Source: an optimization exercise on an open RTL-to-GDS flow (aim: small area). Production flows keep margins and buffers that such runs may drop. At most, simulation tests tie the RTL to the original design; equivalence was not proved. Some runs may be left out. An edit can pass the tests and still lose a function that they never use. For runs 3, 4 and 10, only the layout was checked, not whether the RTL still works.

`design/flow/config.mk`:
```
export PLATFORM = sky130hd
export DESIGN_NAME = cordic_dds
export DESIGN_NICKNAME = cordic_dds
export VERILOG_FILES = /design/flow/design.v
export SDC_FILE = /design/flow/constraint.sdc
export NUM_CORES = 4
export LEC_CHECK = 0
export CAP_MARGIN = 20
export CORE_MARGIN = 2
export CORE_UTILIZATION = 40
export SLEW_MARGIN = 20
```
`design/flow/constraint.sdc`:
```
create_clock -name core_clock -period 5.0 [get_ports {clk}]
set_input_delay 1.0000 -clock core_clock [delete_from_list [all_inputs] [get_ports {clk}]]
set_output_delay 1.0000 -clock core_clock [all_outputs]
set_load 0.01 [all_outputs]
```
`design/flow/run.sh`:
```
#!/bin/bash
# synth_recipe.tcl (not shown) runs the flow's synth.tcl, then flattens the netlist and writes it again
# the make line also repeats each setting of config.mk as NAME=value (left out here)
make -C /OpenROAD-flow-scripts/flow DESIGN_CONFIG=/design/flow/config.mk WORK_HOME=/design/flow/orfs CLKGATE_MAP_FILE= SYNTH_SCRIPT=/design/flow/synth_recipe.tcl finish
```
`design/flow/design.v`:
```
`timescale 1ns / 1ps
module cordic_sin_cos#(
 parameter OUT_WIDTH = 16,
 parameter OUT_REGISTER_EN = 1,
 parameter K = 16'h4DBA
)(
 input                       clk,
 input                       rst_n,
 input  [19:0]               angle,
 output [OUT_WIDTH-1:0]      cos_o,
 output [OUT_WIDTH-1:0]      sin_o
    );
    localparam OUT_WIDTH_EXP = 4;
    localparam K_EXP = {K,{OUT_WIDTH_EXP{1'b0}}};
    localparam ITERATION_NUM = OUT_WIDTH;
    localparam [16*21-1:0] actan_table =  { 21'h20000,21'h12E40,21'h09FB4,21'h05111,
                                            21'h028B1,21'h0145D,21'h00A2F,21'h00518,
                                            21'h0028C,21'h00146,21'h000A3,21'h00051,
                                            21'h00029,21'h00014,21'h0000A,21'h00005};
    reg  signed [OUT_WIDTH+OUT_WIDTH_EXP:0]   real_x[0:ITERATION_NUM];
    reg  signed [OUT_WIDTH+OUT_WIDTH_EXP:0]   imag_y[0:ITERATION_NUM];
    reg  signed [20:0]                        angl_z[0:ITERATION_NUM];
    wire        [1:0]                         quadrant;
    reg  signed [OUT_WIDTH+OUT_WIDTH_EXP:0]   init_x;
    reg  signed [OUT_WIDTH+OUT_WIDTH_EXP:0]   init_y;
    reg  signed [20:0]                        init_z;
    assign quadrant = angle[19:18];
    always @(quadrant,angle) begin
        case (quadrant)
            2'b00:begin
                init_x = K_EXP;
                init_y = 0;
                init_z = {1'b0,angle};
            end
            2'b01:begin
                init_x = -K_EXP;
                init_y = 0;
                init_z = {3'b111,angle[17:0]};
            end
            2'b10: begin
                init_x = -K_EXP;
                init_y = 0;
                init_z = {3'b000,angle[17:0]};
            end
            2'b11:begin
                init_x = K_EXP;
                init_y = 0;
                init_z = {1'b1,angle};
            end
            default:begin
                init_x = 0;
                init_y = 0;
                init_z = 0;
            end
        endcase
    end
    always@(posedge clk or negedge rst_n)  
    begin
        if(rst_n == 1'b0)begin
            real_x[0] <= 'h0;
            imag_y[0] <= 'h0;
            angl_z[0] <= 'h0;
        end else begin
            real_x[0] <= init_x;
            imag_y[0] <= init_y;
            angl_z[0] <= init_z;
        end
    end
    genvar i;
    generate
        for (i = 1 ; i <= ITERATION_NUM; i= i + 1)
        begin: iter
                always@(posedge clk or negedge rst_n)  
                    begin
                        if(rst_n == 1'b0)begin
                            real_x[i] <= 'h0;
                            imag_y[i] <= 'h0;
                            angl_z[i] <= 'h0;
                        end else if(angl_z[i-1][20]==1'b1)begin  
                            real_x[i] <= real_x[i-1] + ( imag_y[i-1]>>>(i-1) );
                            imag_y[i] <= imag_y[i-1] - ( real_x[i-1]>>>(i-1) );
                            angl_z[i] <= angl_z[i-1] + $signed(actan_table[(21*(16-i+1)-1)-:21]);
                        end else begin
                            real_x[i] <= real_x[i-1] - ( imag_y[i-1]>>>(i-1) );
                            imag_y[i] <= imag_y[i-1] + ( real_x[i-1]>>>(i-1) );
                            angl_z[i] <= angl_z[i-1] - $signed(actan_table[(21*(16-i+1)-1)-:21]);
                        end
                    end
        end
    endgenerate
    wire [OUT_WIDTH:0]   real_x_cut;
    wire [OUT_WIDTH:0]   imag_y_cut;
    reg  [OUT_WIDTH-1:0] cos_over_pro;
    reg  [OUT_WIDTH-1:0] sin_over_pro;
    assign real_x_cut = real_x[ITERATION_NUM][OUT_WIDTH+OUT_WIDTH_EXP:OUT_WIDTH_EXP];
    assign imag_y_cut = imag_y[ITERATION_NUM][OUT_WIDTH+OUT_WIDTH_EXP:OUT_WIDTH_EXP];
    always@(*)begin
            case(real_x_cut[OUT_WIDTH:OUT_WIDTH-1])
                2'b00:cos_over_pro = real_x_cut[OUT_WIDTH-1:0];
                2'b01:cos_over_pro = {1'b0,{(OUT_WIDTH-1){1'b1}}};
                2'b10:cos_over_pro = {1'b1,{(OUT_WIDTH-2){1'b0}},1'b1};
                2'b11:cos_over_pro = real_x_cut[OUT_WIDTH-1:0];
                default:cos_over_pro = real_x_cut[OUT_WIDTH-1:0];
            endcase
    end
    always@(*)begin
            case(imag_y_cut[OUT_WIDTH:OUT_WIDTH-1])
                2'b00:sin_over_pro = imag_y_cut[OUT_WIDTH-1:0];
                2'b01:sin_over_pro = {1'b0,{(OUT_WIDTH-1){1'b1}}};
                2'b10:sin_over_pro = {1'b1,{(OUT_WIDTH-2){1'b0}},1'b1};
                2'b11:sin_over_pro = imag_y_cut[OUT_WIDTH-1:0];
                default:sin_over_pro = imag_y_cut[OUT_WIDTH-1:0];
            endcase
    end
    generate if (OUT_REGISTER_EN == 1'b1) begin:reg_out
        reg [OUT_WIDTH-1:0] cos_r;
        reg [OUT_WIDTH-1:0] sin_r;
        always@(posedge clk or negedge rst_n) begin
            if(rst_n == 1'b0)begin
                cos_r <= 'h0;
                sin_r <= 'h0;
            end else begin
                cos_r <= cos_over_pro;
                sin_r <= sin_over_pro;
            end
        end
        assign cos_o = cos_r;
        assign sin_o = sin_r;
    end else begin:no_reg_out
        assign cos_o = cos_over_pro;
        assign sin_o = sin_over_pro;
    end
    endgenerate
endmodule
`timescale 1ns / 1ps
module cordic_dds #(
 parameter OUT_WIDTH = 16,
 parameter OUT_REGISTER_EN = 1,
 parameter FREQ_WORD_INIITIAL = 32'h6D3A06,  
 parameter PHASE_WORD_INIITIAL = 0,
 parameter K = 16'h4DBA
)(
 input                      clk,
 input                      rst_n,
 input                      cfg_vld,
 input      [31:0]          cfg_freq_word,
 input      [31:0]          cfg_phase_word,
 output reg                 sig_vld_o,
 output     [OUT_WIDTH-1:0] sin_o,
 output     [OUT_WIDTH-1:0] cos_o
    );
 localparam PRO_DELAY = OUT_WIDTH + OUT_REGISTER_EN;
 reg [31:0] phase_accum;  
 reg [31:0] add_freq_wd;
 reg [4:0]  pro_cnt;
 always@(posedge clk or negedge rst_n)  
 begin
     if(rst_n == 1'b0)begin
         phase_accum <= PHASE_WORD_INIITIAL;
         add_freq_wd <= FREQ_WORD_INIITIAL;
     end else if(cfg_vld == 1'b1)begin 
         phase_accum <= cfg_phase_word;
         add_freq_wd <= cfg_freq_word;
     end else begin
         phase_accum <=  phase_accum + add_freq_wd;
     end
 end
 always@(posedge clk or negedge rst_n)  
 begin
     if(rst_n == 1'b0)begin
         pro_cnt <= 'h0;
         sig_vld_o <= 1'b0;
     end else if(pro_cnt == PRO_DELAY) begin
         pro_cnt <=  pro_cnt;
         sig_vld_o <= 1'b1;
     end else begin
         pro_cnt <=  pro_cnt + 1'b1;
         sig_vld_o <= 1'b0;
     end
 end
 cordic_sin_cos #(
 .OUT_WIDTH (OUT_WIDTH),
 .OUT_REGISTER_EN(OUT_REGISTER_EN),
 .K(K)
 )cordic_sin_cos_inst(
 .clk    (clk),
 .rst_n  (rst_n),
 .angle  (phase_accum[31:12]),
 .cos_o  (cos_o),
 .sin_o  (sin_o)
  );
endmodule
```
**Run 1: placement by cell class**

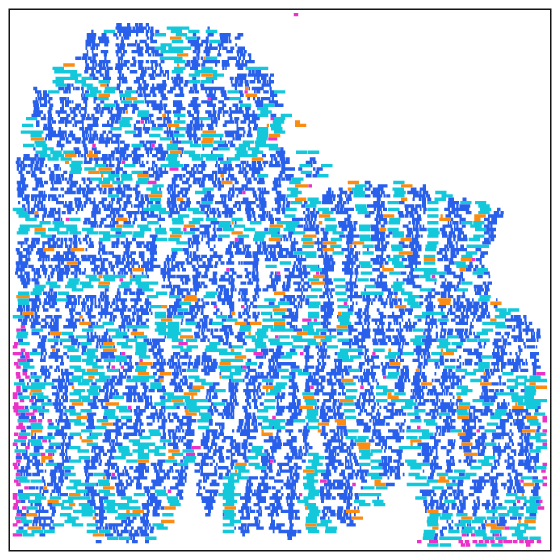
other buffers and delay cells -> magenta  # cells 156, share of their area 1.9%
all other logic -> blue  # cells 6,892, share of their area 60%
flip-flops -> cyan  # cells 1,041, share of their area 32%
clock drivers and dummy loads -> orange  # cells 224, share of their area 5.5%

**Run 1: met2 routing**

The bar under the picture is 100 um long.
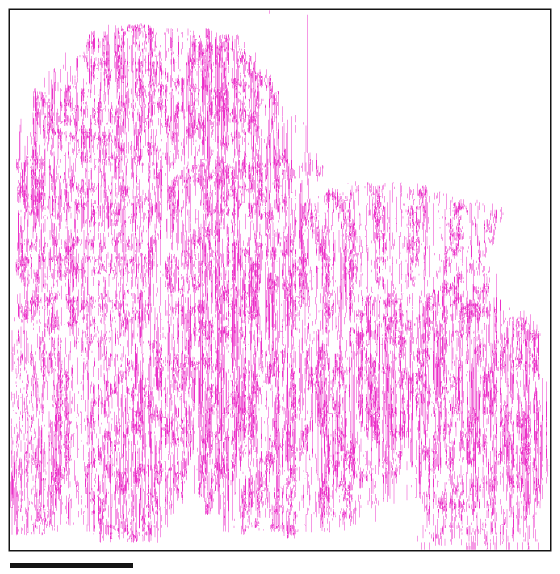
nets with wire on the layer = 7,806
share of all routed wire = 51%
longest straight run = 153 um
Via Count: 58,004
final WL: 185.8 mm
met2 Usage GRT: 0.3531

**Run 1: pin map**

Pins as bars across the die edge, other pins in grey.
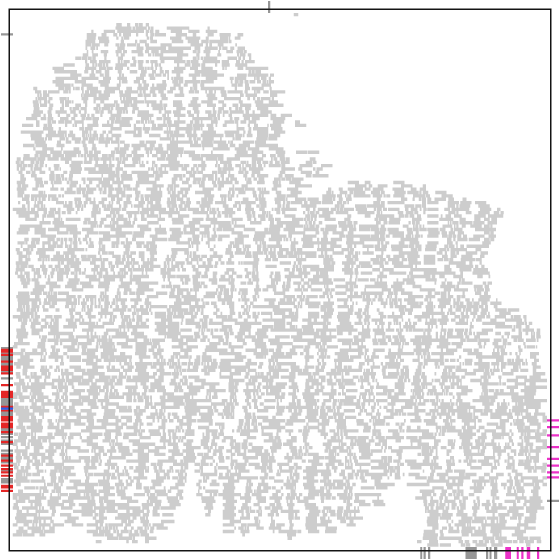
`cfg_vld` -> blue  # pins 1, direction input, edge left
`cfg_freq_word` -> red  # pins 32, direction input, edge left
`sin_o` -> magenta  # pins 16, direction output, edge 8 right, 8 bottom

==> results.toml, run 1 <==
[finish]
multi_input_area_share = 0.5602
largest_reg_flops = 316
post-route-util = 0.4477
nNonClkInverters = 462
final_common_cell = "dfrtp_1"
syn_to_final_growth_pct = 11.45
regMostFlops = "cordic_sin_cos_inst.imag_y"
seq-cell-share = 0.3110
stdcell_count = 10809
antenna_cells = 1
buffers = 156
nNetsFinal = 9292
mostFrequentLayoutCells = "dfrtp_1 (1,030), ha_1 (975), a21oi_1 (797)"
nonClkBufAreaFrac = 0.01827
dominant_cells = "multi-input combinational cells"
largestRegisters = "cordic_sin_cos_inst.imag_y x316, cordic_sin_cos_inst.angl_z x314, cordic_sin_cos_inst.real_x x309"
fillers = 17761
nClkBuffers = 148
multi_input_area_um2 = 46950
design.seq.count = 1041
fin_area_um2 = 83820
register_area_um2 = 26060
multi_input_gates = 6430
clock_area_frac = 0.05265
drive_gt1_frac = 0.05281

[placed_design]
pre_cts_slack_ns = 0.8079
gp_congestion = 0.8862
hpwlAfterDp_mm = 148.0
dp.cells = 10584
placement.io_buffers = 99
dpl-instance-area_um2 = 79400

[die]
die-area_um2 = 191500
ios = 100
start_util = 0.4017
num_rows = 159
coreArea_um2 = 187200
die_x_um = 437.6
die_h_um = 437.6
n_tap_cell = 2495

[global_route]
grt_pass1_vias = 58058
grt_pass1_wl_mm = 302.3
busiest_layer = "met2"
met3_usage = 0.02231
overflow = 0
grt_start_max_net_pins = 138
use_met1 = 0.2306
grtUsageTotal = 0.1919
antenna_found_initial = 0

[logic_synthesis]
synth-async-reset-ratio = 1.000
syn_avg_cell_area_um2 = 9.340
yosys-top-cells-count = "dfrtp_1 (1,030), ha_1 (975), a21oi_1 (797), xnor2_1 (691), nor2_1 (669)"
yosys.area_share.simple = 0.1302
yosys_register_bits = 1041
synth_top_family_by_area = "compound AO/OA/AOI/OAI gates"
synth.area.mux_share = 0.01981
synth_edf_count = 0
yosysMostFrequentCell = "dfrtp_1"
synth.top_cell.area_share = 0.3427
yosysTopAreaCell = "dfrtp_1"
synth_compound_area_frac = 0.1830
ys.flop_type = "dfrtp_1"
syn_area_um2 = 75210
synth_area_leaders = "dfrtp_1 (34%), ha_1 (16%), xnor2_1 (8.0%), a21oi_1 (5.3%), xor2_1 (3.8%)"
synthesis.nets = 9134
yosys.cell_types.count = 89
syn_inst = 8052
yosysWarnings = 5
synth-adder-area-share = 0.1729
synthXorXnorAreaFrac = 0.1184
seq_area_frac_synth = 0.3466

[critical_path]
crit_path_start = "cordic_sin_cos_inst.imag_y[14][15]"
regToRegSetupSlack_ns = 0.76
max_stage_delay_ns = 0.55
r2r_start = "cordic_sin_cos_inst.imag_y[14][15]"
cp.required_ns = 5.72
r2r-end = "cordic_sin_cos_inst.real_x[15][19]"
arrival_ns = 4.96
crit_cells = 16
crit_slowest_cell = "nor3b_1"
path_cells = "inv_1 > ha_1 > nor3b_1 > nand2_1 > ha_1 > o21ai_0 > ha_1 > a21o_1 > a21o_1 > a21o_1 > a21oi_1 > a21oi_1 > o311ai_0 > nand2b_1 > a21oi_1 > xnor2_1"
cp_max_fo = 5
critPathKind = "reg2reg"
path_buf_inv = 1
cp-endpoint = "cordic_sin_cos_inst.real_x[15][19]"
cp-start-kind = "flop"
ff2ff_path_depth = 16
crit_family = "compound AO/OA/AOI/OAI gates"
crit_path_end_kind = "flop"

[clock_tree]
cts_buffers = 119
cts_root_buffer = "clkbuf_16"
cts_tree = "yes"
cts_resized = 0
clkTransAtPathRegs_ns = 0.07
post_cts_buffers = 0
clockBufferDepth = 3
cts_hold_buf = 0
h-tree-depth = 3
cts.sinks = 1041
insertion_delay_ns = 0.79

[drt]
met3_length_mm = 5.522
dr_wl_met2_mm = 94.27
drt-met1-wl_mm = 79.78
drc_errors = 0
drtIter0Drc = 3482
top_layer = "met4"
first_pass_iters = 5
detail_route.vias_per_cell = 5.366
wl_per_cell_um = 17.19
ant_nets = 0

[sta]
fin_skew_ns = 0.09842
setup_ws_ns = 0.7596
rsz0062_at_grt = "no"
min_period_ns = 4.240
finalSetupViolations = 0
fin_hold_ws_ns = 0.1629
maxSlewHeadroom = 0.3147
finalSetupTns_ns = 0
fmax_mhz = 235.8
fin_crit_sh = 0.8481
hold_viol = 0
tightest_slew_ns = 1.027
slew_violations = 0

[run]
cap_violations = 0

[min_path]
hp-class = "in2async"

[run_status]
status = "finished clean"
**Run 1: clock wiring as the flow saved it**

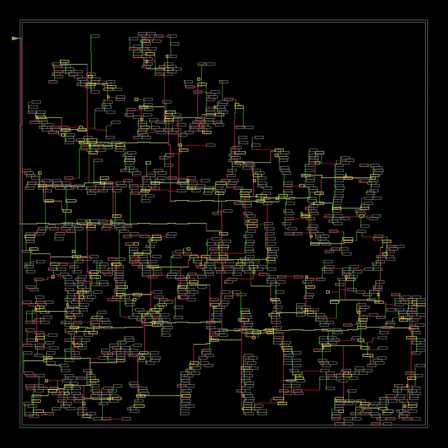

==> run 2: a larger rewrite; changed files in full <==
==> design/flow/design.v <==
module cordic_sin_cos (
  input         clk,
  input  [19:0] angle,
  output [15:0] cos_o,
  output [15:0] sin_o
);
  reg        s_1;
  reg signed [18:0] z_0;
  always @(posedge clk) begin
    s_1 <= angle[19] ^ angle[18];
    z_0 <= angle[18:0];
  end
  reg signed [17:0] z_1;
  reg d_1_r2;
  wire signed [18:0] zn_1 = z_0[18] ? z_0 + 19'sd131072 : z_0 - 19'sd131072;
  always @(posedge clk) begin z_1 <= zn_1[17:0]; d_1_r2 <= z_0[18]; end
  reg signed [17:0] z_2;
  reg d_2_r3;
  wire signed [17:0] zn_2 = z_1[17] ? z_1 + 18'sd77376 : z_1 - 18'sd77376;
  always @(posedge clk) begin z_2 <= zn_2[17:0]; d_2_r3 <= z_1[17]; end
  reg signed [16:0] z_3;
  reg d_3_r4;
  wire signed [17:0] zn_3 = z_2[17] ? z_2 + 18'sd40884 : z_2 - 18'sd40884;
  always @(posedge clk) begin z_3 <= zn_3[16:0]; d_3_r4 <= z_2[17]; end
  reg signed [15:0] z_4;
  reg d_4_r5;
  wire signed [16:0] zn_4 = z_3[16] ? z_3 + 17'sd20753 : z_3 - 17'sd20753;
  always @(posedge clk) begin z_4 <= zn_4[15:0]; d_4_r5 <= z_3[16]; end
  reg signed [14:0] z_5;
  reg d_5_r6;
  wire signed [15:0] zn_5 = z_4[15] ? z_4 + 16'sd10417 : z_4 - 16'sd10417;
  always @(posedge clk) begin z_5 <= zn_5[14:0]; d_5_r6 <= z_4[15]; end
  reg signed [13:0] z_6;
  reg d_6_r7;
  wire signed [14:0] zn_6 = z_5[14] ? z_5 + 15'sd5213 : z_5 - 15'sd5213;
  always @(posedge clk) begin z_6 <= zn_6[13:0]; d_6_r7 <= z_5[14]; end
  reg signed [12:0] z_7;
  reg d_7_r8;
  wire signed [13:0] zn_7 = z_6[13] ? z_6 + 14'sd2607 : z_6 - 14'sd2607;
  always @(posedge clk) begin z_7 <= zn_7[12:0]; d_7_r8 <= z_6[13]; end
  reg signed [11:0] z_8;
  reg d_8_r9;
  wire signed [12:0] zn_8 = z_7[12] ? z_7 + 13'sd1304 : z_7 - 13'sd1304;
  always @(posedge clk) begin z_8 <= zn_8[11:0]; d_8_r9 <= z_7[12]; end
  reg signed [10:0] z_9;
  reg d_9_r10;
  wire signed [11:0] zn_9 = z_8[11] ? z_8 + 12'sd652 : z_8 - 12'sd652;
  always @(posedge clk) begin z_9 <= zn_9[10:0]; d_9_r10 <= z_8[11]; end
  reg signed [9:0] z_10;
  reg d_10_r11;
  wire signed [10:0] zn_10 = z_9[10] ? z_9 + 11'sd326 : z_9 - 11'sd326;
  always @(posedge clk) begin z_10 <= zn_10[9:0]; d_10_r11 <= z_9[10]; end
  reg signed [8:0] z_11;
  reg d_11_r12;
  wire signed [9:0] zn_11 = z_10[9] ? z_10 + 10'sd163 : z_10 - 10'sd163;
  always @(posedge clk) begin z_11 <= zn_11[8:0]; d_11_r12 <= z_10[9]; end
  reg signed [7:0] z_12;
  reg d_12_r13;
  wire signed [8:0] zn_12 = z_11[8] ? z_11 + 9'sd81 : z_11 - 9'sd81;
  always @(posedge clk) begin z_12 <= zn_12[7:0]; d_12_r13 <= z_11[8]; end
  reg signed [6:0] z_13;
  reg d_13_r14;
  wire signed [7:0] zn_13 = z_12[7] ? z_12 + 8'sd41 : z_12 - 8'sd41;
  always @(posedge clk) begin z_13 <= zn_13[6:0]; d_13_r14 <= z_12[7]; end
  reg signed [5:0] z_14;
  reg d_14_r15;
  wire signed [6:0] zn_14 = z_13[6] ? z_13 + 7'sd20 : z_13 - 7'sd20;
  always @(posedge clk) begin z_14 <= zn_14[5:0]; d_14_r15 <= z_13[6]; end
  reg signed [4:0] z_15;
  reg d_15_r16;
  wire signed [5:0] zn_15 = z_14[5] ? z_14 + 6'sd10 : z_14 - 6'sd10;
  always @(posedge clk) begin z_15 <= zn_15[4:0]; d_15_r16 <= z_14[5]; end
  reg d_16_r17;
  always @(posedge clk) d_16_r17 <= z_15[4];
  reg s_2; always @(posedge clk) s_2 <= s_1;
  reg s_3; always @(posedge clk) s_3 <= s_2;
  reg s_4; always @(posedge clk) s_4 <= s_3;
  reg s_5; always @(posedge clk) s_5 <= s_4;
  reg d_1_r3; always @(posedge clk) d_1_r3 <= d_1_r2;
  reg d_1_r4; always @(posedge clk) d_1_r4 <= d_1_r3;
  reg d_1_r5; always @(posedge clk) d_1_r5 <= d_1_r4;
  reg d_2_r4; always @(posedge clk) d_2_r4 <= d_2_r3;
  reg d_2_r5; always @(posedge clk) d_2_r5 <= d_2_r4;
  reg d_3_r5; always @(posedge clk) d_3_r5 <= d_3_r4;
  reg signed [19:0] x_4, y_4;
  reg signed [19:0] tx, ty;
  always @* begin
    case ({s_5,d_1_r5,d_2_r5,d_3_r5,d_4_r5})
      5'd0: begin tx = 1023704; ty = 522322; end
      5'd1: begin tx = 104464; ty = 512374; end
      5'd2: begin tx = 223853; ty = 472577; end
      5'd3: begin tx = 333291; ty = 402935; end
      5'd4: begin tx = 402935; ty = 333291; end
      5'd5: begin tx = 472577; ty = 223853; end
      5'd6: begin tx = 512374; ty = 104464; end
      5'd7: begin tx = 522322; ty = 1023704; end
      5'd8: begin tx = 522323; ty = 24872; end
      5'd9: begin tx = 512373; ty = 944112; end
      5'd10: begin tx = 472578; ty = 824723; end
      5'd11: begin tx = 402934; ty = 715285; end
      5'd12: begin tx = 333292; ty = 645641; end
      5'd13: begin tx = 223852; ty = 575999; end
      5'd14: begin tx = 104465; ty = 536202; end
      5'd15: begin tx = 1023703; ty = 526254; end
      5'd16: begin tx = 24873; ty = 526253; end
      5'd17: begin tx = 944111; ty = 536203; end
      5'd18: begin tx = 824724; ty = 575998; end
      5'd19: begin tx = 715284; ty = 645642; end
      5'd20: begin tx = 645642; ty = 715284; end
      5'd21: begin tx = 575998; ty = 824724; end
      5'd22: begin tx = 536203; ty = 944111; end
      5'd23: begin tx = 526253; ty = 24873; end
      5'd24: begin tx = 526254; ty = 1023703; end
      5'd25: begin tx = 536202; ty = 104465; end
      5'd26: begin tx = 575999; ty = 223852; end
      5'd27: begin tx = 645641; ty = 333292; end
      5'd28: begin tx = 715285; ty = 402934; end
      5'd29: begin tx = 824723; ty = 472578; end
      5'd30: begin tx = 944112; ty = 512373; end
      5'd31: begin tx = 24872; ty = 522323; end
      default: begin tx = 20'd0; ty = 20'd0; end
    endcase
  end
  always @(posedge clk) begin x_4 <= tx; y_4 <= ty; end
  reg [19:0] x_5, y_5;
  wire signed [19:0] ys_5 = $signed(y_4) >>> 4;
  wire signed [19:0] xs_5 = $signed(x_4) >>> 4;
  wire [19:0] xn_5 = x_4 + (ys_5 ^ {20{~d_5_r6}}) + {19'd0, ~d_5_r6};
  wire [19:0] yn_5 = y_4 + (xs_5 ^ {20{d_5_r6}}) + {19'd0, d_5_r6};
  always @(posedge clk) begin x_5 <= xn_5[19:0]; y_5 <= yn_5[19:0]; end
  reg [19:0] x_6, y_6;
  wire signed [19:0] ys_6 = $signed(y_5) >>> 5;
  wire signed [19:0] xs_6 = $signed(x_5) >>> 5;
  wire [19:0] xn_6 = x_5 + (ys_6 ^ {20{~d_6_r7}}) + {19'd0, ~d_6_r7};
  wire [19:0] yn_6 = y_5 + (xs_6 ^ {20{d_6_r7}}) + {19'd0, d_6_r7};
  always @(posedge clk) begin x_6 <= xn_6[19:0]; y_6 <= yn_6[19:0]; end
  reg [19:0] x_7, y_7;
  wire signed [19:0] ys_7 = $signed(y_6) >>> 6;
  wire signed [19:0] xs_7 = $signed(x_6) >>> 6;
  wire [19:0] xn_7 = x_6 + (ys_7 ^ {20{~d_7_r8}}) + {19'd0, ~d_7_r8};
  wire [19:0] yn_7 = y_6 + (xs_7 ^ {20{d_7_r8}}) + {19'd0, d_7_r8};
  always @(posedge clk) begin x_7 <= xn_7[19:0]; y_7 <= yn_7[19:0]; end
  reg [19:0] x_8, y_8;
  wire signed [19:0] ys_8 = $signed(y_7) >>> 7;
  wire signed [19:0] xs_8 = $signed(x_7) >>> 7;
  wire [19:0] xn_8 = x_7 + (ys_8 ^ {20{~d_8_r9}}) + {19'd0, ~d_8_r9};
  wire [19:0] yn_8 = y_7 + (xs_8 ^ {20{d_8_r9}}) + {19'd0, d_8_r9};
  always @(posedge clk) begin x_8 <= xn_8[19:0]; y_8 <= yn_8[19:0]; end
  reg [19:0] x_9, y_9;
  wire signed [19:0] ys_9 = $signed(y_8) >>> 8;
  wire signed [19:0] xs_9 = $signed(x_8) >>> 8;
  wire [19:0] xn_9 = x_8 + (ys_9 ^ {20{~d_9_r10}}) + {19'd0, ~d_9_r10};
  wire [19:0] yn_9 = y_8 + (xs_9 ^ {20{d_9_r10}}) + {19'd0, d_9_r10};
  always @(posedge clk) begin x_9 <= xn_9[19:0]; y_9 <= yn_9[19:0]; end
  reg [19:0] x_10, y_10;
  wire signed [19:0] ys_10 = $signed(y_9) >>> 9;
  wire signed [19:0] xs_10 = $signed(x_9) >>> 9;
  wire [19:0] xn_10 = x_9 + (ys_10 ^ {20{~d_10_r11}}) + {19'd0, ~d_10_r11};
  wire [19:0] yn_10 = y_9 + (xs_10 ^ {20{d_10_r11}}) + {19'd0, d_10_r11};
  always @(posedge clk) begin x_10 <= xn_10[19:0]; y_10 <= yn_10[19:0]; end
  reg [19:0] x_11, y_11;
  wire signed [19:0] ys_11 = $signed(y_10) >>> 10;
  wire signed [19:0] xs_11 = $signed(x_10) >>> 10;
  wire [19:0] xn_11 = x_10 + (ys_11 ^ {20{~d_11_r12}}) + {19'd0, ~d_11_r12};
  wire [19:0] yn_11 = y_10 + (xs_11 ^ {20{d_11_r12}}) + {19'd0, d_11_r12};
  always @(posedge clk) begin x_11 <= xn_11[19:0]; y_11 <= yn_11[19:0]; end
  reg [19:0] x_12, y_12;
  wire signed [19:0] ys_12 = $signed(y_11) >>> 11;
  wire signed [19:0] xs_12 = $signed(x_11) >>> 11;
  wire [19:0] xn_12 = x_11 + (ys_12 ^ {20{~d_12_r13}}) + {19'd0, ~d_12_r13};
  wire [19:0] yn_12 = y_11 + (xs_12 ^ {20{d_12_r13}}) + {19'd0, d_12_r13};
  always @(posedge clk) begin x_12 <= xn_12[19:0]; y_12 <= yn_12[19:0]; end
  reg [19:0] x_13, y_13;
  wire signed [19:0] ys_13 = $signed(y_12) >>> 12;
  wire signed [19:0] xs_13 = $signed(x_12) >>> 12;
  wire [19:0] xn_13 = x_12 + (ys_13 ^ {20{~d_13_r14}}) + {19'd0, ~d_13_r14};
  wire [19:0] yn_13 = y_12 + (xs_13 ^ {20{d_13_r14}}) + {19'd0, d_13_r14};
  always @(posedge clk) begin x_13 <= xn_13[19:0]; y_13 <= yn_13[19:0]; end
  reg [19:0] x_14, y_14;
  wire signed [19:0] ys_14 = $signed(y_13) >>> 13;
  wire signed [19:0] xs_14 = $signed(x_13) >>> 13;
  wire [19:0] xn_14 = x_13 + (ys_14 ^ {20{~d_14_r15}}) + {19'd0, ~d_14_r15};
  wire [19:0] yn_14 = y_13 + (xs_14 ^ {20{d_14_r15}}) + {19'd0, d_14_r15};
  always @(posedge clk) begin x_14 <= xn_14[19:0]; y_14 <= yn_14[19:0]; end
  reg [19:0] x_15, y_15;
  wire signed [19:0] ys_15 = $signed(y_14) >>> 14;
  wire signed [19:0] xs_15 = $signed(x_14) >>> 14;
  wire [19:0] xn_15 = x_14 + (ys_15 ^ {20{~d_15_r16}}) + {19'd0, ~d_15_r16};
  wire [19:0] yn_15 = y_14 + (xs_15 ^ {20{d_15_r16}}) + {19'd0, d_15_r16};
  always @(posedge clk) begin x_15 <= xn_15[19:0]; y_15 <= yn_15[19:0]; end
  reg [19:4] x_16, y_16;
  wire signed [19:0] ys_16 = $signed(y_15) >>> 15;
  wire signed [19:0] xs_16 = $signed(x_15) >>> 15;
  wire [19:0] xn_16 = x_15 + (ys_16 ^ {20{~d_16_r17}}) + {19'd0, ~d_16_r17};
  wire [19:0] yn_16 = y_15 + (xs_16 ^ {20{d_16_r17}}) + {19'd0, d_16_r17};
  always @(posedge clk) begin x_16 <= xn_16[19:4]; y_16 <= yn_16[19:4]; end
  assign cos_o = x_16[19:4];
  assign sin_o = y_16[19:4];
endmodule
module cordic_dds (
  input             clk,
  input             rst_n,
  input             cfg_vld,
  input      [31:0] cfg_freq_word,
  input      [31:0] cfg_phase_word,
  output reg        sig_vld_o,
  output     [15:0] sin_o,
  output     [15:0] cos_o
);
  reg [31:0] phase_accum;
  reg [31:0] add_freq_wd;
  reg [4:0]  pro_cnt;
  always @(posedge clk or negedge rst_n) begin
    if (!rst_n) begin
      phase_accum <= 32'd0;
      add_freq_wd <= 32'h006D3A06;
    end else if (cfg_vld) begin
      phase_accum <= cfg_phase_word;
      add_freq_wd <= cfg_freq_word;
    end else begin
      phase_accum <= phase_accum + add_freq_wd;
    end
  end
  always @(posedge clk or negedge rst_n) begin
    if (!rst_n) begin
      pro_cnt   <= 5'd0;
      sig_vld_o <= 1'b0;
    end else if (pro_cnt == 5'd17) begin
      sig_vld_o <= 1'b1;
    end else begin
      pro_cnt   <= pro_cnt + 5'd1;
      sig_vld_o <= 1'b0;
    end
  end
  cordic_sin_cos u_cordic (
    .clk   (clk),
    .angle (phase_accum[31:12]),
    .cos_o (cos_o),
    .sin_o (sin_o)
  );
endmodule
**Run 2: clock wiring as the flow saved it**

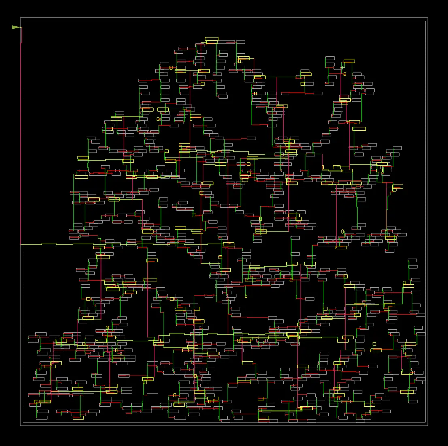
FFs & Latches: 801
Worst Clk Skew: 0.02798 ns
clock sinks: 801
# clk buffers: 116

**Run 2: pin map**

Pins as bars across the die edge, other pins in grey.
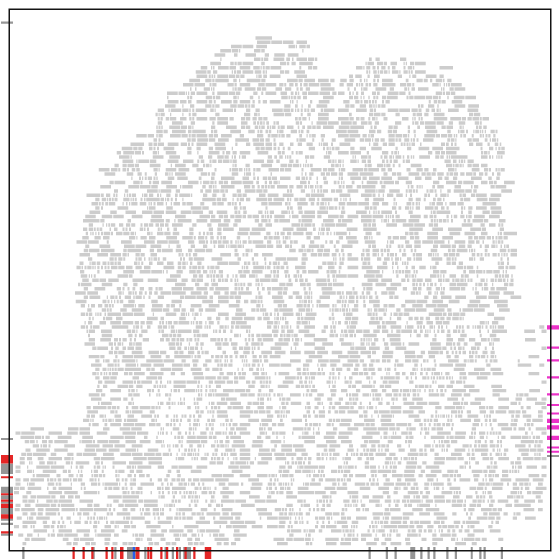
`sin_o` -> magenta  # pins 16, direction output, edge right
`cfg_vld` -> blue  # pins 1, direction input, edge bottom
`cfg_freq_word` -> red  # pins 32, direction input, edge 20 bottom, 12 left
all pins by edge = 52 bottom, 31 left, 17 right

==> run 2 against run 1 <==
  * Still clean
  * Worst hold slack improved by 0.15 ns
  * Synthesized cell count fell by 38%
  * Sequential share of layout area rose by 0.084 points
==> results.toml, run 2 <==
[logic_synthesis]
syn_avg_cell_area_um2 = 9.325
yosysTopAreaCell = "dfxtp_1"
yosysMostFrequentCell = "dfxtp_1"
synthesis.nets = 5703
yosys-top-cells-count = "dfxtp_1 (731), ha_1 (593), xnor2_1 (530), nor2_1 (374), a21oi_1 (372)"
synthXorXnorAreaFrac = 0.1444
yosysWarnings = 2
seq_area_frac_synth = 0.3513
synth.top_cell.area_share = 0.3134
synth_edf_count = 0
yosys.cell_types.count = 82
syn_area_um2 = 46690
synth_area_leaders = "dfxtp_1 (31%), ha_1 (16%), xnor2_1 (9.9%), xor2_1 (4.5%), a21oi_1 (4.0%)"
yosys.area_share.simple = 0.1260
synth_compound_area_frac = 0.1667
syn_inst = 5007
yosys_register_bits = 801

[drt]
drt-total-wl_mm = 103.9
detail_route.vias_per_cell = 5.166
drt-met1-wl_mm = 48.87
wl_per_cell_um = 15.41
first_pass_iters = 5
top_layer = "met5"
via_count = 34822
dr_wl_met2_mm = 46.96

[placed_design]
gp_congestion = 0.8814
placement.io_buffers = 99
dpl-instance-area_um2 = 49450
hpwlAfterDp_mm = 81.70
dp.cells = 6579

[global_route]
use_met1 = 0.2246
busiest_layer = "met2"
antenna_found_initial = 11
met2_usage = 0.2808
grt_start_max_net_pins = 95
met3_usage = 0.02818
overflow = 0
grt_pass1_wl_mm = 168.4
grtUsageTotal = 0.1708
grt_pass1_vias = 33189

[clock_tree]
insertion_delay_ns = 0.66
clockBufferDepth = 3
cts_hold_buf = 0
post_cts_buffers = 0
cts_buffers = 90
cts_resized = 0
cts_tree = "yes"
h-tree-depth = 3
clkTransAtPathRegs_ns = 0.06

[sta]
min_period_ns = 3.888
finalSetupViolations = 0
hold_viol = 0
tightest_slew_ns = 1.046
fmax_mhz = 257.2
fin_hold_ws_ns = 0.3160
rsz0062_at_grt = "no"
fin_crit_sh = 0.7776
finalSetupTns_ns = 0
setup_ws_ns = 1.112

[run]
cap_violations = 0

[die]
die-area_um2 = 119500
start_util = 0.4023
num_rows = 125
ios = 100
die_h_um = 345.6
die_x_um = 345.6
coreArea_um2 = 116000

[finish]
multi_input_area_share = 0.5542
buffers = 124
antenna_cells = 1
final_common_cell = "dfxtp_1"
stdcell_count = 6740
multi_input_area_um2 = 29150
register_area_um2 = 16400
seq-cell-share = 0.3118
drive_gt1_frac = 0.05312
dominant_cells = "multi-input combinational cells"
multi_input_gates = 3910
nNonClkInverters = 220
fillers = 11135
largestRegisters = "add_freq_wd x32, phase_accum x32"
mostFrequentLayoutCells = "dfxtp_1 (730), ha_1 (593), xnor2_1 (530)"
clock_area_frac = 0.05973

[critical_path]
r2r-end = "u_cordic.y_15[18]"
crit_path_start = "u_cordic.d_15_r16"
r2r_start = "u_cordic.d_15_r16"
cp.required_ns = 5.57
path_buf_inv = 1
path_cells = "buf_4 > xor2_1 > ha_1 > or3_1 > o21ai_0 > a2111oi_0 > o41a_1 > o21a_1 > o21a_1 > o21a_1 > o41ai_1 > xnor2_1"
crit_cells = 12
max_stage_delay_ns = 0.58
cp-endpoint = "u_cordic.y_15[18]"
cp-start-kind = "flop"
regToRegSetupSlack_ns = 1.11
arrival_ns = 4.46
crit_slowest_cell = "xor2_1"
crit_family = "compound AO/OA/AOI/OAI gates"
ff2ff_path_depth = 12
cp_max_fo = 8
critPathKind = "reg2reg"

[run_status]
status = "finished clean"

[min_path]
hp-class = "reg2reg"
**Run 2: placement by cell class**

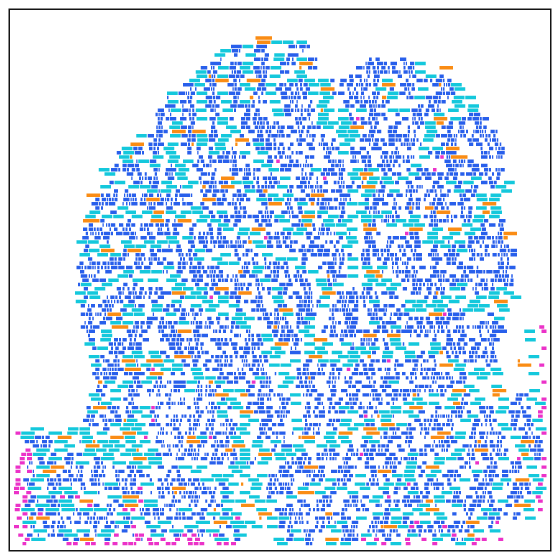

==> run 3: too many edits to list; what changed since run 2 <==
design/flow/design.v: 241 -> 2573 lines; modules unchanged: 0
  cordic_sin_cos: edited, 199 -> 2400 lines
  cordic_dds: edited, 42 -> 173 lines
==> module cordic_dds as of run 3 <==
module cordic_dds (
  input             clk,
  input             rst_n,
  input             cfg_vld,
  input      [31:0] cfg_freq_word,
  input      [31:0] cfg_phase_word,
  output reg        sig_vld_o,
  output     [15:0] sin_o,
  output     [15:0] cos_o
);
  reg [31:0] phase_accum;
  reg [31:0] add_freq_wd;
  reg [4:0]  pro_cnt;
  wire [31:0] acc_sum;
  wire [5:0] acc_sum_k0;
  wire [4:0] acc_sum_s0;
  assign acc_sum_k0[0] = 1'b0;
  assign acc_sum_s0[0] = phase_accum[0] ^ add_freq_wd[0] ^ acc_sum_k0[0];
  assign acc_sum_k0[1] = (phase_accum[0] & add_freq_wd[0]) | (acc_sum_k0[0] & (phase_accum[0] ^ add_freq_wd[0]));
  assign acc_sum_s0[1] = phase_accum[1] ^ add_freq_wd[1] ^ acc_sum_k0[1];
  assign acc_sum_k0[2] = (phase_accum[1] & add_freq_wd[1]) | (acc_sum_k0[1] & (phase_accum[1] ^ add_freq_wd[1]));
  assign acc_sum_s0[2] = phase_accum[2] ^ add_freq_wd[2] ^ acc_sum_k0[2];
  assign acc_sum_k0[3] = (phase_accum[2] & add_freq_wd[2]) | (acc_sum_k0[2] & (phase_accum[2] ^ add_freq_wd[2]));
  assign acc_sum_s0[3] = phase_accum[3] ^ add_freq_wd[3] ^ acc_sum_k0[3];
  assign acc_sum_k0[4] = (phase_accum[3] & add_freq_wd[3]) | (acc_sum_k0[3] & (phase_accum[3] ^ add_freq_wd[3]));
  assign acc_sum_s0[4] = phase_accum[4] ^ add_freq_wd[4] ^ acc_sum_k0[4];
  assign acc_sum_k0[5] = (phase_accum[4] & add_freq_wd[4]) | (acc_sum_k0[4] & (phase_accum[4] ^ add_freq_wd[4]));
  assign acc_sum[4:0] = acc_sum_s0;
  wire acc_sum_c0 = acc_sum_k0[5];
  wire [5:0] acc_sum_k1;
  wire [4:0] acc_sum_s1;
  assign acc_sum_k1[0] = 1'b0;
  assign acc_sum_s1[0] = phase_accum[5] ^ add_freq_wd[5] ^ acc_sum_k1[0];
  assign acc_sum_k1[1] = (phase_accum[5] & add_freq_wd[5]) | (acc_sum_k1[0] & (phase_accum[5] ^ add_freq_wd[5]));
  assign acc_sum_s1[1] = phase_accum[6] ^ add_freq_wd[6] ^ acc_sum_k1[1];
  assign acc_sum_k1[2] = (phase_accum[6] & add_freq_wd[6]) | (acc_sum_k1[1] & (phase_accum[6] ^ add_freq_wd[6]));
  assign acc_sum_s1[2] = phase_accum[7] ^ add_freq_wd[7] ^ acc_sum_k1[2];
  assign acc_sum_k1[3] = (phase_accum[7] & add_freq_wd[7]) | (acc_sum_k1[2] & (phase_accum[7] ^ add_freq_wd[7]));
  assign acc_sum_s1[3] = phase_accum[8] ^ add_freq_wd[8] ^ acc_sum_k1[3];
  assign acc_sum_k1[4] = (phase_accum[8] & add_freq_wd[8]) | (acc_sum_k1[3] & (phase_accum[8] ^ add_freq_wd[8]));
  assign acc_sum_s1[4] = phase_accum[9] ^ add_freq_wd[9] ^ acc_sum_k1[4];
  assign acc_sum_k1[5] = (phase_accum[9] & add_freq_wd[9]) | (acc_sum_k1[4] & (phase_accum[9] ^ add_freq_wd[9]));
  wire [5:0] acc_sum_p1;
  assign acc_sum_p1[0] = 1'b1;
  assign acc_sum_p1[1] = acc_sum_p1[0] & acc_sum_s1[0];
  assign acc_sum_p1[2] = acc_sum_p1[1] & acc_sum_s1[1];
  assign acc_sum_p1[3] = acc_sum_p1[2] & acc_sum_s1[2];
  assign acc_sum_p1[4] = acc_sum_p1[3] & acc_sum_s1[3];
  assign acc_sum_p1[5] = acc_sum_p1[4] & acc_sum_s1[4];
  assign acc_sum[9:5] = acc_sum_s1 ^ (acc_sum_p1[4:0] & {5{acc_sum_c0}});
  wire acc_sum_c1 = acc_sum_k1[5] | (acc_sum_c0 & acc_sum_p1[5]);
  wire [5:0] acc_sum_k2;
  wire [4:0] acc_sum_s2;
  assign acc_sum_k2[0] = 1'b0;
  assign acc_sum_s2[0] = phase_accum[10] ^ add_freq_wd[10] ^ acc_sum_k2[0];
  assign acc_sum_k2[1] = (phase_accum[10] & add_freq_wd[10]) | (acc_sum_k2[0] & (phase_accum[10] ^ add_freq_wd[10]));
  assign acc_sum_s2[1] = phase_accum[11] ^ add_freq_wd[11] ^ acc_sum_k2[1];
  assign acc_sum_k2[2] = (phase_accum[11] & add_freq_wd[11]) | (acc_sum_k2[1] & (phase_accum[11] ^ add_freq_wd[11]));
  assign acc_sum_s2[2] = phase_accum[12] ^ add_freq_wd[12] ^ acc_sum_k2[2];
  assign acc_sum_k2[3] = (phase_accum[12] & add_freq_wd[12]) | (acc_sum_k2[2] & (phase_accum[12] ^ add_freq_wd[12]));
  assign acc_sum_s2[3] = phase_accum[13] ^ add_freq_wd[13] ^ acc_sum_k2[3];
  assign acc_sum_k2[4] = (phase_accum[13] & add_freq_wd[13]) | (acc_sum_k2[3] & (phase_accum[13] ^ add_freq_wd[13]));
  assign acc_sum_s2[4] = phase_accum[14] ^ add_freq_wd[14] ^ acc_sum_k2[4];
  assign acc_sum_k2[5] = (phase_accum[14] & add_freq_wd[14]) | (acc_sum_k2[4] & (phase_accum[14] ^ add_freq_wd[14]));
  wire [5:0] acc_sum_p2;
  assign acc_sum_p2[0] = 1'b1;
  assign acc_sum_p2[1] = acc_sum_p2[0] & acc_sum_s2[0];
  assign acc_sum_p2[2] = acc_sum_p2[1] & acc_sum_s2[1];
  assign acc_sum_p2[3] = acc_sum_p2[2] & acc_sum_s2[2];
  assign acc_sum_p2[4] = acc_sum_p2[3] & acc_sum_s2[3];
  assign acc_sum_p2[5] = acc_sum_p2[4] & acc_sum_s2[4];
  assign acc_sum[14:10] = acc_sum_s2 ^ (acc_sum_p2[4:0] & {5{acc_sum_c1}});
  wire acc_sum_c2 = acc_sum_k2[5] | (acc_sum_c1 & acc_sum_p2[5]);
  wire [5:0] acc_sum_k3;
  wire [4:0] acc_sum_s3;
  assign acc_sum_k3[0] = 1'b0;
  assign acc_sum_s3[0] = phase_accum[15] ^ add_freq_wd[15] ^ acc_sum_k3[0];
  assign acc_sum_k3[1] = (phase_accum[15] & add_freq_wd[15]) | (acc_sum_k3[0] & (phase_accum[15] ^ add_freq_wd[15]));
  assign acc_sum_s3[1] = phase_accum[16] ^ add_freq_wd[16] ^ acc_sum_k3[1];
  assign acc_sum_k3[2] = (phase_accum[16] & add_freq_wd[16]) | (acc_sum_k3[1] & (phase_accum[16] ^ add_freq_wd[16]));
  assign acc_sum_s3[2] = phase_accum[17] ^ add_freq_wd[17] ^ acc_sum_k3[2];
  assign acc_sum_k3[3] = (phase_accum[17] & add_freq_wd[17]) | (acc_sum_k3[2] & (phase_accum[17] ^ add_freq_wd[17]));
  assign acc_sum_s3[3] = phase_accum[18] ^ add_freq_wd[18] ^ acc_sum_k3[3];
  assign acc_sum_k3[4] = (phase_accum[18] & add_freq_wd[18]) | (acc_sum_k3[3] & (phase_accum[18] ^ add_freq_wd[18]));
  assign acc_sum_s3[4] = phase_accum[19] ^ add_freq_wd[19] ^ acc_sum_k3[4];
  assign acc_sum_k3[5] = (phase_accum[19] & add_freq_wd[19]) | (acc_sum_k3[4] & (phase_accum[19] ^ add_freq_wd[19]));
  wire [5:0] acc_sum_p3;
  assign acc_sum_p3[0] = 1'b1;
  assign acc_sum_p3[1] = acc_sum_p3[0] & acc_sum_s3[0];
  assign acc_sum_p3[2] = acc_sum_p3[1] & acc_sum_s3[1];
  assign acc_sum_p3[3] = acc_sum_p3[2] & acc_sum_s3[2];
  assign acc_sum_p3[4] = acc_sum_p3[3] & acc_sum_s3[3];
  assign acc_sum_p3[5] = acc_sum_p3[4] & acc_sum_s3[4];
  assign acc_sum[19:15] = acc_sum_s3 ^ (acc_sum_p3[4:0] & {5{acc_sum_c2}});
  wire acc_sum_c3 = acc_sum_k3[5] | (acc_sum_c2 & acc_sum_p3[5]);
  wire [6:0] acc_sum_k4;
  wire [5:0] acc_sum_s4;
  assign acc_sum_k4[0] = 1'b0;
  assign acc_sum_s4[0] = phase_accum[20] ^ add_freq_wd[20] ^ acc_sum_k4[0];
  assign acc_sum_k4[1] = (phase_accum[20] & add_freq_wd[20]) | (acc_sum_k4[0] & (phase_accum[20] ^ add_freq_wd[20]));
  assign acc_sum_s4[1] = phase_accum[21] ^ add_freq_wd[21] ^ acc_sum_k4[1];
  assign acc_sum_k4[2] = (phase_accum[21] & add_freq_wd[21]) | (acc_sum_k4[1] & (phase_accum[21] ^ add_freq_wd[21]));
  assign acc_sum_s4[2] = phase_accum[22] ^ add_freq_wd[22] ^ acc_sum_k4[2];
  assign acc_sum_k4[3] = (phase_accum[22] & add_freq_wd[22]) | (acc_sum_k4[2] & (phase_accum[22] ^ add_freq_wd[22]));
  assign acc_sum_s4[3] = phase_accum[23] ^ add_freq_wd[23] ^ acc_sum_k4[3];
  assign acc_sum_k4[4] = (phase_accum[23] & add_freq_wd[23]) | (acc_sum_k4[3] & (phase_accum[23] ^ add_freq_wd[23]));
  assign acc_sum_s4[4] = phase_accum[24] ^ add_freq_wd[24] ^ acc_sum_k4[4];
  assign acc_sum_k4[5] = (phase_accum[24] & add_freq_wd[24]) | (acc_sum_k4[4] & (phase_accum[24] ^ add_freq_wd[24]));
  assign acc_sum_s4[5] = phase_accum[25] ^ add_freq_wd[25] ^ acc_sum_k4[5];
  assign acc_sum_k4[6] = (phase_accum[25] & add_freq_wd[25]) | (acc_sum_k4[5] & (phase_accum[25] ^ add_freq_wd[25]));
  wire [6:0] acc_sum_p4;
  assign acc_sum_p4[0] = 1'b1;
  assign acc_sum_p4[1] = acc_sum_p4[0] & acc_sum_s4[0];
  assign acc_sum_p4[2] = acc_sum_p4[1] & acc_sum_s4[1];
  assign acc_sum_p4[3] = acc_sum_p4[2] & acc_sum_s4[2];
  assign acc_sum_p4[4] = acc_sum_p4[3] & acc_sum_s4[3];
  assign acc_sum_p4[5] = acc_sum_p4[4] & acc_sum_s4[4];
  assign acc_sum_p4[6] = acc_sum_p4[5] & acc_sum_s4[5];
  assign acc_sum[25:20] = acc_sum_s4 ^ (acc_sum_p4[5:0] & {6{acc_sum_c3}});
  wire acc_sum_c4 = acc_sum_k4[6] | (acc_sum_c3 & acc_sum_p4[6]);
  wire [6:0] acc_sum_k5;
  wire [5:0] acc_sum_s5;
  assign acc_sum_k5[0] = 1'b0;
  assign acc_sum_s5[0] = phase_accum[26] ^ add_freq_wd[26] ^ acc_sum_k5[0];
  assign acc_sum_k5[1] = (phase_accum[26] & add_freq_wd[26]) | (acc_sum_k5[0] & (phase_accum[26] ^ add_freq_wd[26]));
  assign acc_sum_s5[1] = phase_accum[27] ^ add_freq_wd[27] ^ acc_sum_k5[1];
  assign acc_sum_k5[2] = (phase_accum[27] & add_freq_wd[27]) | (acc_sum_k5[1] & (phase_accum[27] ^ add_freq_wd[27]));
  assign acc_sum_s5[2] = phase_accum[28] ^ add_freq_wd[28] ^ acc_sum_k5[2];
  assign acc_sum_k5[3] = (phase_accum[28] & add_freq_wd[28]) | (acc_sum_k5[2] & (phase_accum[28] ^ add_freq_wd[28]));
  assign acc_sum_s5[3] = phase_accum[29] ^ add_freq_wd[29] ^ acc_sum_k5[3];
  assign acc_sum_k5[4] = (phase_accum[29] & add_freq_wd[29]) | (acc_sum_k5[3] & (phase_accum[29] ^ add_freq_wd[29]));
  assign acc_sum_s5[4] = phase_accum[30] ^ add_freq_wd[30] ^ acc_sum_k5[4];
  assign acc_sum_k5[5] = (phase_accum[30] & add_freq_wd[30]) | (acc_sum_k5[4] & (phase_accum[30] ^ add_freq_wd[30]));
  assign acc_sum_s5[5] = phase_accum[31] ^ add_freq_wd[31] ^ acc_sum_k5[5];
  assign acc_sum_k5[6] = (phase_accum[31] & add_freq_wd[31]) | (acc_sum_k5[5] & (phase_accum[31] ^ add_freq_wd[31]));
  wire [6:0] acc_sum_p5;
  assign acc_sum_p5[0] = 1'b1;
  assign acc_sum_p5[1] = acc_sum_p5[0] & acc_sum_s5[0];
  assign acc_sum_p5[2] = acc_sum_p5[1] & acc_sum_s5[1];
  assign acc_sum_p5[3] = acc_sum_p5[2] & acc_sum_s5[2];
  assign acc_sum_p5[4] = acc_sum_p5[3] & acc_sum_s5[3];
  assign acc_sum_p5[5] = acc_sum_p5[4] & acc_sum_s5[4];
  assign acc_sum_p5[6] = acc_sum_p5[5] & acc_sum_s5[5];
  assign acc_sum[31:26] = acc_sum_s5 ^ (acc_sum_p5[5:0] & {6{acc_sum_c4}});
  always @(posedge clk or negedge rst_n) begin
    if (!rst_n) begin
      phase_accum <= 32'd0;
      add_freq_wd <= 32'h006D3A06;
    end else if (cfg_vld) begin
      phase_accum <= cfg_phase_word;
      add_freq_wd <= cfg_freq_word;
    end else begin
      phase_accum <= acc_sum;
    end
  end
  always @(posedge clk or negedge rst_n) begin
    if (!rst_n) begin
      pro_cnt   <= 5'd0;
      sig_vld_o <= 1'b0;
    end else if (pro_cnt == 5'd17) begin
      sig_vld_o <= 1'b1;
    end else begin
      pro_cnt   <= pro_cnt + 5'd1;
      sig_vld_o <= 1'b0;
    end
  end
  cordic_sin_cos u_cordic (
    .clk   (clk),
    .angle (phase_accum[31:12]),
    .cos_o (cos_o),
    .sin_o (sin_o)
  );
endmodule
--- a/design/flow/config.mk
+++ b/design/flow/config.mk
@@ -9,3 +9,4 @@
 export CORE_MARGIN = 2
 export CORE_UTILIZATION = 40
+export CTS_BUF_LIST = sky130_fd_sc_hd__clkbuf_4
 export SLEW_MARGIN = 20
**Run 3: placement by cell class**

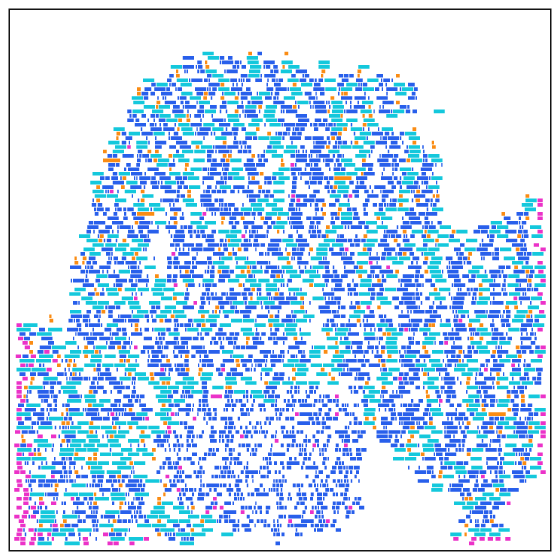
all other logic -> blue  # cells 3,068, share of their area 59%
clock drivers and dummy loads -> orange  # cells 351, share of their area 5.5%
other buffers and delay cells -> magenta  # cells 158, share of their area 3.1%
flip-flops -> cyan  # cells 733, share of their area 33%
Finished Core Util: 0.4523
core box area: 105,300 um^2

**Run 3: pin map**

Pins as bars across the die edge, other pins in grey.
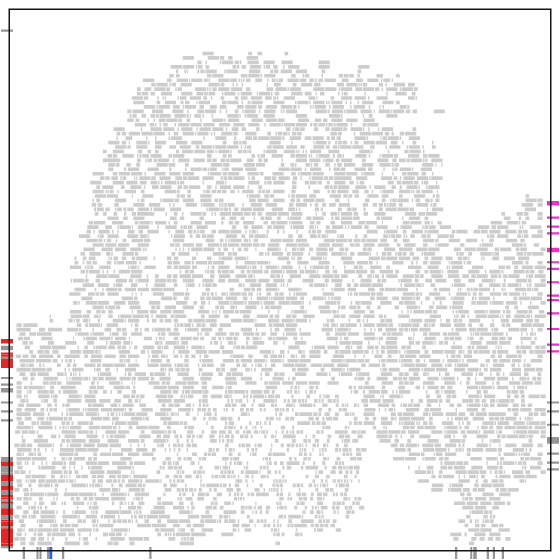
Die Ht: 329.9 um
die width: 329.9 um
I/O Buffers: 99

==> run 3 against run 2 <==
  * Sequential cell count shrank 68
  * Critical path depth decreased by 1
  * Non-clock buffer count up 34
  * Largest cell class unchanged
  * Global-route usage grew 0.15 points
  * Critical path type unchanged
  * First-iteration DRC count shrank 17%
  * Synthesized cell count down 21%
==> results.toml, run 3 <==
[critical_path]
crit_slowest_cell = "dfxtp_1"
cp_max_fo = 16
cp.required_ns = 6.00
path_cells = "xor2_1 > buf_4 > inv_1 > fa_1 > fa_1 > fa_1 > nand3b_1 > o32a_1 > o41a_4 > nor4b_4 > xnor2_1"
crit_path_start = "u_cordic.d_13_r14"
crit_cells = 11
crit_family = "adder cells"
r2r_start = "u_cordic.d_13_r14"
max_stage_delay_ns = 0.86
r2r-end = "u_cordic.y_13[19]"
arrival_ns = 5.33
crit_path_end_kind = "flop"
critPathKind = "reg2reg"

[finish]
fillers = 9974
register_area_um2 = 15050
buffers = 158
final_common_cell = "dfxtp_1"
seq-cell-share = 0.3161
syn_to_final_growth_pct = 12.11
fin_area_um2 = 47620
dominant_cells = "multi-input combinational cells"
stdcell_count = 5710
nNonClkInverters = 627
multi_input_gates = 2441
multi_input_area_share = 0.5144
largestRegisters = "add_freq_wd x32, phase_accum x32"
multi_input_area_um2 = 24490
antenna_cells = 9

[clock_tree]
insertion_delay_ns = 1.11
cts_buffers = 197
cts_tree = "yes"
h-tree-depth = 4
cts_hold_buf = 1
cts_resized = 0
cts.sinks = 733
post_cts_buffers = 0
clockBufferDepth = 3
clkTransAtPathRegs_ns = 0.07

[placed_design]
gp_congestion = 0.9453
dp.cells = 5349
pre_cts_slack_ns = 0.6384
hpwlAfterDp_mm = 68.52
dpl-instance-area_um2 = 45070

[drt]
via_count = 27364
ant_nets = 0
first_pass_iters = 6
drt-total-wl_mm = 89.54
met3_length_mm = 5.293
wl_per_cell_um = 15.68
detail_route.vias_per_cell = 4.792

[run_status]
status = "finished clean"

[die]
start_util = 0.4035
n_tap_cell = 1391
num_rows = 119
ios = 100

[min_path]
hp-class = "reg2reg"

[global_route]
grt_pass1_wl_mm = 147.6
antenna_found_initial = 2
grtUsageTotal = 0.1723
grt_start_max_net_pins = 102
busiest_layer = "met2"
use_met1 = 0.1967
met3_usage = 0.04300

[logic_synthesis]
synth_area_leaders = "dfxtp_1 (31%), fa_1 (20%), ha_1 (6.9%), xor2_1 (6.3%), inv_1 (5.5%)"
synth_top_family_by_area = "adder cells"
syn_area_um2 = 42470
yosysMostFrequentCell = "dfxtp_1"
synth-async-reset-ratio = 0.09550
ys.flop_type = "dfxtp_1"
yosys.area_share.simple = 0.07574
synthXorXnorAreaFrac = 0.1142
yosysWarnings = 2
synth.area.mux_share = 0.02970
synth-adder-area-share = 0.2704
yosys-top-cells-count = "dfxtp_1 (663), inv_1 (624), fa_1 (428), xor2_1 (306), xnor2_1 (248)"
synthesis.nets = 4667
syn_inst = 3939
seq_area_frac_synth = 0.3541
yosys.cell_types.count = 94
syn_avg_cell_area_um2 = 10.78

[sta]
hold_viol = 0
tightest_slew_ns = 1.001
fin_hold_ws_ns = 0.3159
fmax_mhz = 231.0
setup_ws_ns = 0.6712
fin_skew_ns = 0.06104
finalSetupViolations = 0
min_period_ns = 4.329
finalSetupTns_ns = 0

[run]
cap_violations = 0
**Run 3: met2 routing**

The bar under the picture is 100 um long.
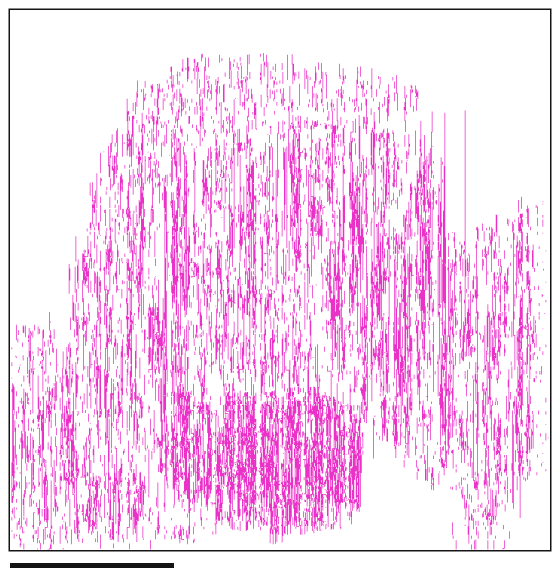

==> run 3 -> run 4 <==
--- a/design/flow/config.mk
+++ b/design/flow/config.mk
@@ -8,5 +8,6 @@
 export CAP_MARGIN = 20
 export CORE_MARGIN = 2
 export CORE_UTILIZATION = 40
-export CTS_BUF_LIST = sky130_fd_sc_hd__clkbuf_4
+export CTS_BUF_LIST = sky130_fd_sc_hd__clkbuf_2 sky130_fd_sc_hd__clkbuf_4 sky130_fd_sc_hd__clkbuf_8
+export CTS_CLUSTER_SIZE = 20
 export SLEW_MARGIN = 20
**Run 4: met2 routing**

The bar under the picture is 100 um long.
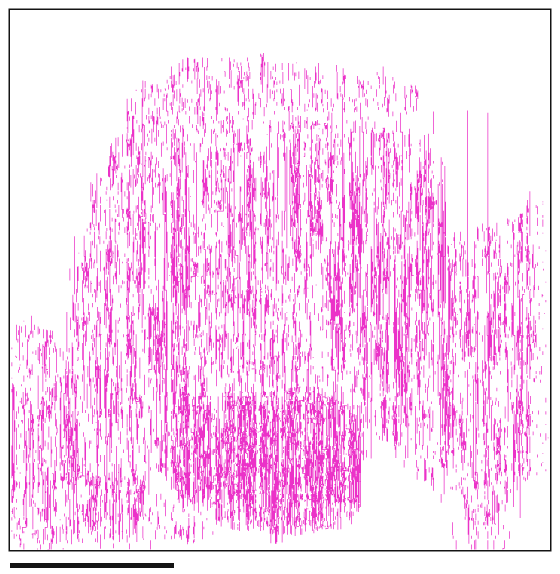
wire length on this layer = 45.6 mm
nets with wire on the layer = 4,019
main direction = vertical
Via Count: 26,880
met2 Usage GRT: 0.3050
final WL: 89.57 mm

==> run 4 against run 3 <==
  * Synthesized area stayed put
  * First-iteration DRC count rose by 2.6%
  * Register-to-register slack hardly changed
  * Worst setup slack gained 0.0033 ns
  * Critical path type unchanged
  * Critical endpoint unchanged
  * Highest routed layer unchanged
==> results.toml, run 4 <==
[drt]
dr_wl_met2_mm = 45.61
top_layer = "met4"
drc_errors = 0
detail_route.vias_per_cell = 4.815
drt-met1-wl_mm = 35.96
drtIter0Drc = 1680

[run_status]
status = "finished clean"

[global_route]
grt_pass1_vias = 28293
busiest_layer = "met2"
antenna_found_initial = 3
use_met1 = 0.2006
overflow = 0
met3_usage = 0.03585

[critical_path]
crit_family = "adder cells"
r2r-end = "u_cordic.y_13[19]"
arrival_ns = 5.05
critPathKind = "reg2reg"
cp-endpoint = "u_cordic.y_13[19]"
r2r_start = "u_cordic.d_13_r14"
cp.required_ns = 5.73
cp-start-kind = "flop"
crit_cells = 11

[finish]
clock_area_frac = 0.06165
antenna_cells = 4
largestRegisters = "add_freq_wd x32, phase_accum x32"
nClkBuffers = 194
final_common_cell = "dfxtp_1"
dominant_cells = "multi-input combinational cells"
nNonClkInverters = 627
multi_input_area_um2 = 24490
multi_input_gates = 2441
post-route-util = 0.4564
register_area_um2 = 15050

[sta]
slew_violations = 0
maxSlewHeadroom = 0.3318
fin_skew_ns = 0.03639
fmax_mhz = 231.2
fin_crit_sh = 0.8651
rsz0062_at_grt = "no"
min_period_ns = 4.326
fin_hold_ws_ns = 0.2844
finalSetupTns_ns = 0

[die]
die-area_um2 = 108800
n_tap_cell = 1391
die_h_um = 329.9
start_util = 0.4035
die_x_um = 329.9
ios = 100
coreArea_um2 = 105300

[logic_synthesis]
yosys.cell_types.count = 94
synth-adder-area-share = 0.2704
synth.top_cell.area_share = 0.3125
syn_inst = 3939
synthXorXnorAreaFrac = 0.1142
yosys_register_bits = 733
synth-async-reset-ratio = 0.09550
yosys-top-cells-count = "dfxtp_1 (663), inv_1 (624), fa_1 (428), xor2_1 (306), xnor2_1 (248)"
yosysTopAreaCell = "dfxtp_1"
yosysMostFrequentCell = "dfxtp_1"

[clock_tree]
h-tree-depth = 4
post_cts_buffers = 0
clkTransAtPathRegs_ns = 0.06
cts_hold_buf = 0
cts.sinks = 733
cts_buffers = 132

[placed_design]
pre_cts_slack_ns = 0.6384
dpl-instance-area_um2 = 45070
hpwlAfterDp_mm = 68.52

[min_path]
hp-class = "in2async"
**Run 4: pin map**

Pins as bars across the die edge, other pins in grey.
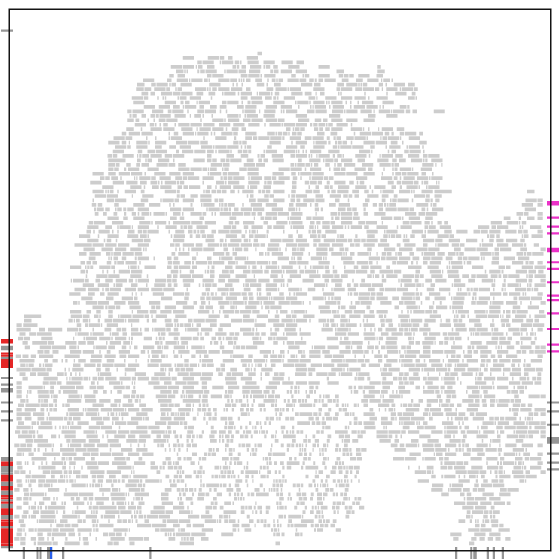

**Run 4: placement by cell class**

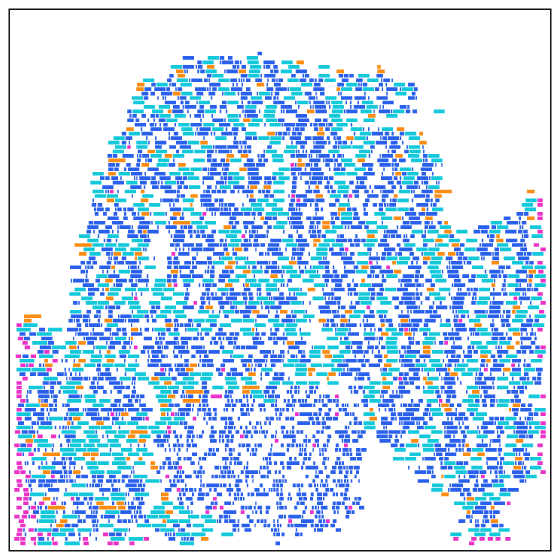

==> run 4 -> run 5 <==
--- a/design/flow/design.v
+++ b/design/flow/design.v
@@ -10,7 +10,81 @@
     s_r1 <= angle[19] ^ angle[18];
     z_0  <= angle[18:0];
   end
-  wire [17:0] zn_1 = {~z_0[17], z_0[16:0]};
+  wire [17:0] zn_1;
+  wire [5:0] zn_1_k0;
+  wire [4:0] zn_1_s0;
+  assign zn_1_k0[0] = ~z_0[18];
+  assign zn_1_s0[0] = z_0[0] ^ ~z_0[18] ^ zn_1_k0[0];
+  assign zn_1_k0[1] = (z_0[0] & ~z_0[18]) | (zn_1_k0[0] & (z_0[0] ^ ~z_0[18]));
+  assign zn_1_s0[1] = z_0[1] ^ ~z_0[18] ^ zn_1_k0[1];
+  assign zn_1_k0[2] = (z_0[1] & ~z_0[18]) | (zn_1_k0[1] & (z_0[1] ^ ~z_0[18]));
+  assign zn_1_s0[2] = z_0[2] ^ ~z_0[18] ^ zn_1_k0[2];
+  assign zn_1_k0[3] = (z_0[2] & ~z_0[18]) | (zn_1_k0[2] & (z_0[2] ^ ~z_0[18]));
+  assign zn_1_s0[3] = z_0[3] ^ ~z_0[18] ^ zn_1_k0[3];
+  assign zn_1_k0[4] = (z_0[3] & ~z_0[18]) | (zn_1_k0[3] & (z_0[3] ^ ~z_0[18]));
+  assign zn_1_s0[4] = z_0[4] ^ ~z_0[18] ^ zn_1_k0[4];
+  assign zn_1_k0[5] = (z_0[4] & ~z_0[18]) | (zn_1_k0[4] & (z_0[4] ^ ~z_0[18]));
+  assign zn_1[4:0] = zn_1_s0;
+  wire zn_1_c0 = zn_1_k0[5];
+  wire [5:0] zn_1_k1;
+  wire [4:0] zn_1_s1;
+  assign zn_1_k1[0] = 1'b0;
+  assign zn_1_s1[0] = z_0[5] ^ ~z_0[18] ^ zn_1_k1[0];
+  assign zn_1_k1[1] = (z_0[5] & ~z_0[18]) | (zn_1_k1[0] & (z_0[5] ^ ~z_0[18]));
+  assign zn_1_s1[1] = z_0[6] ^ ~z_0[18] ^ zn_1_k1[1];
+  assign zn_1_k1[2] = (z_0[6] & ~z_0[18]) | (zn_1_k1[1] & (z_0[6] ^ ~z_0[18]));
+  assign zn_1_s1[2] = z_0[7] ^ ~z_0[18] ^ zn_1_k1[2];
+  assign zn_1_k1[3] = (z_0[7] & ~z_0[18]) | (zn_1_k1[2] & (z_0[7] ^ ~z_0[18]));
+  assign zn_1_s1[3] = z_0[8] ^ ~z_0[18] ^ zn_1_k1[3];
+  assign zn_1_k1[4] = (z_0[8] & ~z_0[18]) | (zn_1_k1[3] & (z_0[8] ^ ~z_0[18]));
+  assign zn_1_s1[4] = z_0[9] ^ ~z_0[18] ^ zn_1_k1[4];
+  assign zn_1_k1[5] = (z_0[9] & ~z_0[18]) | (zn_1_k1[4] & (z_0[9] ^ ~z_0[18]));
+  wire [5:0] zn_1_p1;
+  assign zn_1_p1[0] = 1'b1;
+  assign zn_1_p1[1] = zn_1_p1[0] & zn_1_s1[0];
+  assign zn_1_p1[2] = zn_1_p1[1] & zn_1_s1[1];
+  assign zn_1_p1[3] = zn_1_p1[2] & zn_1_s1[2];
+  assign zn_1_p1[4] = zn_1_p1[3] & zn_1_s1[3];
+  assign zn_1_p1[5] = zn_1_p1[4] & zn_1_s1[4];
+  assign zn_1[9:5] = zn_1_s1 ^ (zn_1_p1[4:0] & {5{zn_1_c0}});
+  wire zn_1_c1 = zn_1_k1[5] | (zn_1_c0 & zn_1_p1[5]);
+  wire [5:0] zn_1_k2;
+  wire [4:0] zn_1_s2;
+  assign zn_1_k2[0] = 1'b0;
+  assign zn_1_s2[0] = z_0[10] ^ ~z_0[18] ^ zn_1_k2[0];
+  assign zn_1_k2[1] = (z_0[10] & ~z_0[18]) | (zn_1_k2[0] & (z_0[10] ^ ~z_0[18]));
+  assign zn_1_s2[1] = z_0[11] ^ ~z_0[18] ^ zn_1_k2[1];
+  assign zn_1_k2[2] = (z_0[11] & ~z_0[18]) | (zn_1_k2[1] & (z_0[11] ^ ~z_0[18]));
+  assign zn_1_s2[2] = z_0[12] ^ ~z_0[18] ^ zn_1_k2[2];
+  assign zn_1_k2[3] = (z_0[12] & ~z_0[18]) | (zn_1_k2[2] & (z_0[12] ^ ~z_0[18]));
+  assign zn_1_s2[3] = z_0[13] ^ ~z_0[18] ^ zn_1_k2[3];
+  assign zn_1_k2[4] = (z_0[13] & ~z_0[18]) | (zn_1_k2[3] & (z_0[13] ^ ~z_0[18]));
+  assign zn_1_s2[4] = z_0[14] ^ ~z_0[18] ^ zn_1_k2[4];
+  assign zn_1_k2[5] = (z_0[14] & ~z_0[18]) | (zn_1_k2[4] & (z_0[14] ^ ~z_0[18]));
+  wire [5:0] zn_1_p2;
+  assign zn_1_p2[0] = 1'b1;
+  assign zn_1_p2[1] = zn_1_p2[0] & zn_1_s2[0];
+  assign zn_1_p2[2] = zn_1_p2[1] & zn_1_s2[1];
+  assign zn_1_p2[3] = zn_1_p2[2] & zn_1_s2[2];
+  assign zn_1_p2[4] = zn_1_p2[3] & zn_1_s2[3];
+  assign zn_1_p2[5] = zn_1_p2[4] & zn_1_s2[4];
+  assign zn_1[14:10] = zn_1_s2 ^ (zn_1_p2[4:0] & {5{zn_1_c1}});
+  wire zn_1_c2 = zn_1_k2[5] | (zn_1_c1 & zn_1_p2[5]);
+  wire [3:0] zn_1_k3;
+  wire [2:0] zn_1_s3;
+  assign zn_1_k3[0] = 1'b0;
+  assign zn_1_s3[0] = z_0[15] ^ ~z_0[18] ^ zn_1_k3[0];
+  assign zn_1_k3[1] = (z_0[15] & ~z_0[18]) | (zn_1_k3[0] & (z_0[15] ^ ~z_0[18]));
+  assign zn_1_s3[1] = z_0[16] ^ ~z_0[18] ^ zn_1_k3[1];
+  assign zn_1_k3[2] = (z_0[16] & ~z_0[18]) | (zn_1_k3[1] & (z_0[16] ^ ~z_0[18]));
+  assign zn_1_s3[2] = z_0[17] ^ z_0[18] ^ zn_1_k3[2];
+  assign zn_1_k3[3] = (z_0[17] & z_0[18]) | (zn_1_k3[2] & (z_0[17] ^ z_0[18]));
+  wire [3:0] zn_1_p3;
+  assign zn_1_p3[0] = 1'b1;
+  assign zn_1_p3[1] = zn_1_p3[0] & zn_1_s3[0];
+  assign zn_1_p3[2] = zn_1_p3[1] & zn_1_s3[1];
+  assign zn_1_p3[3] = zn_1_p3[2] & zn_1_s3[2];
+  assign zn_1[17:15] = zn_1_s3 ^ (zn_1_p3[2:0] & {3{zn_1_c2}});
   reg [17:0] z_1;
   reg d_1_r2;
   always @(posedge clk) begin z_1 <= zn_1; d_1_r2 <= z_0[18]; end
--- a/design/flow/config.mk
+++ b/design/flow/config.mk
@@ -8,6 +8,4 @@
 export CAP_MARGIN = 20
 export CORE_MARGIN = 2
 export CORE_UTILIZATION = 40
-export CTS_BUF_LIST = sky130_fd_sc_hd__clkbuf_2 sky130_fd_sc_hd__clkbuf_4 sky130_fd_sc_hd__clkbuf_8
-export CTS_CLUSTER_SIZE = 20
 export SLEW_MARGIN = 20
**Run 5: placement by cell class**

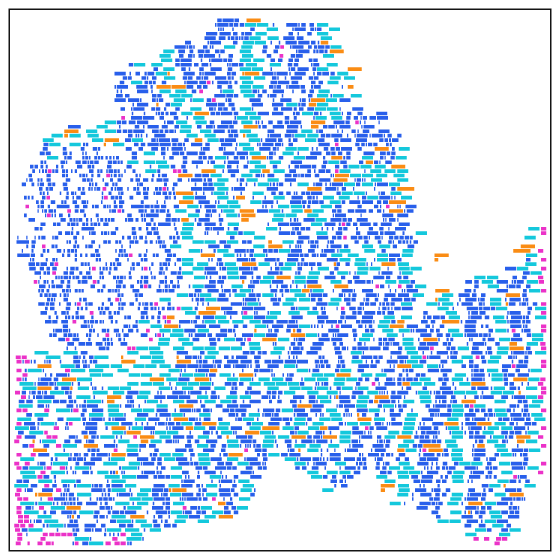
# rows: 120
fraction of area in registers: 0.3103
Finished Core Util: 0.4544

==> run 5 against run 4 <==
  * Synthesized cell count grew 2.0%
  * Sequential share of layout area shrank 0.30 points
  * Routed wire length grew 1.5%
  * Synthesized area grew 0.97%
==> results.toml, run 5 <==
[critical_path]
r2r-end = "u_cordic.y_9[19]"
crit_path_frequent_cell = "fa_1"
max_stage_delay_ns = 0.89
ff2ff_path_depth = 9
crit_cells = 9
path_cells = "xor2_1 > inv_1 > fa_1 > fa_1 > fa_1 > or4_1 > o22a_1 > nor3b_1 > xnor2_1"
cp_max_fo = 18
cp-start-kind = "flop"
critPathKind = "reg2reg"
regToRegSetupSlack_ns = 0.58
cp-endpoint = "u_cordic.y_9[19]"
arrival_ns = 4.97
crit_family = "adder cells"
path_buf_inv = 1
crit_path_start = "u_cordic.d_9_r10"
crit_slowest_cell = "dfxtp_1"
r2r_start = "u_cordic.d_9_r10"
cp.required_ns = 5.55
crit_path_end_kind = "flop"

[sta]
maxSlewHeadroom = 0.3533
fin_skew_ns = 0.04557
hold_viol = 0
fin_crit_sh = 0.8831
tightest_slew_ns = 0.9700
setup_ws_ns = 0.5847
min_period_ns = 4.415
rsz0062_at_grt = "no"
fin_hold_ws_ns = 0.3200
finalSetupViolations = 0
slew_violations = 0
fmax_mhz = 226.5
finalSetupTns_ns = 0

[clock_tree]
h-tree-depth = 3
clockBufferDepth = 3
cts_hold_buf = 0
cts_resized = 0
post_cts_buffers = 0
cts_root_buffer = "clkbuf_16"
cts_buffers = 82
clkTransAtPathRegs_ns = 0.06
cts.sinks = 733
insertion_delay_ns = 0.65
cts_tree = "yes"

[finish]
fin_area_um2 = 48510
dominant_cells = "multi-input combinational cells"
nonClkBufAreaFrac = 0.03137
antenna_cells = 0
final_common_cell = "dfxtp_1"
stdcell_count = 5604
fillers = 10003
nNonClkInverters = 617
design.seq.count = 733
nNetsFinal = 4883
nClkBuffers = 124
register_area_um2 = 15050
largestRegisters = "add_freq_wd x32, phase_accum x32"
buffers = 171
clock_area_frac = 0.05959
multi_input_area_share = 0.5148
syn_to_final_growth_pct = 13.11
mostFrequentLayoutCells = "dfxtp_1 (659), inv_1 (613), fa_1 (441)"
drive_gt1_frac = 0.07046
multi_input_area_um2 = 24970
multi_input_gates = 2529

[logic_synthesis]
yosys_register_bits = 733
synth.area.mux_share = 0.02051
seq_area_frac_synth = 0.3507
syn_area_um2 = 42880
yosysWarnings = 2
syn_avg_cell_area_um2 = 10.68
synthXorXnorAreaFrac = 0.1176
yosys-top-cells-count = "dfxtp_1 (663), inv_1 (614), fa_1 (441), xor2_1 (360), ha_1 (241)"
yosysTopAreaCell = "dfxtp_1"
ys.flop_type = "dfxtp_1"
synth-async-reset-ratio = 0.09550
synth.top_cell.area_share = 0.3095
synth_area_leaders = "dfxtp_1 (31%), fa_1 (21%), xor2_1 (7.4%), ha_1 (7.0%), inv_1 (5.4%)"
yosysMostFrequentCell = "dfxtp_1"
synth_compound_area_frac = 0.08817
yosys.cell_types.count = 88
synthesis.nets = 4766
synth_edf_count = 0
synth-adder-area-share = 0.2762
synth_top_family_by_area = "adder cells"
yosys.area_share.simple = 0.07965
syn_inst = 4017

[placed_design]
gp_congestion = 0.9569
placement.io_buffers = 99
dpl-instance-area_um2 = 45620
pre_cts_slack_ns = 0.5602
hpwlAfterDp_mm = 70.67
dp.cells = 5453

[drt]
drt-met1-wl_mm = 37.40
top_layer = "met4"
met3_length_mm = 4.880
first_pass_iters = 6
detail_route.vias_per_cell = 4.858
drc_errors = 0
dr_wl_met2_mm = 45.06
ant_nets = 0
wl_per_cell_um = 16.22
via_count = 27227
drt-total-wl_mm = 90.91
drtIter0Drc = 1914

[die]
die_h_um = 331.4
die-area_um2 = 109800
n_tap_cell = 1403
start_util = 0.4017
die_x_um = 331.4
ios = 100
coreArea_um2 = 106800

[run_status]
status = "finished clean"

[global_route]
met2_usage = 0.2942
grt_pass1_vias = 28182
grt_pass1_wl_mm = 149.2
busiest_layer = "met2"
overflow = 0
grtUsageTotal = 0.1683
met3_usage = 0.03075
grt_start_max_net_pins = 56
antenna_found_initial = 1
use_met1 = 0.2044

[run]
cap_violations = 0

[min_path]
min_from = "u_cordic.d_1_r3"
hold_end = "u_cordic.d_1_r4"
whs_path_depth = 0
hp-class = "reg2reg"
**Run 5: met2 routing**

The bar under the picture is 100 um long.
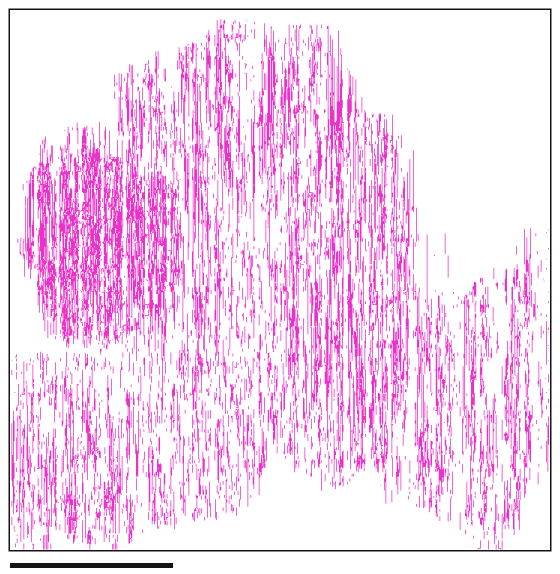
main direction = vertical
share of all routed wire = 50%
nets with wire on the layer = 4,037
longest straight run = 80.6 um

**Run 5: wires at chosen ports, followed through buffers**

The bar under the picture is 100 um long.
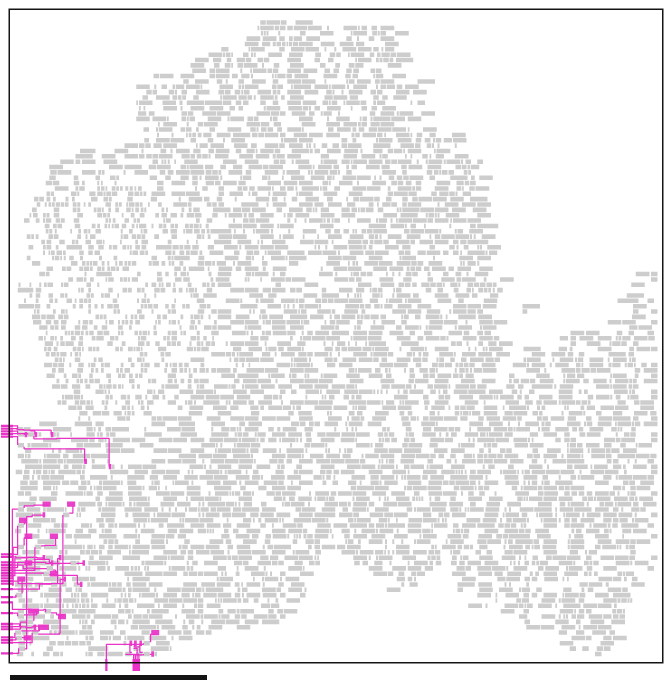

## Run 6: large edit since run 5, in outline
design/flow/design.v: 2647 -> 2561 lines; modules unchanged: 1
  cordic_sin_cos: edited, 2474 -> 2388 lines
==> design/flow/flow/run.sh (new file) <==
#!/bin/bash
# Layout flow: the standard ORFS flow (standard.sh), with these changes:
#  - Yosys's synth runs without its internal "abc -fast" (SYNTH_ARGS=-noabc), so the
#    full adders are extracted from the RTL's own ripple-carry structure, without the
#    inverters that the early ABC pass's polarity choices leave around them;
#  - clock tree synthesis uses clkbuf_4 buffers and inserts no dummy loads;
#  - the port buffers are buf_1 cells.
# Everything else (floorplan, power grid, tap cells, placement, routing, repair) is the
# standard flow. The full output of the ORFS run is in standard.log beside this script's
# work folder, and each ORFS step keeps its own log under orfs/logs/.
set -o pipefail
bash standard.sh \
  SYNTH_ARGS=-noabc \
  "CTS_ARGS=-sink_clustering_enable -repair_clock_nets -dont_use_dummy_load -buf_list sky130_fd_sc_hd__clkbuf_4" \
  "BUFFER_PORTS_ARGS=-buffer_cell sky130_fd_sc_hd__buf_1" \
  finish > standard.log 2>&1
==> design/flow/standard.sh (new file) <==
#!/bin/bash
# synth_recipe.tcl (not shown) runs the flow's synth.tcl, then flattens the netlist and writes it again
# the make line also repeats each setting of config.mk as NAME=value (left out here)
make -C /OpenROAD-flow-scripts/flow DESIGN_CONFIG=/design/flow/config.mk WORK_HOME=/design/flow/orfs CLKGATE_MAP_FILE= SYNTH_SCRIPT=/design/flow/synth_recipe.tcl "${@:-finish}"
removed: design/flow/run.sh
**Run 6: wires at chosen ports, followed through buffers**

The bar under the picture is 100 um long.
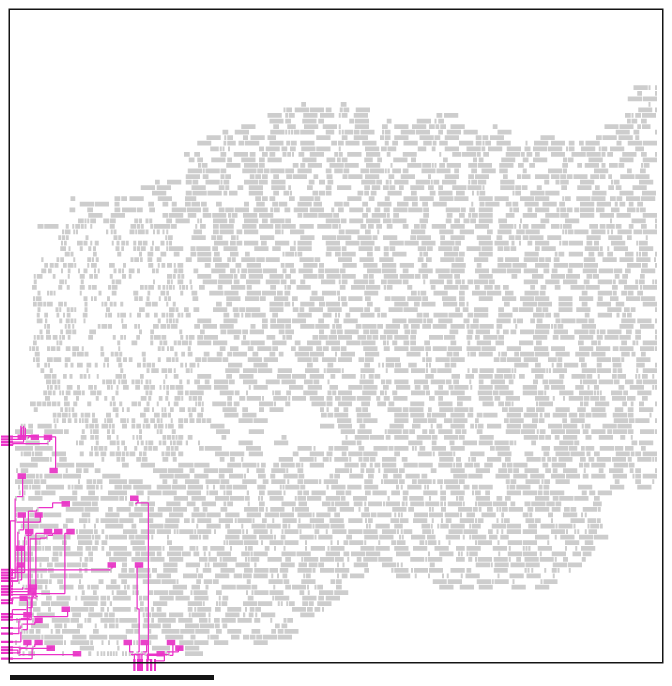
`cfg_freq_word` -> magenta  # direction input, end cells 32, buffers 32, wire 1,030 um
# IOs: 100

==> run 6 against run 5 <==
  * Still clean on timing, DRC and antenna
  * Global-route usage shrank 0.80 points
  * Maximum frequency is 2.1% higher
  * Design area is 11% lower
  * Non-clock buffer count shrank 10
  * Critical path depth is 5 higher
  * First-iteration DRC count down 23%
  * Die area down 7.0%
  * Synthesized area fell by 7.1%
  * Highest routed layer unchanged
==> results.toml, run 6 <==
[drt]
dr_wl_met2_mm = 41.18
ant_nets = 0
drtIter0Drc = 1465
drt-met1-wl_mm = 29.36
wl_per_cell_um = 15.94
detail_route.vias_per_cell = 4.955
top_layer = "met4"
drc_errors = 0
first_pass_iters = 6
met3_length_mm = 4.741

[logic_synthesis]
yosysTopAreaCell = "dfxtp_1"
yosys.area_share.simple = 0.07068
ys.flop_type = "dfxtp_1"
syn_inst = 3457
synth.top_cell.area_share = 0.3326
synth_top_family_by_area = "adder cells"
seq_area_frac_synth = 0.3769
synth_compound_area_frac = 0.07759
yosys-top-cells-count = "dfxtp_1 (662), fa_1 (451), xor2_1 (305), xnor2_1 (304), inv_1 (239)"
synth_edf_count = 0
yosysMostFrequentCell = "dfxtp_1"
synth-async-reset-ratio = 0.09563
yosys_register_bits = 732
synthesis.nets = 4180
synth_area_leaders = "dfxtp_1 (33%), fa_1 (23%), xor2_1 (6.7%), xnor2_1 (6.7%), ha_1 (6.4%)"
synth.area.mux_share = 0.01272
yosys.cell_types.count = 80
synthXorXnorAreaFrac = 0.1339
synth-adder-area-share = 0.2909

[run]
cap_violations = 0

[global_route]
grt_pass1_vias = 26110
overflow = 0
grt_pass1_wl_mm = 130.4
grt_start_max_net_pins = 64
use_met1 = 0.1722
antenna_found_initial = 3
busiest_layer = "met2"
met3_usage = 0.03267
grtUsageTotal = 0.1603

[finish]
dominant_cells = "multi-input combinational cells"
nNonClkInverters = 243
fin_area_um2 = 43240
multi_input_area_share = 0.5417
drive_gt1_frac = 0.09932
register_area_um2 = 15030
fillers = 9310
antenna_cells = 2
clock_area_frac = 0.03246
largestRegisters = "add_freq_wd x32, phase_accum x32"
post-route-util = 0.4387
multi_input_gates = 2342
nonClkBufAreaFrac = 0.01982
nNetsFinal = 4390
stdcell_count = 4954
multi_input_area_um2 = 23430
buffers = 161
syn_to_final_growth_pct = 8.522
seq-cell-share = 0.3476

[critical_path]
crit_slowest_cell = "fa_1"
r2r-end = "u_cordic.z_2[15]"
cp-endpoint = "u_cordic.z_2[15]"
crit_cells = 14
crit_family = "adder cells"
cp_max_fo = 6
path_buf_inv = 2
cp-start-kind = "flop"
crit_path_start = "u_cordic.z_1[17]"
regToRegSetupSlack_ns = 0.67
crit_path_frequent_cell = "fa_1"
r2r_start = "u_cordic.z_1[17]"
arrival_ns = 5.13
ff2ff_path_depth = 14
cp.required_ns = 5.80

[die]
die_x_um = 319.6
coreArea_um2 = 98560
n_tap_cell = 1287
num_rows = 115
die-area_um2 = 102200
die_h_um = 319.6
start_util = 0.4043

[sta]
finalSetupTns_ns = 0
fin_hold_ws_ns = 0.2081
maxSlewHeadroom = 0.2567
slew_violations = 0
finalSetupViolations = 0
tightest_slew_ns = 1.114
rsz0062_at_grt = "no"
min_period_ns = 4.326
setup_ws_ns = 0.6737
fin_crit_sh = 0.8653
fmax_mhz = 231.1

[placed_design]
hpwlAfterDp_mm = 60.26
gp_congestion = 0.9417
pre_cts_slack_ns = 0.6324
dpl-instance-area_um2 = 41820
placement.io_buffers = 99
dp.cells = 4764

[clock_tree]
cts_resized = 0
clockBufferDepth = 3
cts.sinks = 732
cts_buffers = 187
cts_root_buffer = "clkbuf_4"
clkTransAtPathRegs_ns = 0.06
insertion_delay_ns = 0.95
h-tree-depth = 4
post_cts_buffers = 0
cts_tree = "yes"
cts_hold_buf = 0

[min_path]
min_from = "cfg_phase_word[22]"
hp-class = "in2reg"
hold_end = "phase_accum[22]"
whs_path_depth = 3

[run_status]
status = "finished clean"
**Run 6: met2 routing**

The bar under the picture is 100 um long.
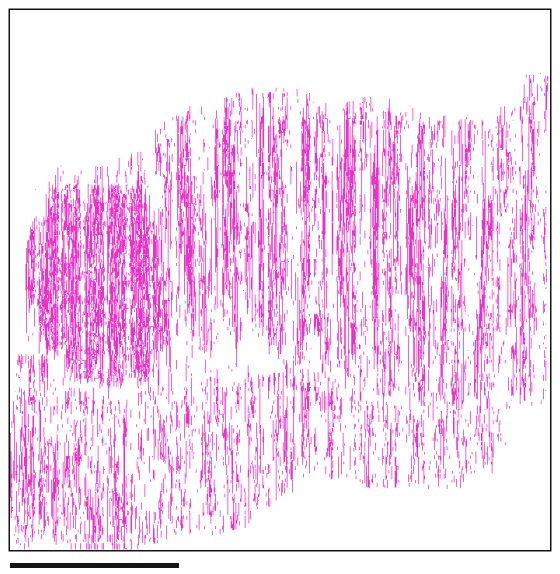
final WL: 78.98 mm
met2 Usage GRT: 0.2924
Via Count: 24,545

**Run 6: placement by cell class**

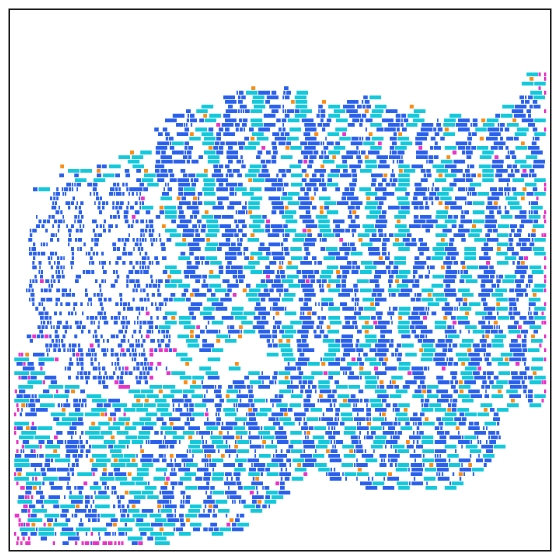

==> run 6 -> run 7 <==
==> design/flow/run.sh (new file) <==
#!/bin/bash
# synth_recipe.tcl (not shown) runs the flow's synth.tcl, then flattens the netlist and writes it again
# the make line also repeats each setting of config.mk as NAME=value (left out here)
make -C /OpenROAD-flow-scripts/flow DESIGN_CONFIG=/design/flow/config.mk WORK_HOME=/design/flow/orfs CLKGATE_MAP_FILE= SYNTH_SCRIPT=/design/flow/synth_recipe.tcl finish
--- a/design/flow/config.mk
+++ b/design/flow/config.mk
@@ -8,4 +8,5 @@
 export CAP_MARGIN = 20
 export CORE_MARGIN = 2
 export CORE_UTILIZATION = 40
+export CTS_BUF_LIST = sky130_fd_sc_hd__clkbuf_4
 export SLEW_MARGIN = 20
removed: design/flow/flow/run.sh
removed: design/flow/standard.sh
**Run 7: placement by cell class**

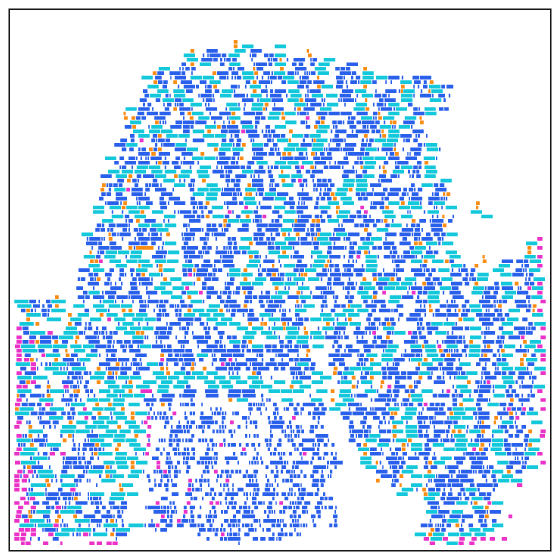
flip-flops -> cyan  # cells 732, share of their area 33%
all other logic -> blue  # cells 3,026, share of their area 58%
other buffers and delay cells -> magenta  # cells 170, share of their area 3.4%
clock drivers and dummy loads -> orange  # cells 341, share of their area 5.2%
# rows: 118
fraction of area in registers: 0.3186

==> run 7 against run 6 <==
  * Final cell count is 14% higher
  * Maximum frequency is 4.9% lower
  * Core utilization is 1.6 points higher
  * Clock-buffer cell count is 84 higher
  * Critical endpoint is now u_cordic.y_11[16]
  * Global-route usage is 1.2 points higher
  * Worst hold slack better by 0.11 ns
  * Largest cell class unchanged
  * Design area is 9.1% higher
  * Via count is 11% higher
  * Sequential cell count stayed put
  * Sequential share of layout area is 2.9 points lower
==> results.toml, run 7 <==
[logic_synthesis]
ys.flop_type = "dfxtp_1"
syn_area_um2 = 42010
synth.area.mux_share = 0.03231
synth-async-reset-ratio = 0.09563
synthesis.nets = 4604
seq_area_frac_synth = 0.3575
synth_top_family_by_area = "adder cells"
yosys.area_share.simple = 0.07690
synth_edf_count = 0
synth_compound_area_frac = 0.07910
yosys_register_bits = 732
yosysWarnings = 2
synth_area_leaders = "dfxtp_1 (32%), fa_1 (20%), ha_1 (6.8%), xor2_1 (6.7%), inv_1 (5.5%)"
syn_avg_cell_area_um2 = 10.83
synth-adder-area-share = 0.2720
yosysTopAreaCell = "dfxtp_1"
yosys.cell_types.count = 87
yosys-top-cells-count = "dfxtp_1 (662), inv_1 (612), fa_1 (427), xor2_1 (319), xnor2_1 (236)"
yosysMostFrequentCell = "dfxtp_1"
syn_inst = 3880
synthXorXnorAreaFrac = 0.1157

[placed_design]
hpwlAfterDp_mm = 69.38
dpl-instance-area_um2 = 44780
dp.cells = 5307
placement.io_buffers = 99
gp_congestion = 0.9599
pre_cts_slack_ns = 0.2780

[critical_path]
cp_max_fo = 13
cp-start-kind = "flop"
crit_slowest_cell = "dfxtp_1"
max_stage_delay_ns = 0.82
crit_path_frequent_cell = "fa_1"
path_cells = "buf_4 > xor2_1 > fa_1 > inv_1 > fa_1 > fa_1 > fa_1 > nand3b_1 > o32ai_1 > nor2b_1 > nand2b_1 > o21ai_0 > ha_1 > xor2_1"
crit_cells = 14
arrival_ns = 5.50
r2r-end = "u_cordic.y_11[16]"
path_buf_inv = 2
regToRegSetupSlack_ns = 0.45
cp-endpoint = "u_cordic.y_11[16]"
crit_family = "adder cells"
crit_path_end_kind = "flop"
r2r_start = "u_cordic.d_11_r12"
critPathKind = "reg2reg"
crit_path_start = "u_cordic.d_11_r12"
ff2ff_path_depth = 14

[global_route]
met2_usage = 0.3029
met3_usage = 0.04215
antenna_found_initial = 3
grt_pass1_wl_mm = 145.7
use_met1 = 0.1933
overflow = 0
busiest_layer = "met2"
grt_start_max_net_pins = 157
grt_pass1_vias = 28484
grtUsageTotal = 0.1721

[drt]
via_count = 27124
drt-met1-wl_mm = 34.78
first_pass_iters = 5
wl_per_cell_um = 15.81
ant_nets = 0
drc_errors = 0
detail_route.vias_per_cell = 4.795
dr_wl_met2_mm = 45.13
drt-total-wl_mm = 89.44
met3_length_mm = 5.435
top_layer = "met5"
drtIter0Drc = 1610

[die]
ios = 100
die-area_um2 = 107600
start_util = 0.4048
n_tap_cell = 1380
die_x_um = 328.1
coreArea_um2 = 103800

[sta]
finalSetupTns_ns = 0
min_period_ns = 4.547
maxSlewHeadroom = 0.3268
fin_skew_ns = 0.06715
setup_ws_ns = 0.4529
fin_crit_sh = 0.9094
fin_hold_ws_ns = 0.3222
rsz0062_at_grt = "no"
finalSetupViolations = 0
slew_violations = 0
tightest_slew_ns = 1.008
hold_viol = 0
fmax_mhz = 219.9

[finish]
nNetsFinal = 4846
syn_to_final_growth_pct = 12.28
fillers = 9882
post-route-util = 0.4545
design.seq.count = 732
mostFrequentLayoutCells = "dfxtp_1 (657), inv_1 (612), fa_1 (427)"
drive_gt1_frac = 0.1138
stdcell_count = 5657
clock_area_frac = 0.04979
fin_area_um2 = 47170
final_common_cell = "dfxtp_1"
nonClkBufAreaFrac = 0.03247
largestRegisters = "add_freq_wd x32, phase_accum x32"
multi_input_gates = 2411
antenna_cells = 8
nNonClkInverters = 615
buffers = 170
multi_input_area_um2 = 24210
multi_input_area_share = 0.5132
dominant_cells = "multi-input combinational cells"

[run_status]
status = "finished clean"

[clock_tree]
cts_buffers = 192
clockBufferDepth = 3
clkTransAtPathRegs_ns = 0.07
cts_root_buffer = "clkbuf_4"
cts_tree = "yes"
cts_resized = 0
insertion_delay_ns = 1.05
cts.sinks = 732

[run]
cap_violations = 0

[min_path]
hp-class = "reg2reg"
whs_path_depth = 0
min_from = "u_cordic.d_1_r4"
hold_end = "u_cordic.d_1_r5"
**Run 7: pin map**

Pins as bars across the die edge, other pins in grey.
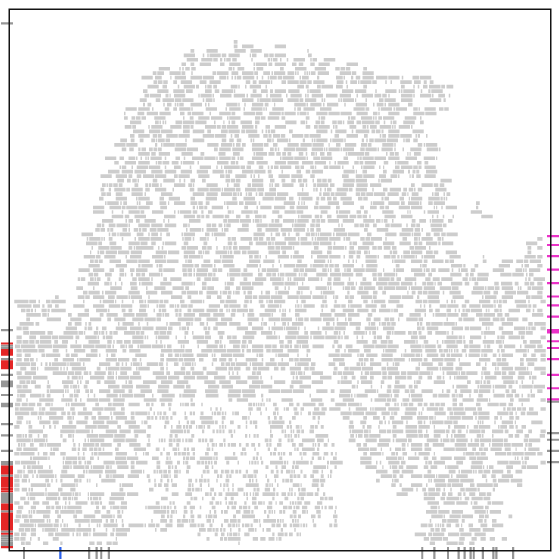
`cfg_freq_word` -> red  # pins 32, direction input, edge left
`cfg_vld` -> blue  # pins 1, direction input, edge bottom
`sin_o` -> magenta  # pins 16, direction output, edge right

**Run 7: clock wiring as the flow saved it**

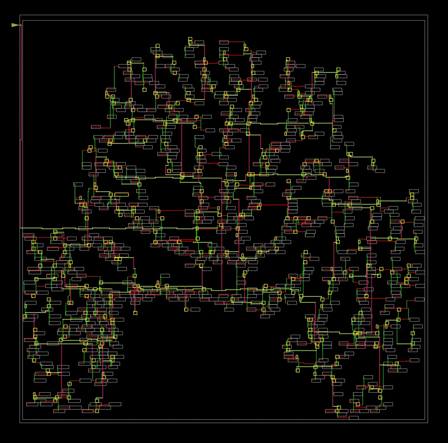

--- run 8: outline of the changes from run 7 ---
design/flow/design.v: 2561 -> 2589 lines; modules unchanged: 1
  cordic_sin_cos: edited, 2388 -> 2416 lines
==> design/flow/flow/run.sh (new file) <==
#!/bin/bash
# Layout flow: the standard ORFS flow (standard.sh), with these changes:
#  - Yosys's synth runs without its internal "abc -fast" (SYNTH_ARGS=-noabc), so the
#    full adders are extracted from the RTL's own ripple-carry structure, without the
#    inverters that the early ABC pass's polarity choices leave around them;
#  - clock tree synthesis uses clkbuf_4 buffers and inserts no dummy loads;
#  - the port buffers are buf_1 cells.
# Everything else (floorplan, power grid, tap cells, placement, routing, repair) is the
# standard flow. The full output of the ORFS run is in standard.log beside this script's
# work folder, and each ORFS step keeps its own log under orfs/logs/.
set -o pipefail
bash standard.sh \
  SYNTH_ARGS=-noabc \
  "CTS_ARGS=-sink_clustering_enable -repair_clock_nets -dont_use_dummy_load -buf_list sky130_fd_sc_hd__clkbuf_4 -sink_clustering_size 10 -sink_clustering_max_diameter 50" \
  "BUFFER_PORTS_ARGS=-buffer_cell sky130_fd_sc_hd__buf_1" \
  finish > standard.log 2>&1
==> design/flow/standard.sh (new file) <==
#!/bin/bash
# synth_recipe.tcl (not shown) runs the flow's synth.tcl, then flattens the netlist and writes it again
# the make line also repeats each setting of config.mk as NAME=value (left out here)
make -C /OpenROAD-flow-scripts/flow DESIGN_CONFIG=/design/flow/config.mk WORK_HOME=/design/flow/orfs CLKGATE_MAP_FILE= SYNTH_SCRIPT=/design/flow/synth_recipe.tcl "${@:-finish}"
--- a/design/flow/config.mk
+++ b/design/flow/config.mk
@@ -8,5 +8,4 @@
 export CAP_MARGIN = 20
 export CORE_MARGIN = 2
-export CORE_UTILIZATION = 40
-export CTS_BUF_LIST = sky130_fd_sc_hd__clkbuf_4
+export CORE_UTILIZATION = 55
 export SLEW_MARGIN = 20
removed: design/flow/run.sh
**Run 8: clock wiring as the flow saved it**

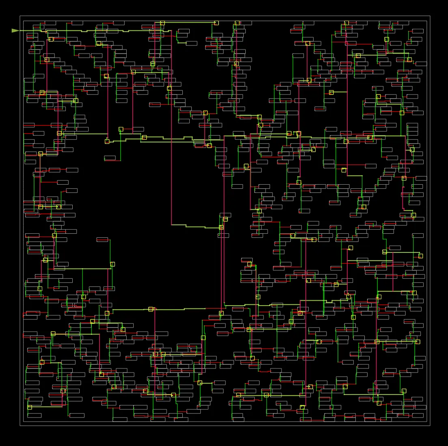
Worst Clk Skew: 0.1320 ns
FFs & Latches: 746
clock sinks: 746

==> run 8 against run 7 <==
  * Still clean
  * Clock skew up 0.065 ns
  * Synthesized area down 5.5%
  * Global-route usage up 8.4 points
  * Register-to-register slack lost 0.19 ns
  * Clock-buffer cell count decreased by 174
  * Largest cell class unchanged
==> results.toml, run 8 <==
[run_status]
status = "finished clean"

[min_path]
whs_path_depth = 3
min_from = "cfg_phase_word[6]"
hp-class = "in2reg"

[clock_tree]
clockBufferDepth = 3
cts_resized = 0
clkTransAtPathRegs_ns = 0.10
post_cts_buffers = 0
cts_root_buffer = "clkbuf_4"

[global_route]
busiest_layer = "met2"
grt_start_max_net_pins = 93
grt_pass1_wl_mm = 147.2
use_met1 = 0.3352
grt_pass1_vias = 26365
met2_usage = 0.4208
antenna_found_initial = 3

[finish]
fin_area_um2 = 41770
stdcell_count = 4348
nClkBuffers = 97
nNonClkInverters = 76
mostFrequentLayoutCells = "dfxtp_1 (669), fa_1 (450), xor2_1 (333)"
multi_input_area_share = 0.5607

[die]
die_x_um = 272.7
n_tap_cell = 950
die-area_um2 = 74340

[sta]
min_period_ns = 4.738
finalSetupViolations = 0
fin_hold_ws_ns = 0.3004
fmax_mhz = 211.1

[critical_path]
crit_path_start = "u_cordic.z_2[0]"
regToRegSetupSlack_ns = 0.26
arrival_ns = 5.54
crit_slowest_cell = "fa_1"
cp.required_ns = 5.80
crit_family = "adder cells"
path_buf_inv = 3
r2r-end = "u_cordic.z_3[16]"
crit_cells = 18

[logic_synthesis]
yosysTopAreaCell = "dfxtp_1"
synthesis.nets = 3999
syn_avg_cell_area_um2 = 12.12
yosysMostFrequentCell = "dfxtp_1"
synth.area.mux_share = 0.01456
yosys_register_bits = 746
seq_area_frac_synth = 0.3854

[placed_design]
placement.io_buffers = 99
hpwlAfterDp_mm = 71.31

[drt]
first_pass_iters = 6
met3_length_mm = 4.570
wl_per_cell_um = 21.20
via_count = 24260
**Run 8: placement by cell class**

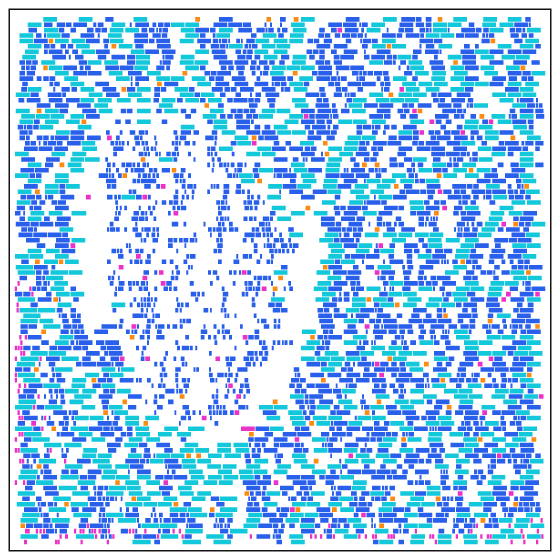
all other logic -> blue  # cells 2,394, share of their area 58%
flip-flops -> cyan  # cells 746, share of their area 38%
cells driving clock nets -> orange  # cells 97, share of their area 1.8%
other buffers and delay cells -> magenta  # cells 157, share of their area 2.0%
core box area: 71,490 um^2
fraction of area in registers: 0.3666
# rows: 98

**Run 8: wires at chosen ports, followed through buffers**

The bar under the picture is 100 um long.
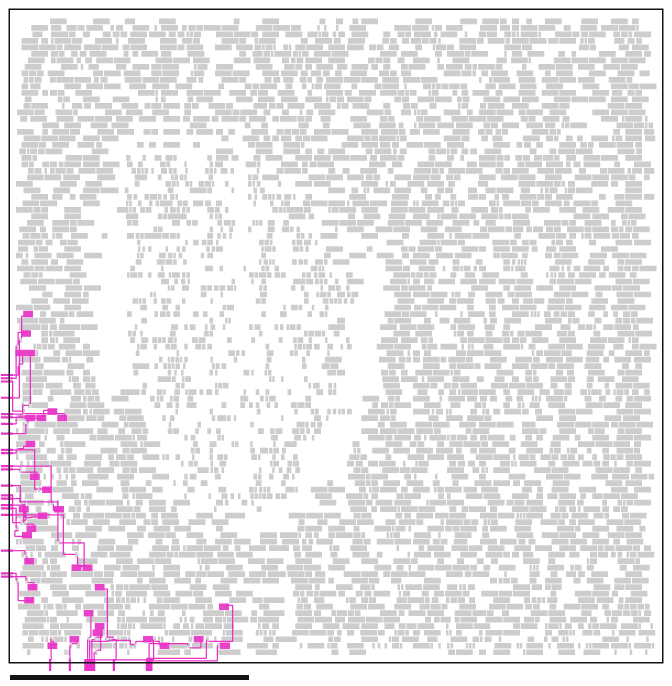

==> run 8 -> run 9 <==
--- a/design/flow/flow/run.sh
+++ b/design/flow/flow/run.sh
@@ -11,6 +11,6 @@
 set -o pipefail
 bash standard.sh \
   SYNTH_ARGS=-noabc \
-  "CTS_ARGS=-sink_clustering_enable -repair_clock_nets -dont_use_dummy_load -buf_list sky130_fd_sc_hd__clkbuf_4 -sink_clustering_size 10 -sink_clustering_max_diameter 50" \
+  "CTS_ARGS=-sink_clustering_enable -repair_clock_nets -dont_use_dummy_load -buf_list sky130_fd_sc_hd__clkbuf_4" \
   "BUFFER_PORTS_ARGS=-buffer_cell sky130_fd_sc_hd__buf_1" \
   finish > standard.log 2>&1
--- a/design/flow/config.mk
+++ b/design/flow/config.mk
@@ -7,5 +7,5 @@
 export LEC_CHECK = 0
 export CAP_MARGIN = 20
 export CORE_MARGIN = 2
-export CORE_UTILIZATION = 55
+export CORE_UTILIZATION = 40
 export SLEW_MARGIN = 20
**Run 9: wires at chosen ports, followed through buffers**

The bar under the picture is 100 um long.
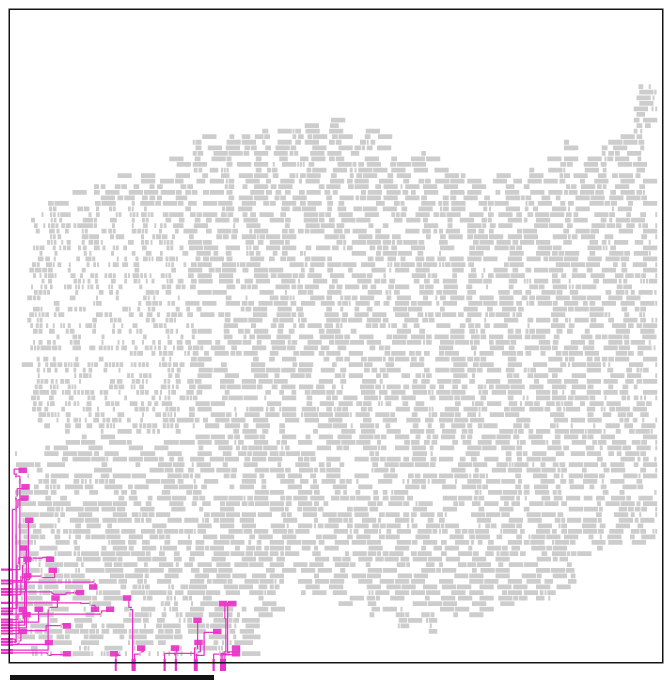

==> run 9 against run 8 <==
  * Register-to-register slack gained 0.096 ns
  * Non-clock buffer count grew 6
  * First-iteration DRC count increased by 1.1%
  * Sequential cell count stayed put
  * Core utilization decreased by 15 points
  * Worst hold slack worse by 0.14 ns
  * Worst setup slack better by 0.096 ns
  * Routed wire length decreased by 15%
  * Critical path depth shrank 1
  * Clock skew is 0.015 ns lower
  * Maximum frequency is 2.1% higher
  * Sequential share of layout area shrank 1.0 points
==> results.toml, run 9 <==
[finish]
mostFrequentLayoutCells = "dfxtp_1 (668), fa_1 (449), xor2_1 (332)"
design.seq.count = 746
drive_gt1_frac = 0.1159
final_common_cell = "dfxtp_1"
clock_area_frac = 0.03338
multi_input_area_um2 = 23430
largestRegisters = "add_freq_wd x32, phase_accum x32"
nonClkBufAreaFrac = 0.02024
buffers = 163
register_area_um2 = 15310
nClkBuffers = 191
seq-cell-share = 0.3565
syn_to_final_growth_pct = 8.207
antenna_cells = 3
fillers = 9318
post-route-util = 0.4365
dominant_cells = "multi-input combinational cells"
multi_input_area_share = 0.5455
stdcell_count = 4784
nNetsFinal = 4219
nNonClkInverters = 76
fin_area_um2 = 42960
multi_input_gates = 2318

[logic_synthesis]
syn_area_um2 = 39700
yosys_register_bits = 746
synth_compound_area_frac = 0.07501
synth-adder-area-share = 0.2920
ys.flop_type = "dfxtp_1"
synthXorXnorAreaFrac = 0.1359
yosysTopAreaCell = "dfxtp_1"
yosysWarnings = 2
yosys.cell_types.count = 97
synth_area_leaders = "dfxtp_1 (34%), fa_1 (23%), xor2_1 (7.4%), ha_1 (6.5%), xnor2_1 (6.1%)"
synth-async-reset-ratio = 0.09383
synthesis.nets = 3999
synth.area.mux_share = 0.01456
yosysMostFrequentCell = "dfxtp_1"
syn_inst = 3276
syn_avg_cell_area_um2 = 12.12
synth_edf_count = 0
yosys-top-cells-count = "dfxtp_1 (676), fa_1 (451), xor2_1 (337), xnor2_1 (277), ha_1 (205)"
yosys.area_share.simple = 0.07047
synth_top_family_by_area = "adder cells"
seq_area_frac_synth = 0.3854
synth.top_cell.area_share = 0.3409

[placed_design]
hpwlAfterDp_mm = 59.47
placement.io_buffers = 99
dpl-instance-area_um2 = 41480
gp_congestion = 0.9644
pre_cts_slack_ns = 0.2655
dp.cells = 4589

[clock_tree]
h-tree-depth = 4
clockBufferDepth = 3
cts_buffers = 191
cts_root_buffer = "clkbuf_4"
cts_hold_buf = 1
clkTransAtPathRegs_ns = 0.06
cts_resized = 0
cts.sinks = 746
post_cts_buffers = 0
insertion_delay_ns = 1.03
cts_tree = "yes"

[min_path]
min_from = "cfg_phase_word[6]"
whs_path_depth = 3
hp-class = "in2reg"
hold_end = "phase_accum[6]"

[drt]
detail_route.vias_per_cell = 5.000
top_layer = "met5"
first_pass_iters = 9
drtIter0Drc = 1248
drt-met1-wl_mm = 29.19
wl_per_cell_um = 16.45
via_count = 23919
ant_nets = 0
drc_errors = 0
dr_wl_met2_mm = 40.71
drt-total-wl_mm = 78.69
met3_length_mm = 5.285

[sta]
fin_hold_ws_ns = 0.1629
rsz0062_at_grt = "no"
maxSlewHeadroom = 0.2127
finalSetupViolations = 0
fin_crit_sh = 0.9283
hold_viol = 0
min_period_ns = 4.642
fin_skew_ns = 0.1172
setup_ws_ns = 0.3585
fmax_mhz = 215.4
finalSetupTns_ns = 0
slew_violations = 0
tightest_slew_ns = 1.176

[critical_path]
path_buf_inv = 2
max_stage_delay_ns = 0.46
r2r-end = "u_cordic.z_3[16]"
critPathKind = "reg2reg"
crit_slowest_cell = "fa_1"
cp_max_fo = 4
cp.required_ns = 5.84
crit_path_end_kind = "flop"
regToRegSetupSlack_ns = 0.36
ff2ff_path_depth = 17
crit_family = "adder cells"
path_cells = "ha_1 > inv_1 > ha_1 > or2_2 > fa_1 > fa_2 > fa_2 > fa_1 > and3_1 > and3_1 > a21o_1 > and3_1 > a41o_1 > ha_1 > xor2_2 > xor2_1 > inv_1"
crit_cells = 17
cp-endpoint = "u_cordic.z_3[16]"
arrival_ns = 5.48
cp-start-kind = "flop"
crit_path_start = "u_cordic.zp_2"
r2r_start = "u_cordic.zp_2"

[global_route]
grtUsageTotal = 0.1588
met3_usage = 0.03563
overflow = 0
antenna_found_initial = 3
grt_pass1_wl_mm = 128.7
met2_usage = 0.2868
grt_start_max_net_pins = 74
use_met1 = 0.1710
grt_pass1_vias = 25603
busiest_layer = "met2"

[run]
cap_violations = 0

[die]
num_rows = 115
n_tap_cell = 1287
ios = 100
coreArea_um2 = 98420
die_h_um = 319.0
start_util = 0.4034
die_x_um = 319.0
die-area_um2 = 101800

[run_status]
status = "finished clean"
**Run 9: placement by cell class**

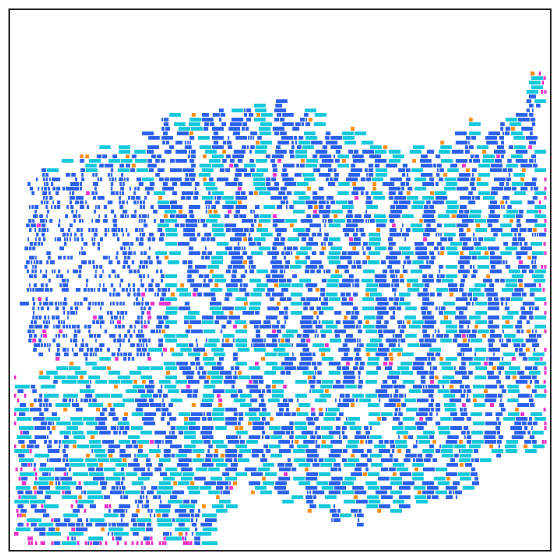
cells driving clock nets -> orange  # cells 191, share of their area 3.5%
flip-flops -> cyan  # cells 746, share of their area 37%
all other logic -> blue  # cells 2,394, share of their area 57%
other buffers and delay cells -> magenta  # cells 163, share of their area 2.1%

**Run 9: pin map**

Pins as bars across the die edge, other pins in grey.
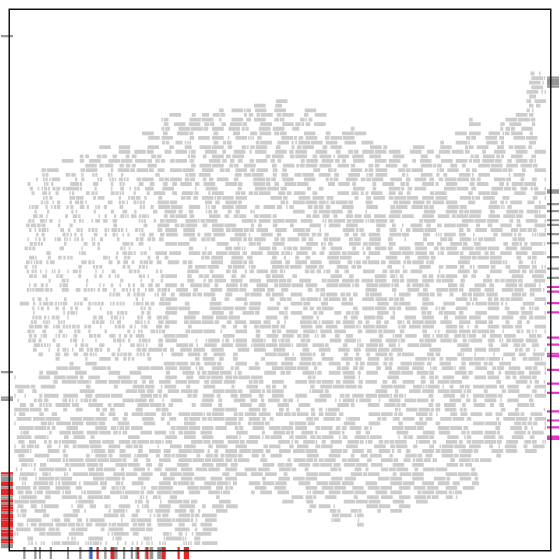

--- run 10: outline of the changes from run 9 ---
design/flow/design.v: 2589 -> 2522 lines; modules unchanged: 1
  cordic_sin_cos: edited, 2416 -> 2349 lines
--- a/design/flow/flow/run.sh
+++ b/design/flow/flow/run.sh
@@ -12,5 +12,5 @@
 bash standard.sh \
   SYNTH_ARGS=-noabc \
-  "CTS_ARGS=-sink_clustering_enable -repair_clock_nets -dont_use_dummy_load -buf_list sky130_fd_sc_hd__clkbuf_4" \
+  "CTS_ARGS=-sink_clustering_enable -repair_clock_nets -dont_use_dummy_load -buf_list sky130_fd_sc_hd__clkbuf_4 -sink_clustering_size 10 -sink_clustering_max_diameter 50" \
   "BUFFER_PORTS_ARGS=-buffer_cell sky130_fd_sc_hd__buf_1" \
   finish > standard.log 2>&1
--- a/design/flow/config.mk
+++ b/design/flow/config.mk
@@ -8,4 +8,4 @@
 export CAP_MARGIN = 20
 export CORE_MARGIN = 2
-export CORE_UTILIZATION = 40
+export CORE_UTILIZATION = 55
 export SLEW_MARGIN = 20
**Run 10: pin map**

Pins as bars across the die edge, other pins in grey.
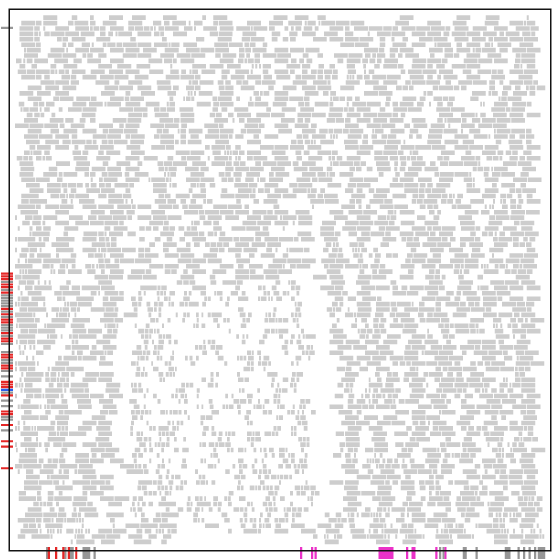
Die Ht: 271.8 um
die width: 271.8 um

==> run 10 against run 9 <==
  * Clock-buffer cell count down 93
  * Global-route usage up 9.0 points
  * Worst setup slack worse by 0.13 ns
  * Via count down 0.24%
  * Sequential share of layout area up 1.1 points
  * Critical path type unchanged
  * Largest cell class unchanged
  * Highest routed layer is now met4
==> results.toml, run 10 <==
[critical_path]
path_cells = "xor2_1 > fa_1 > fa_1 > fa_1 > fa_1 > fa_1 > fa_2 > and4_1 > a31oi_1 > nor2_1 > and4_1 > or2_2 > ha_1 > xor2_1"
crit_slowest_cell = "fa_1"
crit_path_frequent_cell = "fa_1"
r2r_start = "u_cordic.d_13_r14"
max_stage_delay_ns = 0.45
path_buf_inv = 0
cp_max_fo = 4
crit_path_end_kind = "flop"
crit_cells = 14
cp-start-kind = "flop"
regToRegSetupSlack_ns = 0.23
ff2ff_path_depth = 14
r2r-end = "u_cordic.y_13[17]"
critPathKind = "reg2reg"
arrival_ns = 5.47
crit_path_start = "u_cordic.d_13_r14"
crit_family = "adder cells"
cp.required_ns = 5.69
cp-endpoint = "u_cordic.y_13[17]"

[finish]
nonClkBufAreaFrac = 0.02244
multi_input_area_share = 0.5564
drive_gt1_frac = 0.09096
syn_to_final_growth_pct = 5.755
design.seq.count = 746
nNetsFinal = 4095
fin_area_um2 = 41710
post-route-util = 0.5854
nNonClkInverters = 85
antenna_cells = 2
register_area_um2 = 15320
seq-cell-share = 0.3673
mostFrequentLayoutCells = "dfxtp_1 (667), fa_1 (451), xor2_1 (303)"
stdcell_count = 4327
largestRegisters = "add_freq_wd x32, phase_accum x32"
dominant_cells = "multi-input combinational cells"
buffers = 163
multi_input_area_um2 = 23210
final_common_cell = "dfxtp_1"
fillers = 5951
clock_area_frac = 0.01764
multi_input_gates = 2283

[global_route]
met2_usage = 0.4210
grt_pass1_wl_mm = 143.1
met3_usage = 0.03627
antenna_found_initial = 2
grtUsageTotal = 0.2492
use_met1 = 0.3156
grt_start_max_net_pins = 109
grt_pass1_vias = 25826
overflow = 0
busiest_layer = "met2"

[logic_synthesis]
yosys.cell_types.count = 86
yosys.area_share.simple = 0.06637
yosys-top-cells-count = "dfxtp_1 (676), fa_1 (456), xor2_1 (308), xnor2_1 (277), ha_1 (195)"
synth-adder-area-share = 0.2933
synthesis.nets = 3973
yosysTopAreaCell = "dfxtp_1"
synth.area.mux_share = 0.01307
synth_compound_area_frac = 0.08204
yosys_register_bits = 746
synth_edf_count = 0
syn_avg_cell_area_um2 = 12.12
seq_area_frac_synth = 0.3879
synth_top_family_by_area = "adder cells"
ys.flop_type = "dfxtp_1"
synth_area_leaders = "dfxtp_1 (34%), fa_1 (23%), xor2_1 (6.8%), ha_1 (6.2%), xnor2_1 (6.2%)"
syn_area_um2 = 39440
synthXorXnorAreaFrac = 0.1299
synth.top_cell.area_share = 0.3431
synth-async-reset-ratio = 0.09383
yosysWarnings = 2
syn_inst = 3255
yosysMostFrequentCell = "dfxtp_1"

[die]
coreArea_um2 = 71240
num_rows = 98
n_tap_cell = 950
ios = 100
start_util = 0.5536
die-area_um2 = 73860

[placed_design]
placement.io_buffers = 99
gp_congestion = 0.8861
dpl-instance-area_um2 = 40880
pre_cts_slack_ns = 0.1070
dp.cells = 4226
hpwlAfterDp_mm = 68.75

[drt]
dr_wl_met2_mm = 44.03
top_layer = "met4"
met3_length_mm = 4.251
detail_route.vias_per_cell = 5.515
via_count = 23862
drt-met1-wl_mm = 36.52
ant_nets = 0
wl_per_cell_um = 20.61
drtIter0Drc = 1283
first_pass_iters = 6
drt-total-wl_mm = 89.16
drc_errors = 0

[clock_tree]
cts.sinks = 746
clkTransAtPathRegs_ns = 0.12
cts_tree = "yes"
cts_hold_buf = 1
cts_resized = 0
clockBufferDepth = 3
cts_buffers = 98
h-tree-depth = 3
post_cts_buffers = 0
cts_root_buffer = "clkbuf_4"

[sta]
finalSetupViolations = 0
tightest_slew_ns = 1.055
fmax_mhz = 209.5
min_period_ns = 4.773
fin_crit_sh = 0.9546
rsz0062_at_grt = "no"
slew_violations = 0
maxSlewHeadroom = 0.2950
fin_hold_ws_ns = 0.3163
hold_viol = 0
setup_ws_ns = 0.2269
finalSetupTns_ns = 0

[run]
cap_violations = 0

[min_path]
hp-class = "reg2reg"
whs_path_depth = 0
hold_end = "u_cordic.z_1[0]"
min_from = "u_cordic.z_0[0]"

[run_status]
status = "finished clean"
**Run 10: clock wiring as the flow saved it**

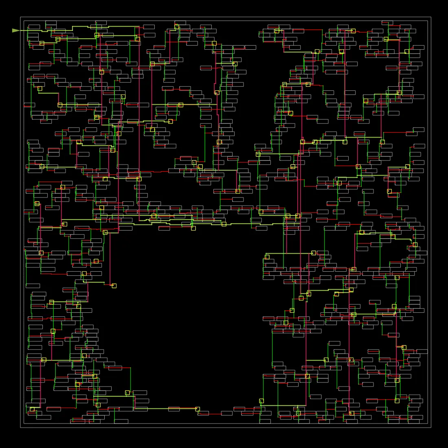
# clk buffers: 98
Worst Clk Skew: 0.1188 ns
worst skew pair latency: 0.88 ns


## Gallery

Met2 routing.
The bar under the picture is 100 um long.
panel A
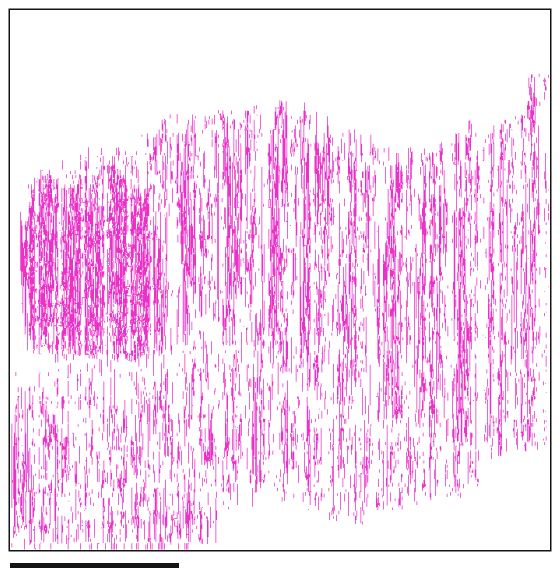
panel B
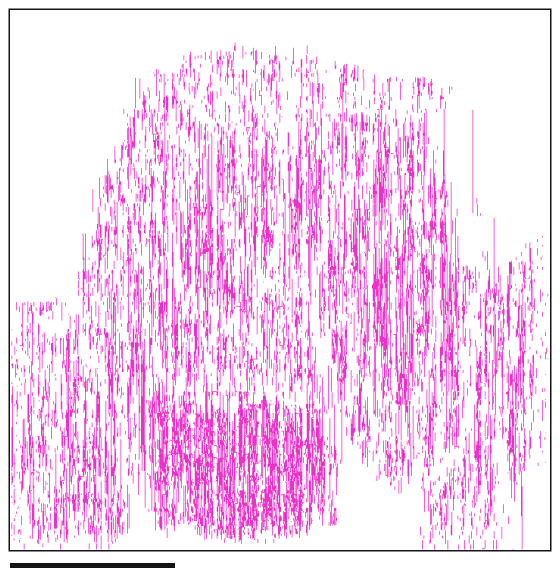
panel C
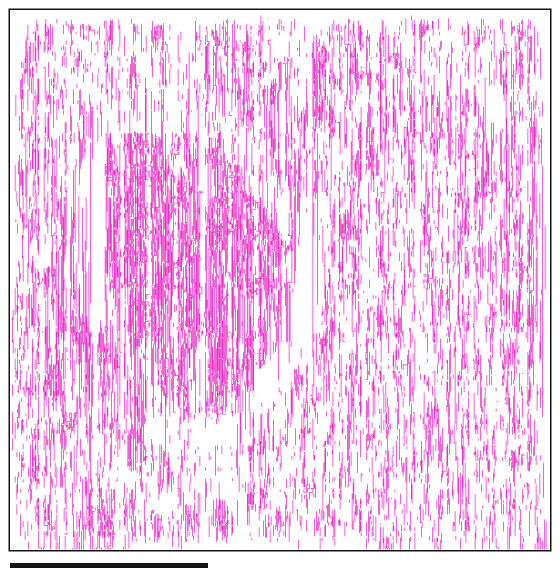
panel D
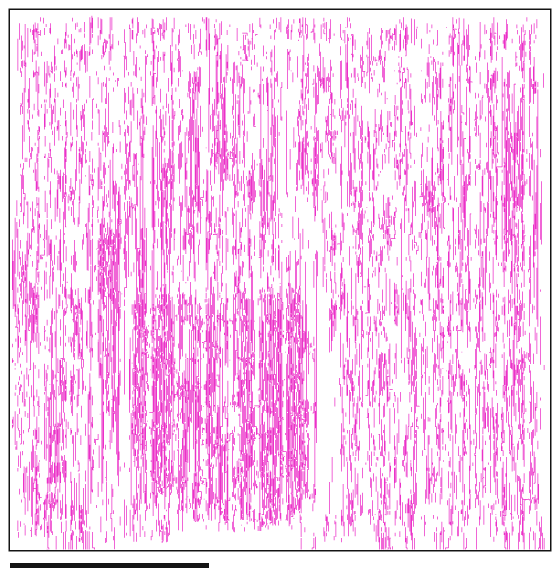
panel E
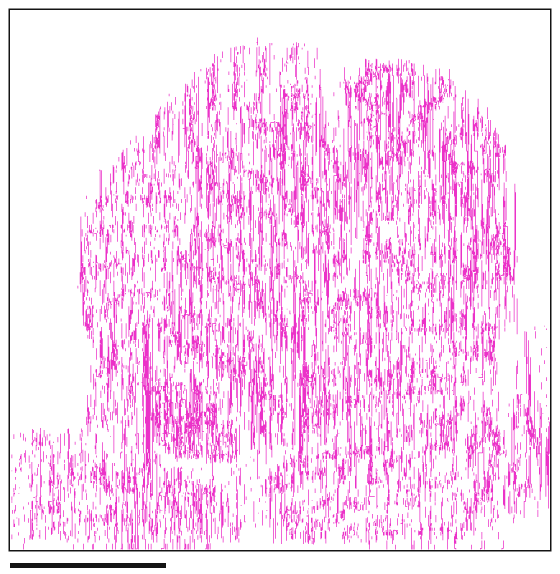
Panel B is run 7.
Panel A is run 9.
Panel D is run 10.
Panel C is run 8.
Panel E is run 2.

[re-timing with driven ports]
The results above use ideal ports. As a check the final layouts listed here were re-extracted and re-timed, cells and wires unchanged.
Step 1 (the two cells are an assumption about what drives the block):
set clk [get_ports {clk}]
set_driving_cell -lib_cell sky130_fd_sc_hd__clkbuf_16 $clk
set_driving_cell -lib_cell sky130_fd_sc_hd__buf_2 [delete_from_list [all_inputs] $clk]
Step 2 moves the port delays by t, midway between the first and last clock arrival at a register: inputs arrive t later, outputs are due t later. That takes back most of the time a late clock gives input paths.
Slacks: no drivers / after step 1 / after step 2; pairs: no drivers / after step 1.
run | t, ns | setup WS [ns] | clock arrival spread, ns | worst register clock-pin slew, ns
run 1 | 0.829 | 0.760 / 0.760 / 0.760 | 0.109 / 0.109 | 0.07 / 0.07
run 2 | 0.718 | 1.112 / 1.112 / 1.112 | 0.028 / 0.028 | 0.06 / 0.06
run 3 | 1.139 | 0.671 / 0.671 / 0.671 | 0.064 / 0.063 | 0.08 / 0.08
run 4 | 0.847 | 0.674 / 0.674 / 0.674 | 0.038 / 0.038 | 0.07 / 0.07
run 5 | 0.693 | 0.585 / 0.585 / 0.585 | 0.047 / 0.046 | 0.06 / 0.06
run 6 | 0.984 | 0.674 / 0.674 / 0.674 | 0.159 / 0.159 | 0.07 / 0.07
run 7 | 1.081 | 0.453 / 0.453 / 0.453 | 0.072 / 0.072 | 0.08 / 0.08
run 8 | 0.905 | 0.262 / 0.262 / 0.262 | 0.152 / 0.152 | 0.11 / 0.11
run 9 | 1.030 | 0.358 / 0.358 / 0.358 | 0.159 / 0.158 | 0.07 / 0.07
run 10 | 0.881 | 0.227 / 0.227 / 0.227 | 0.120 / 0.121 | 0.12 / 0.12
After both steps every run listed still meets setup and hold.
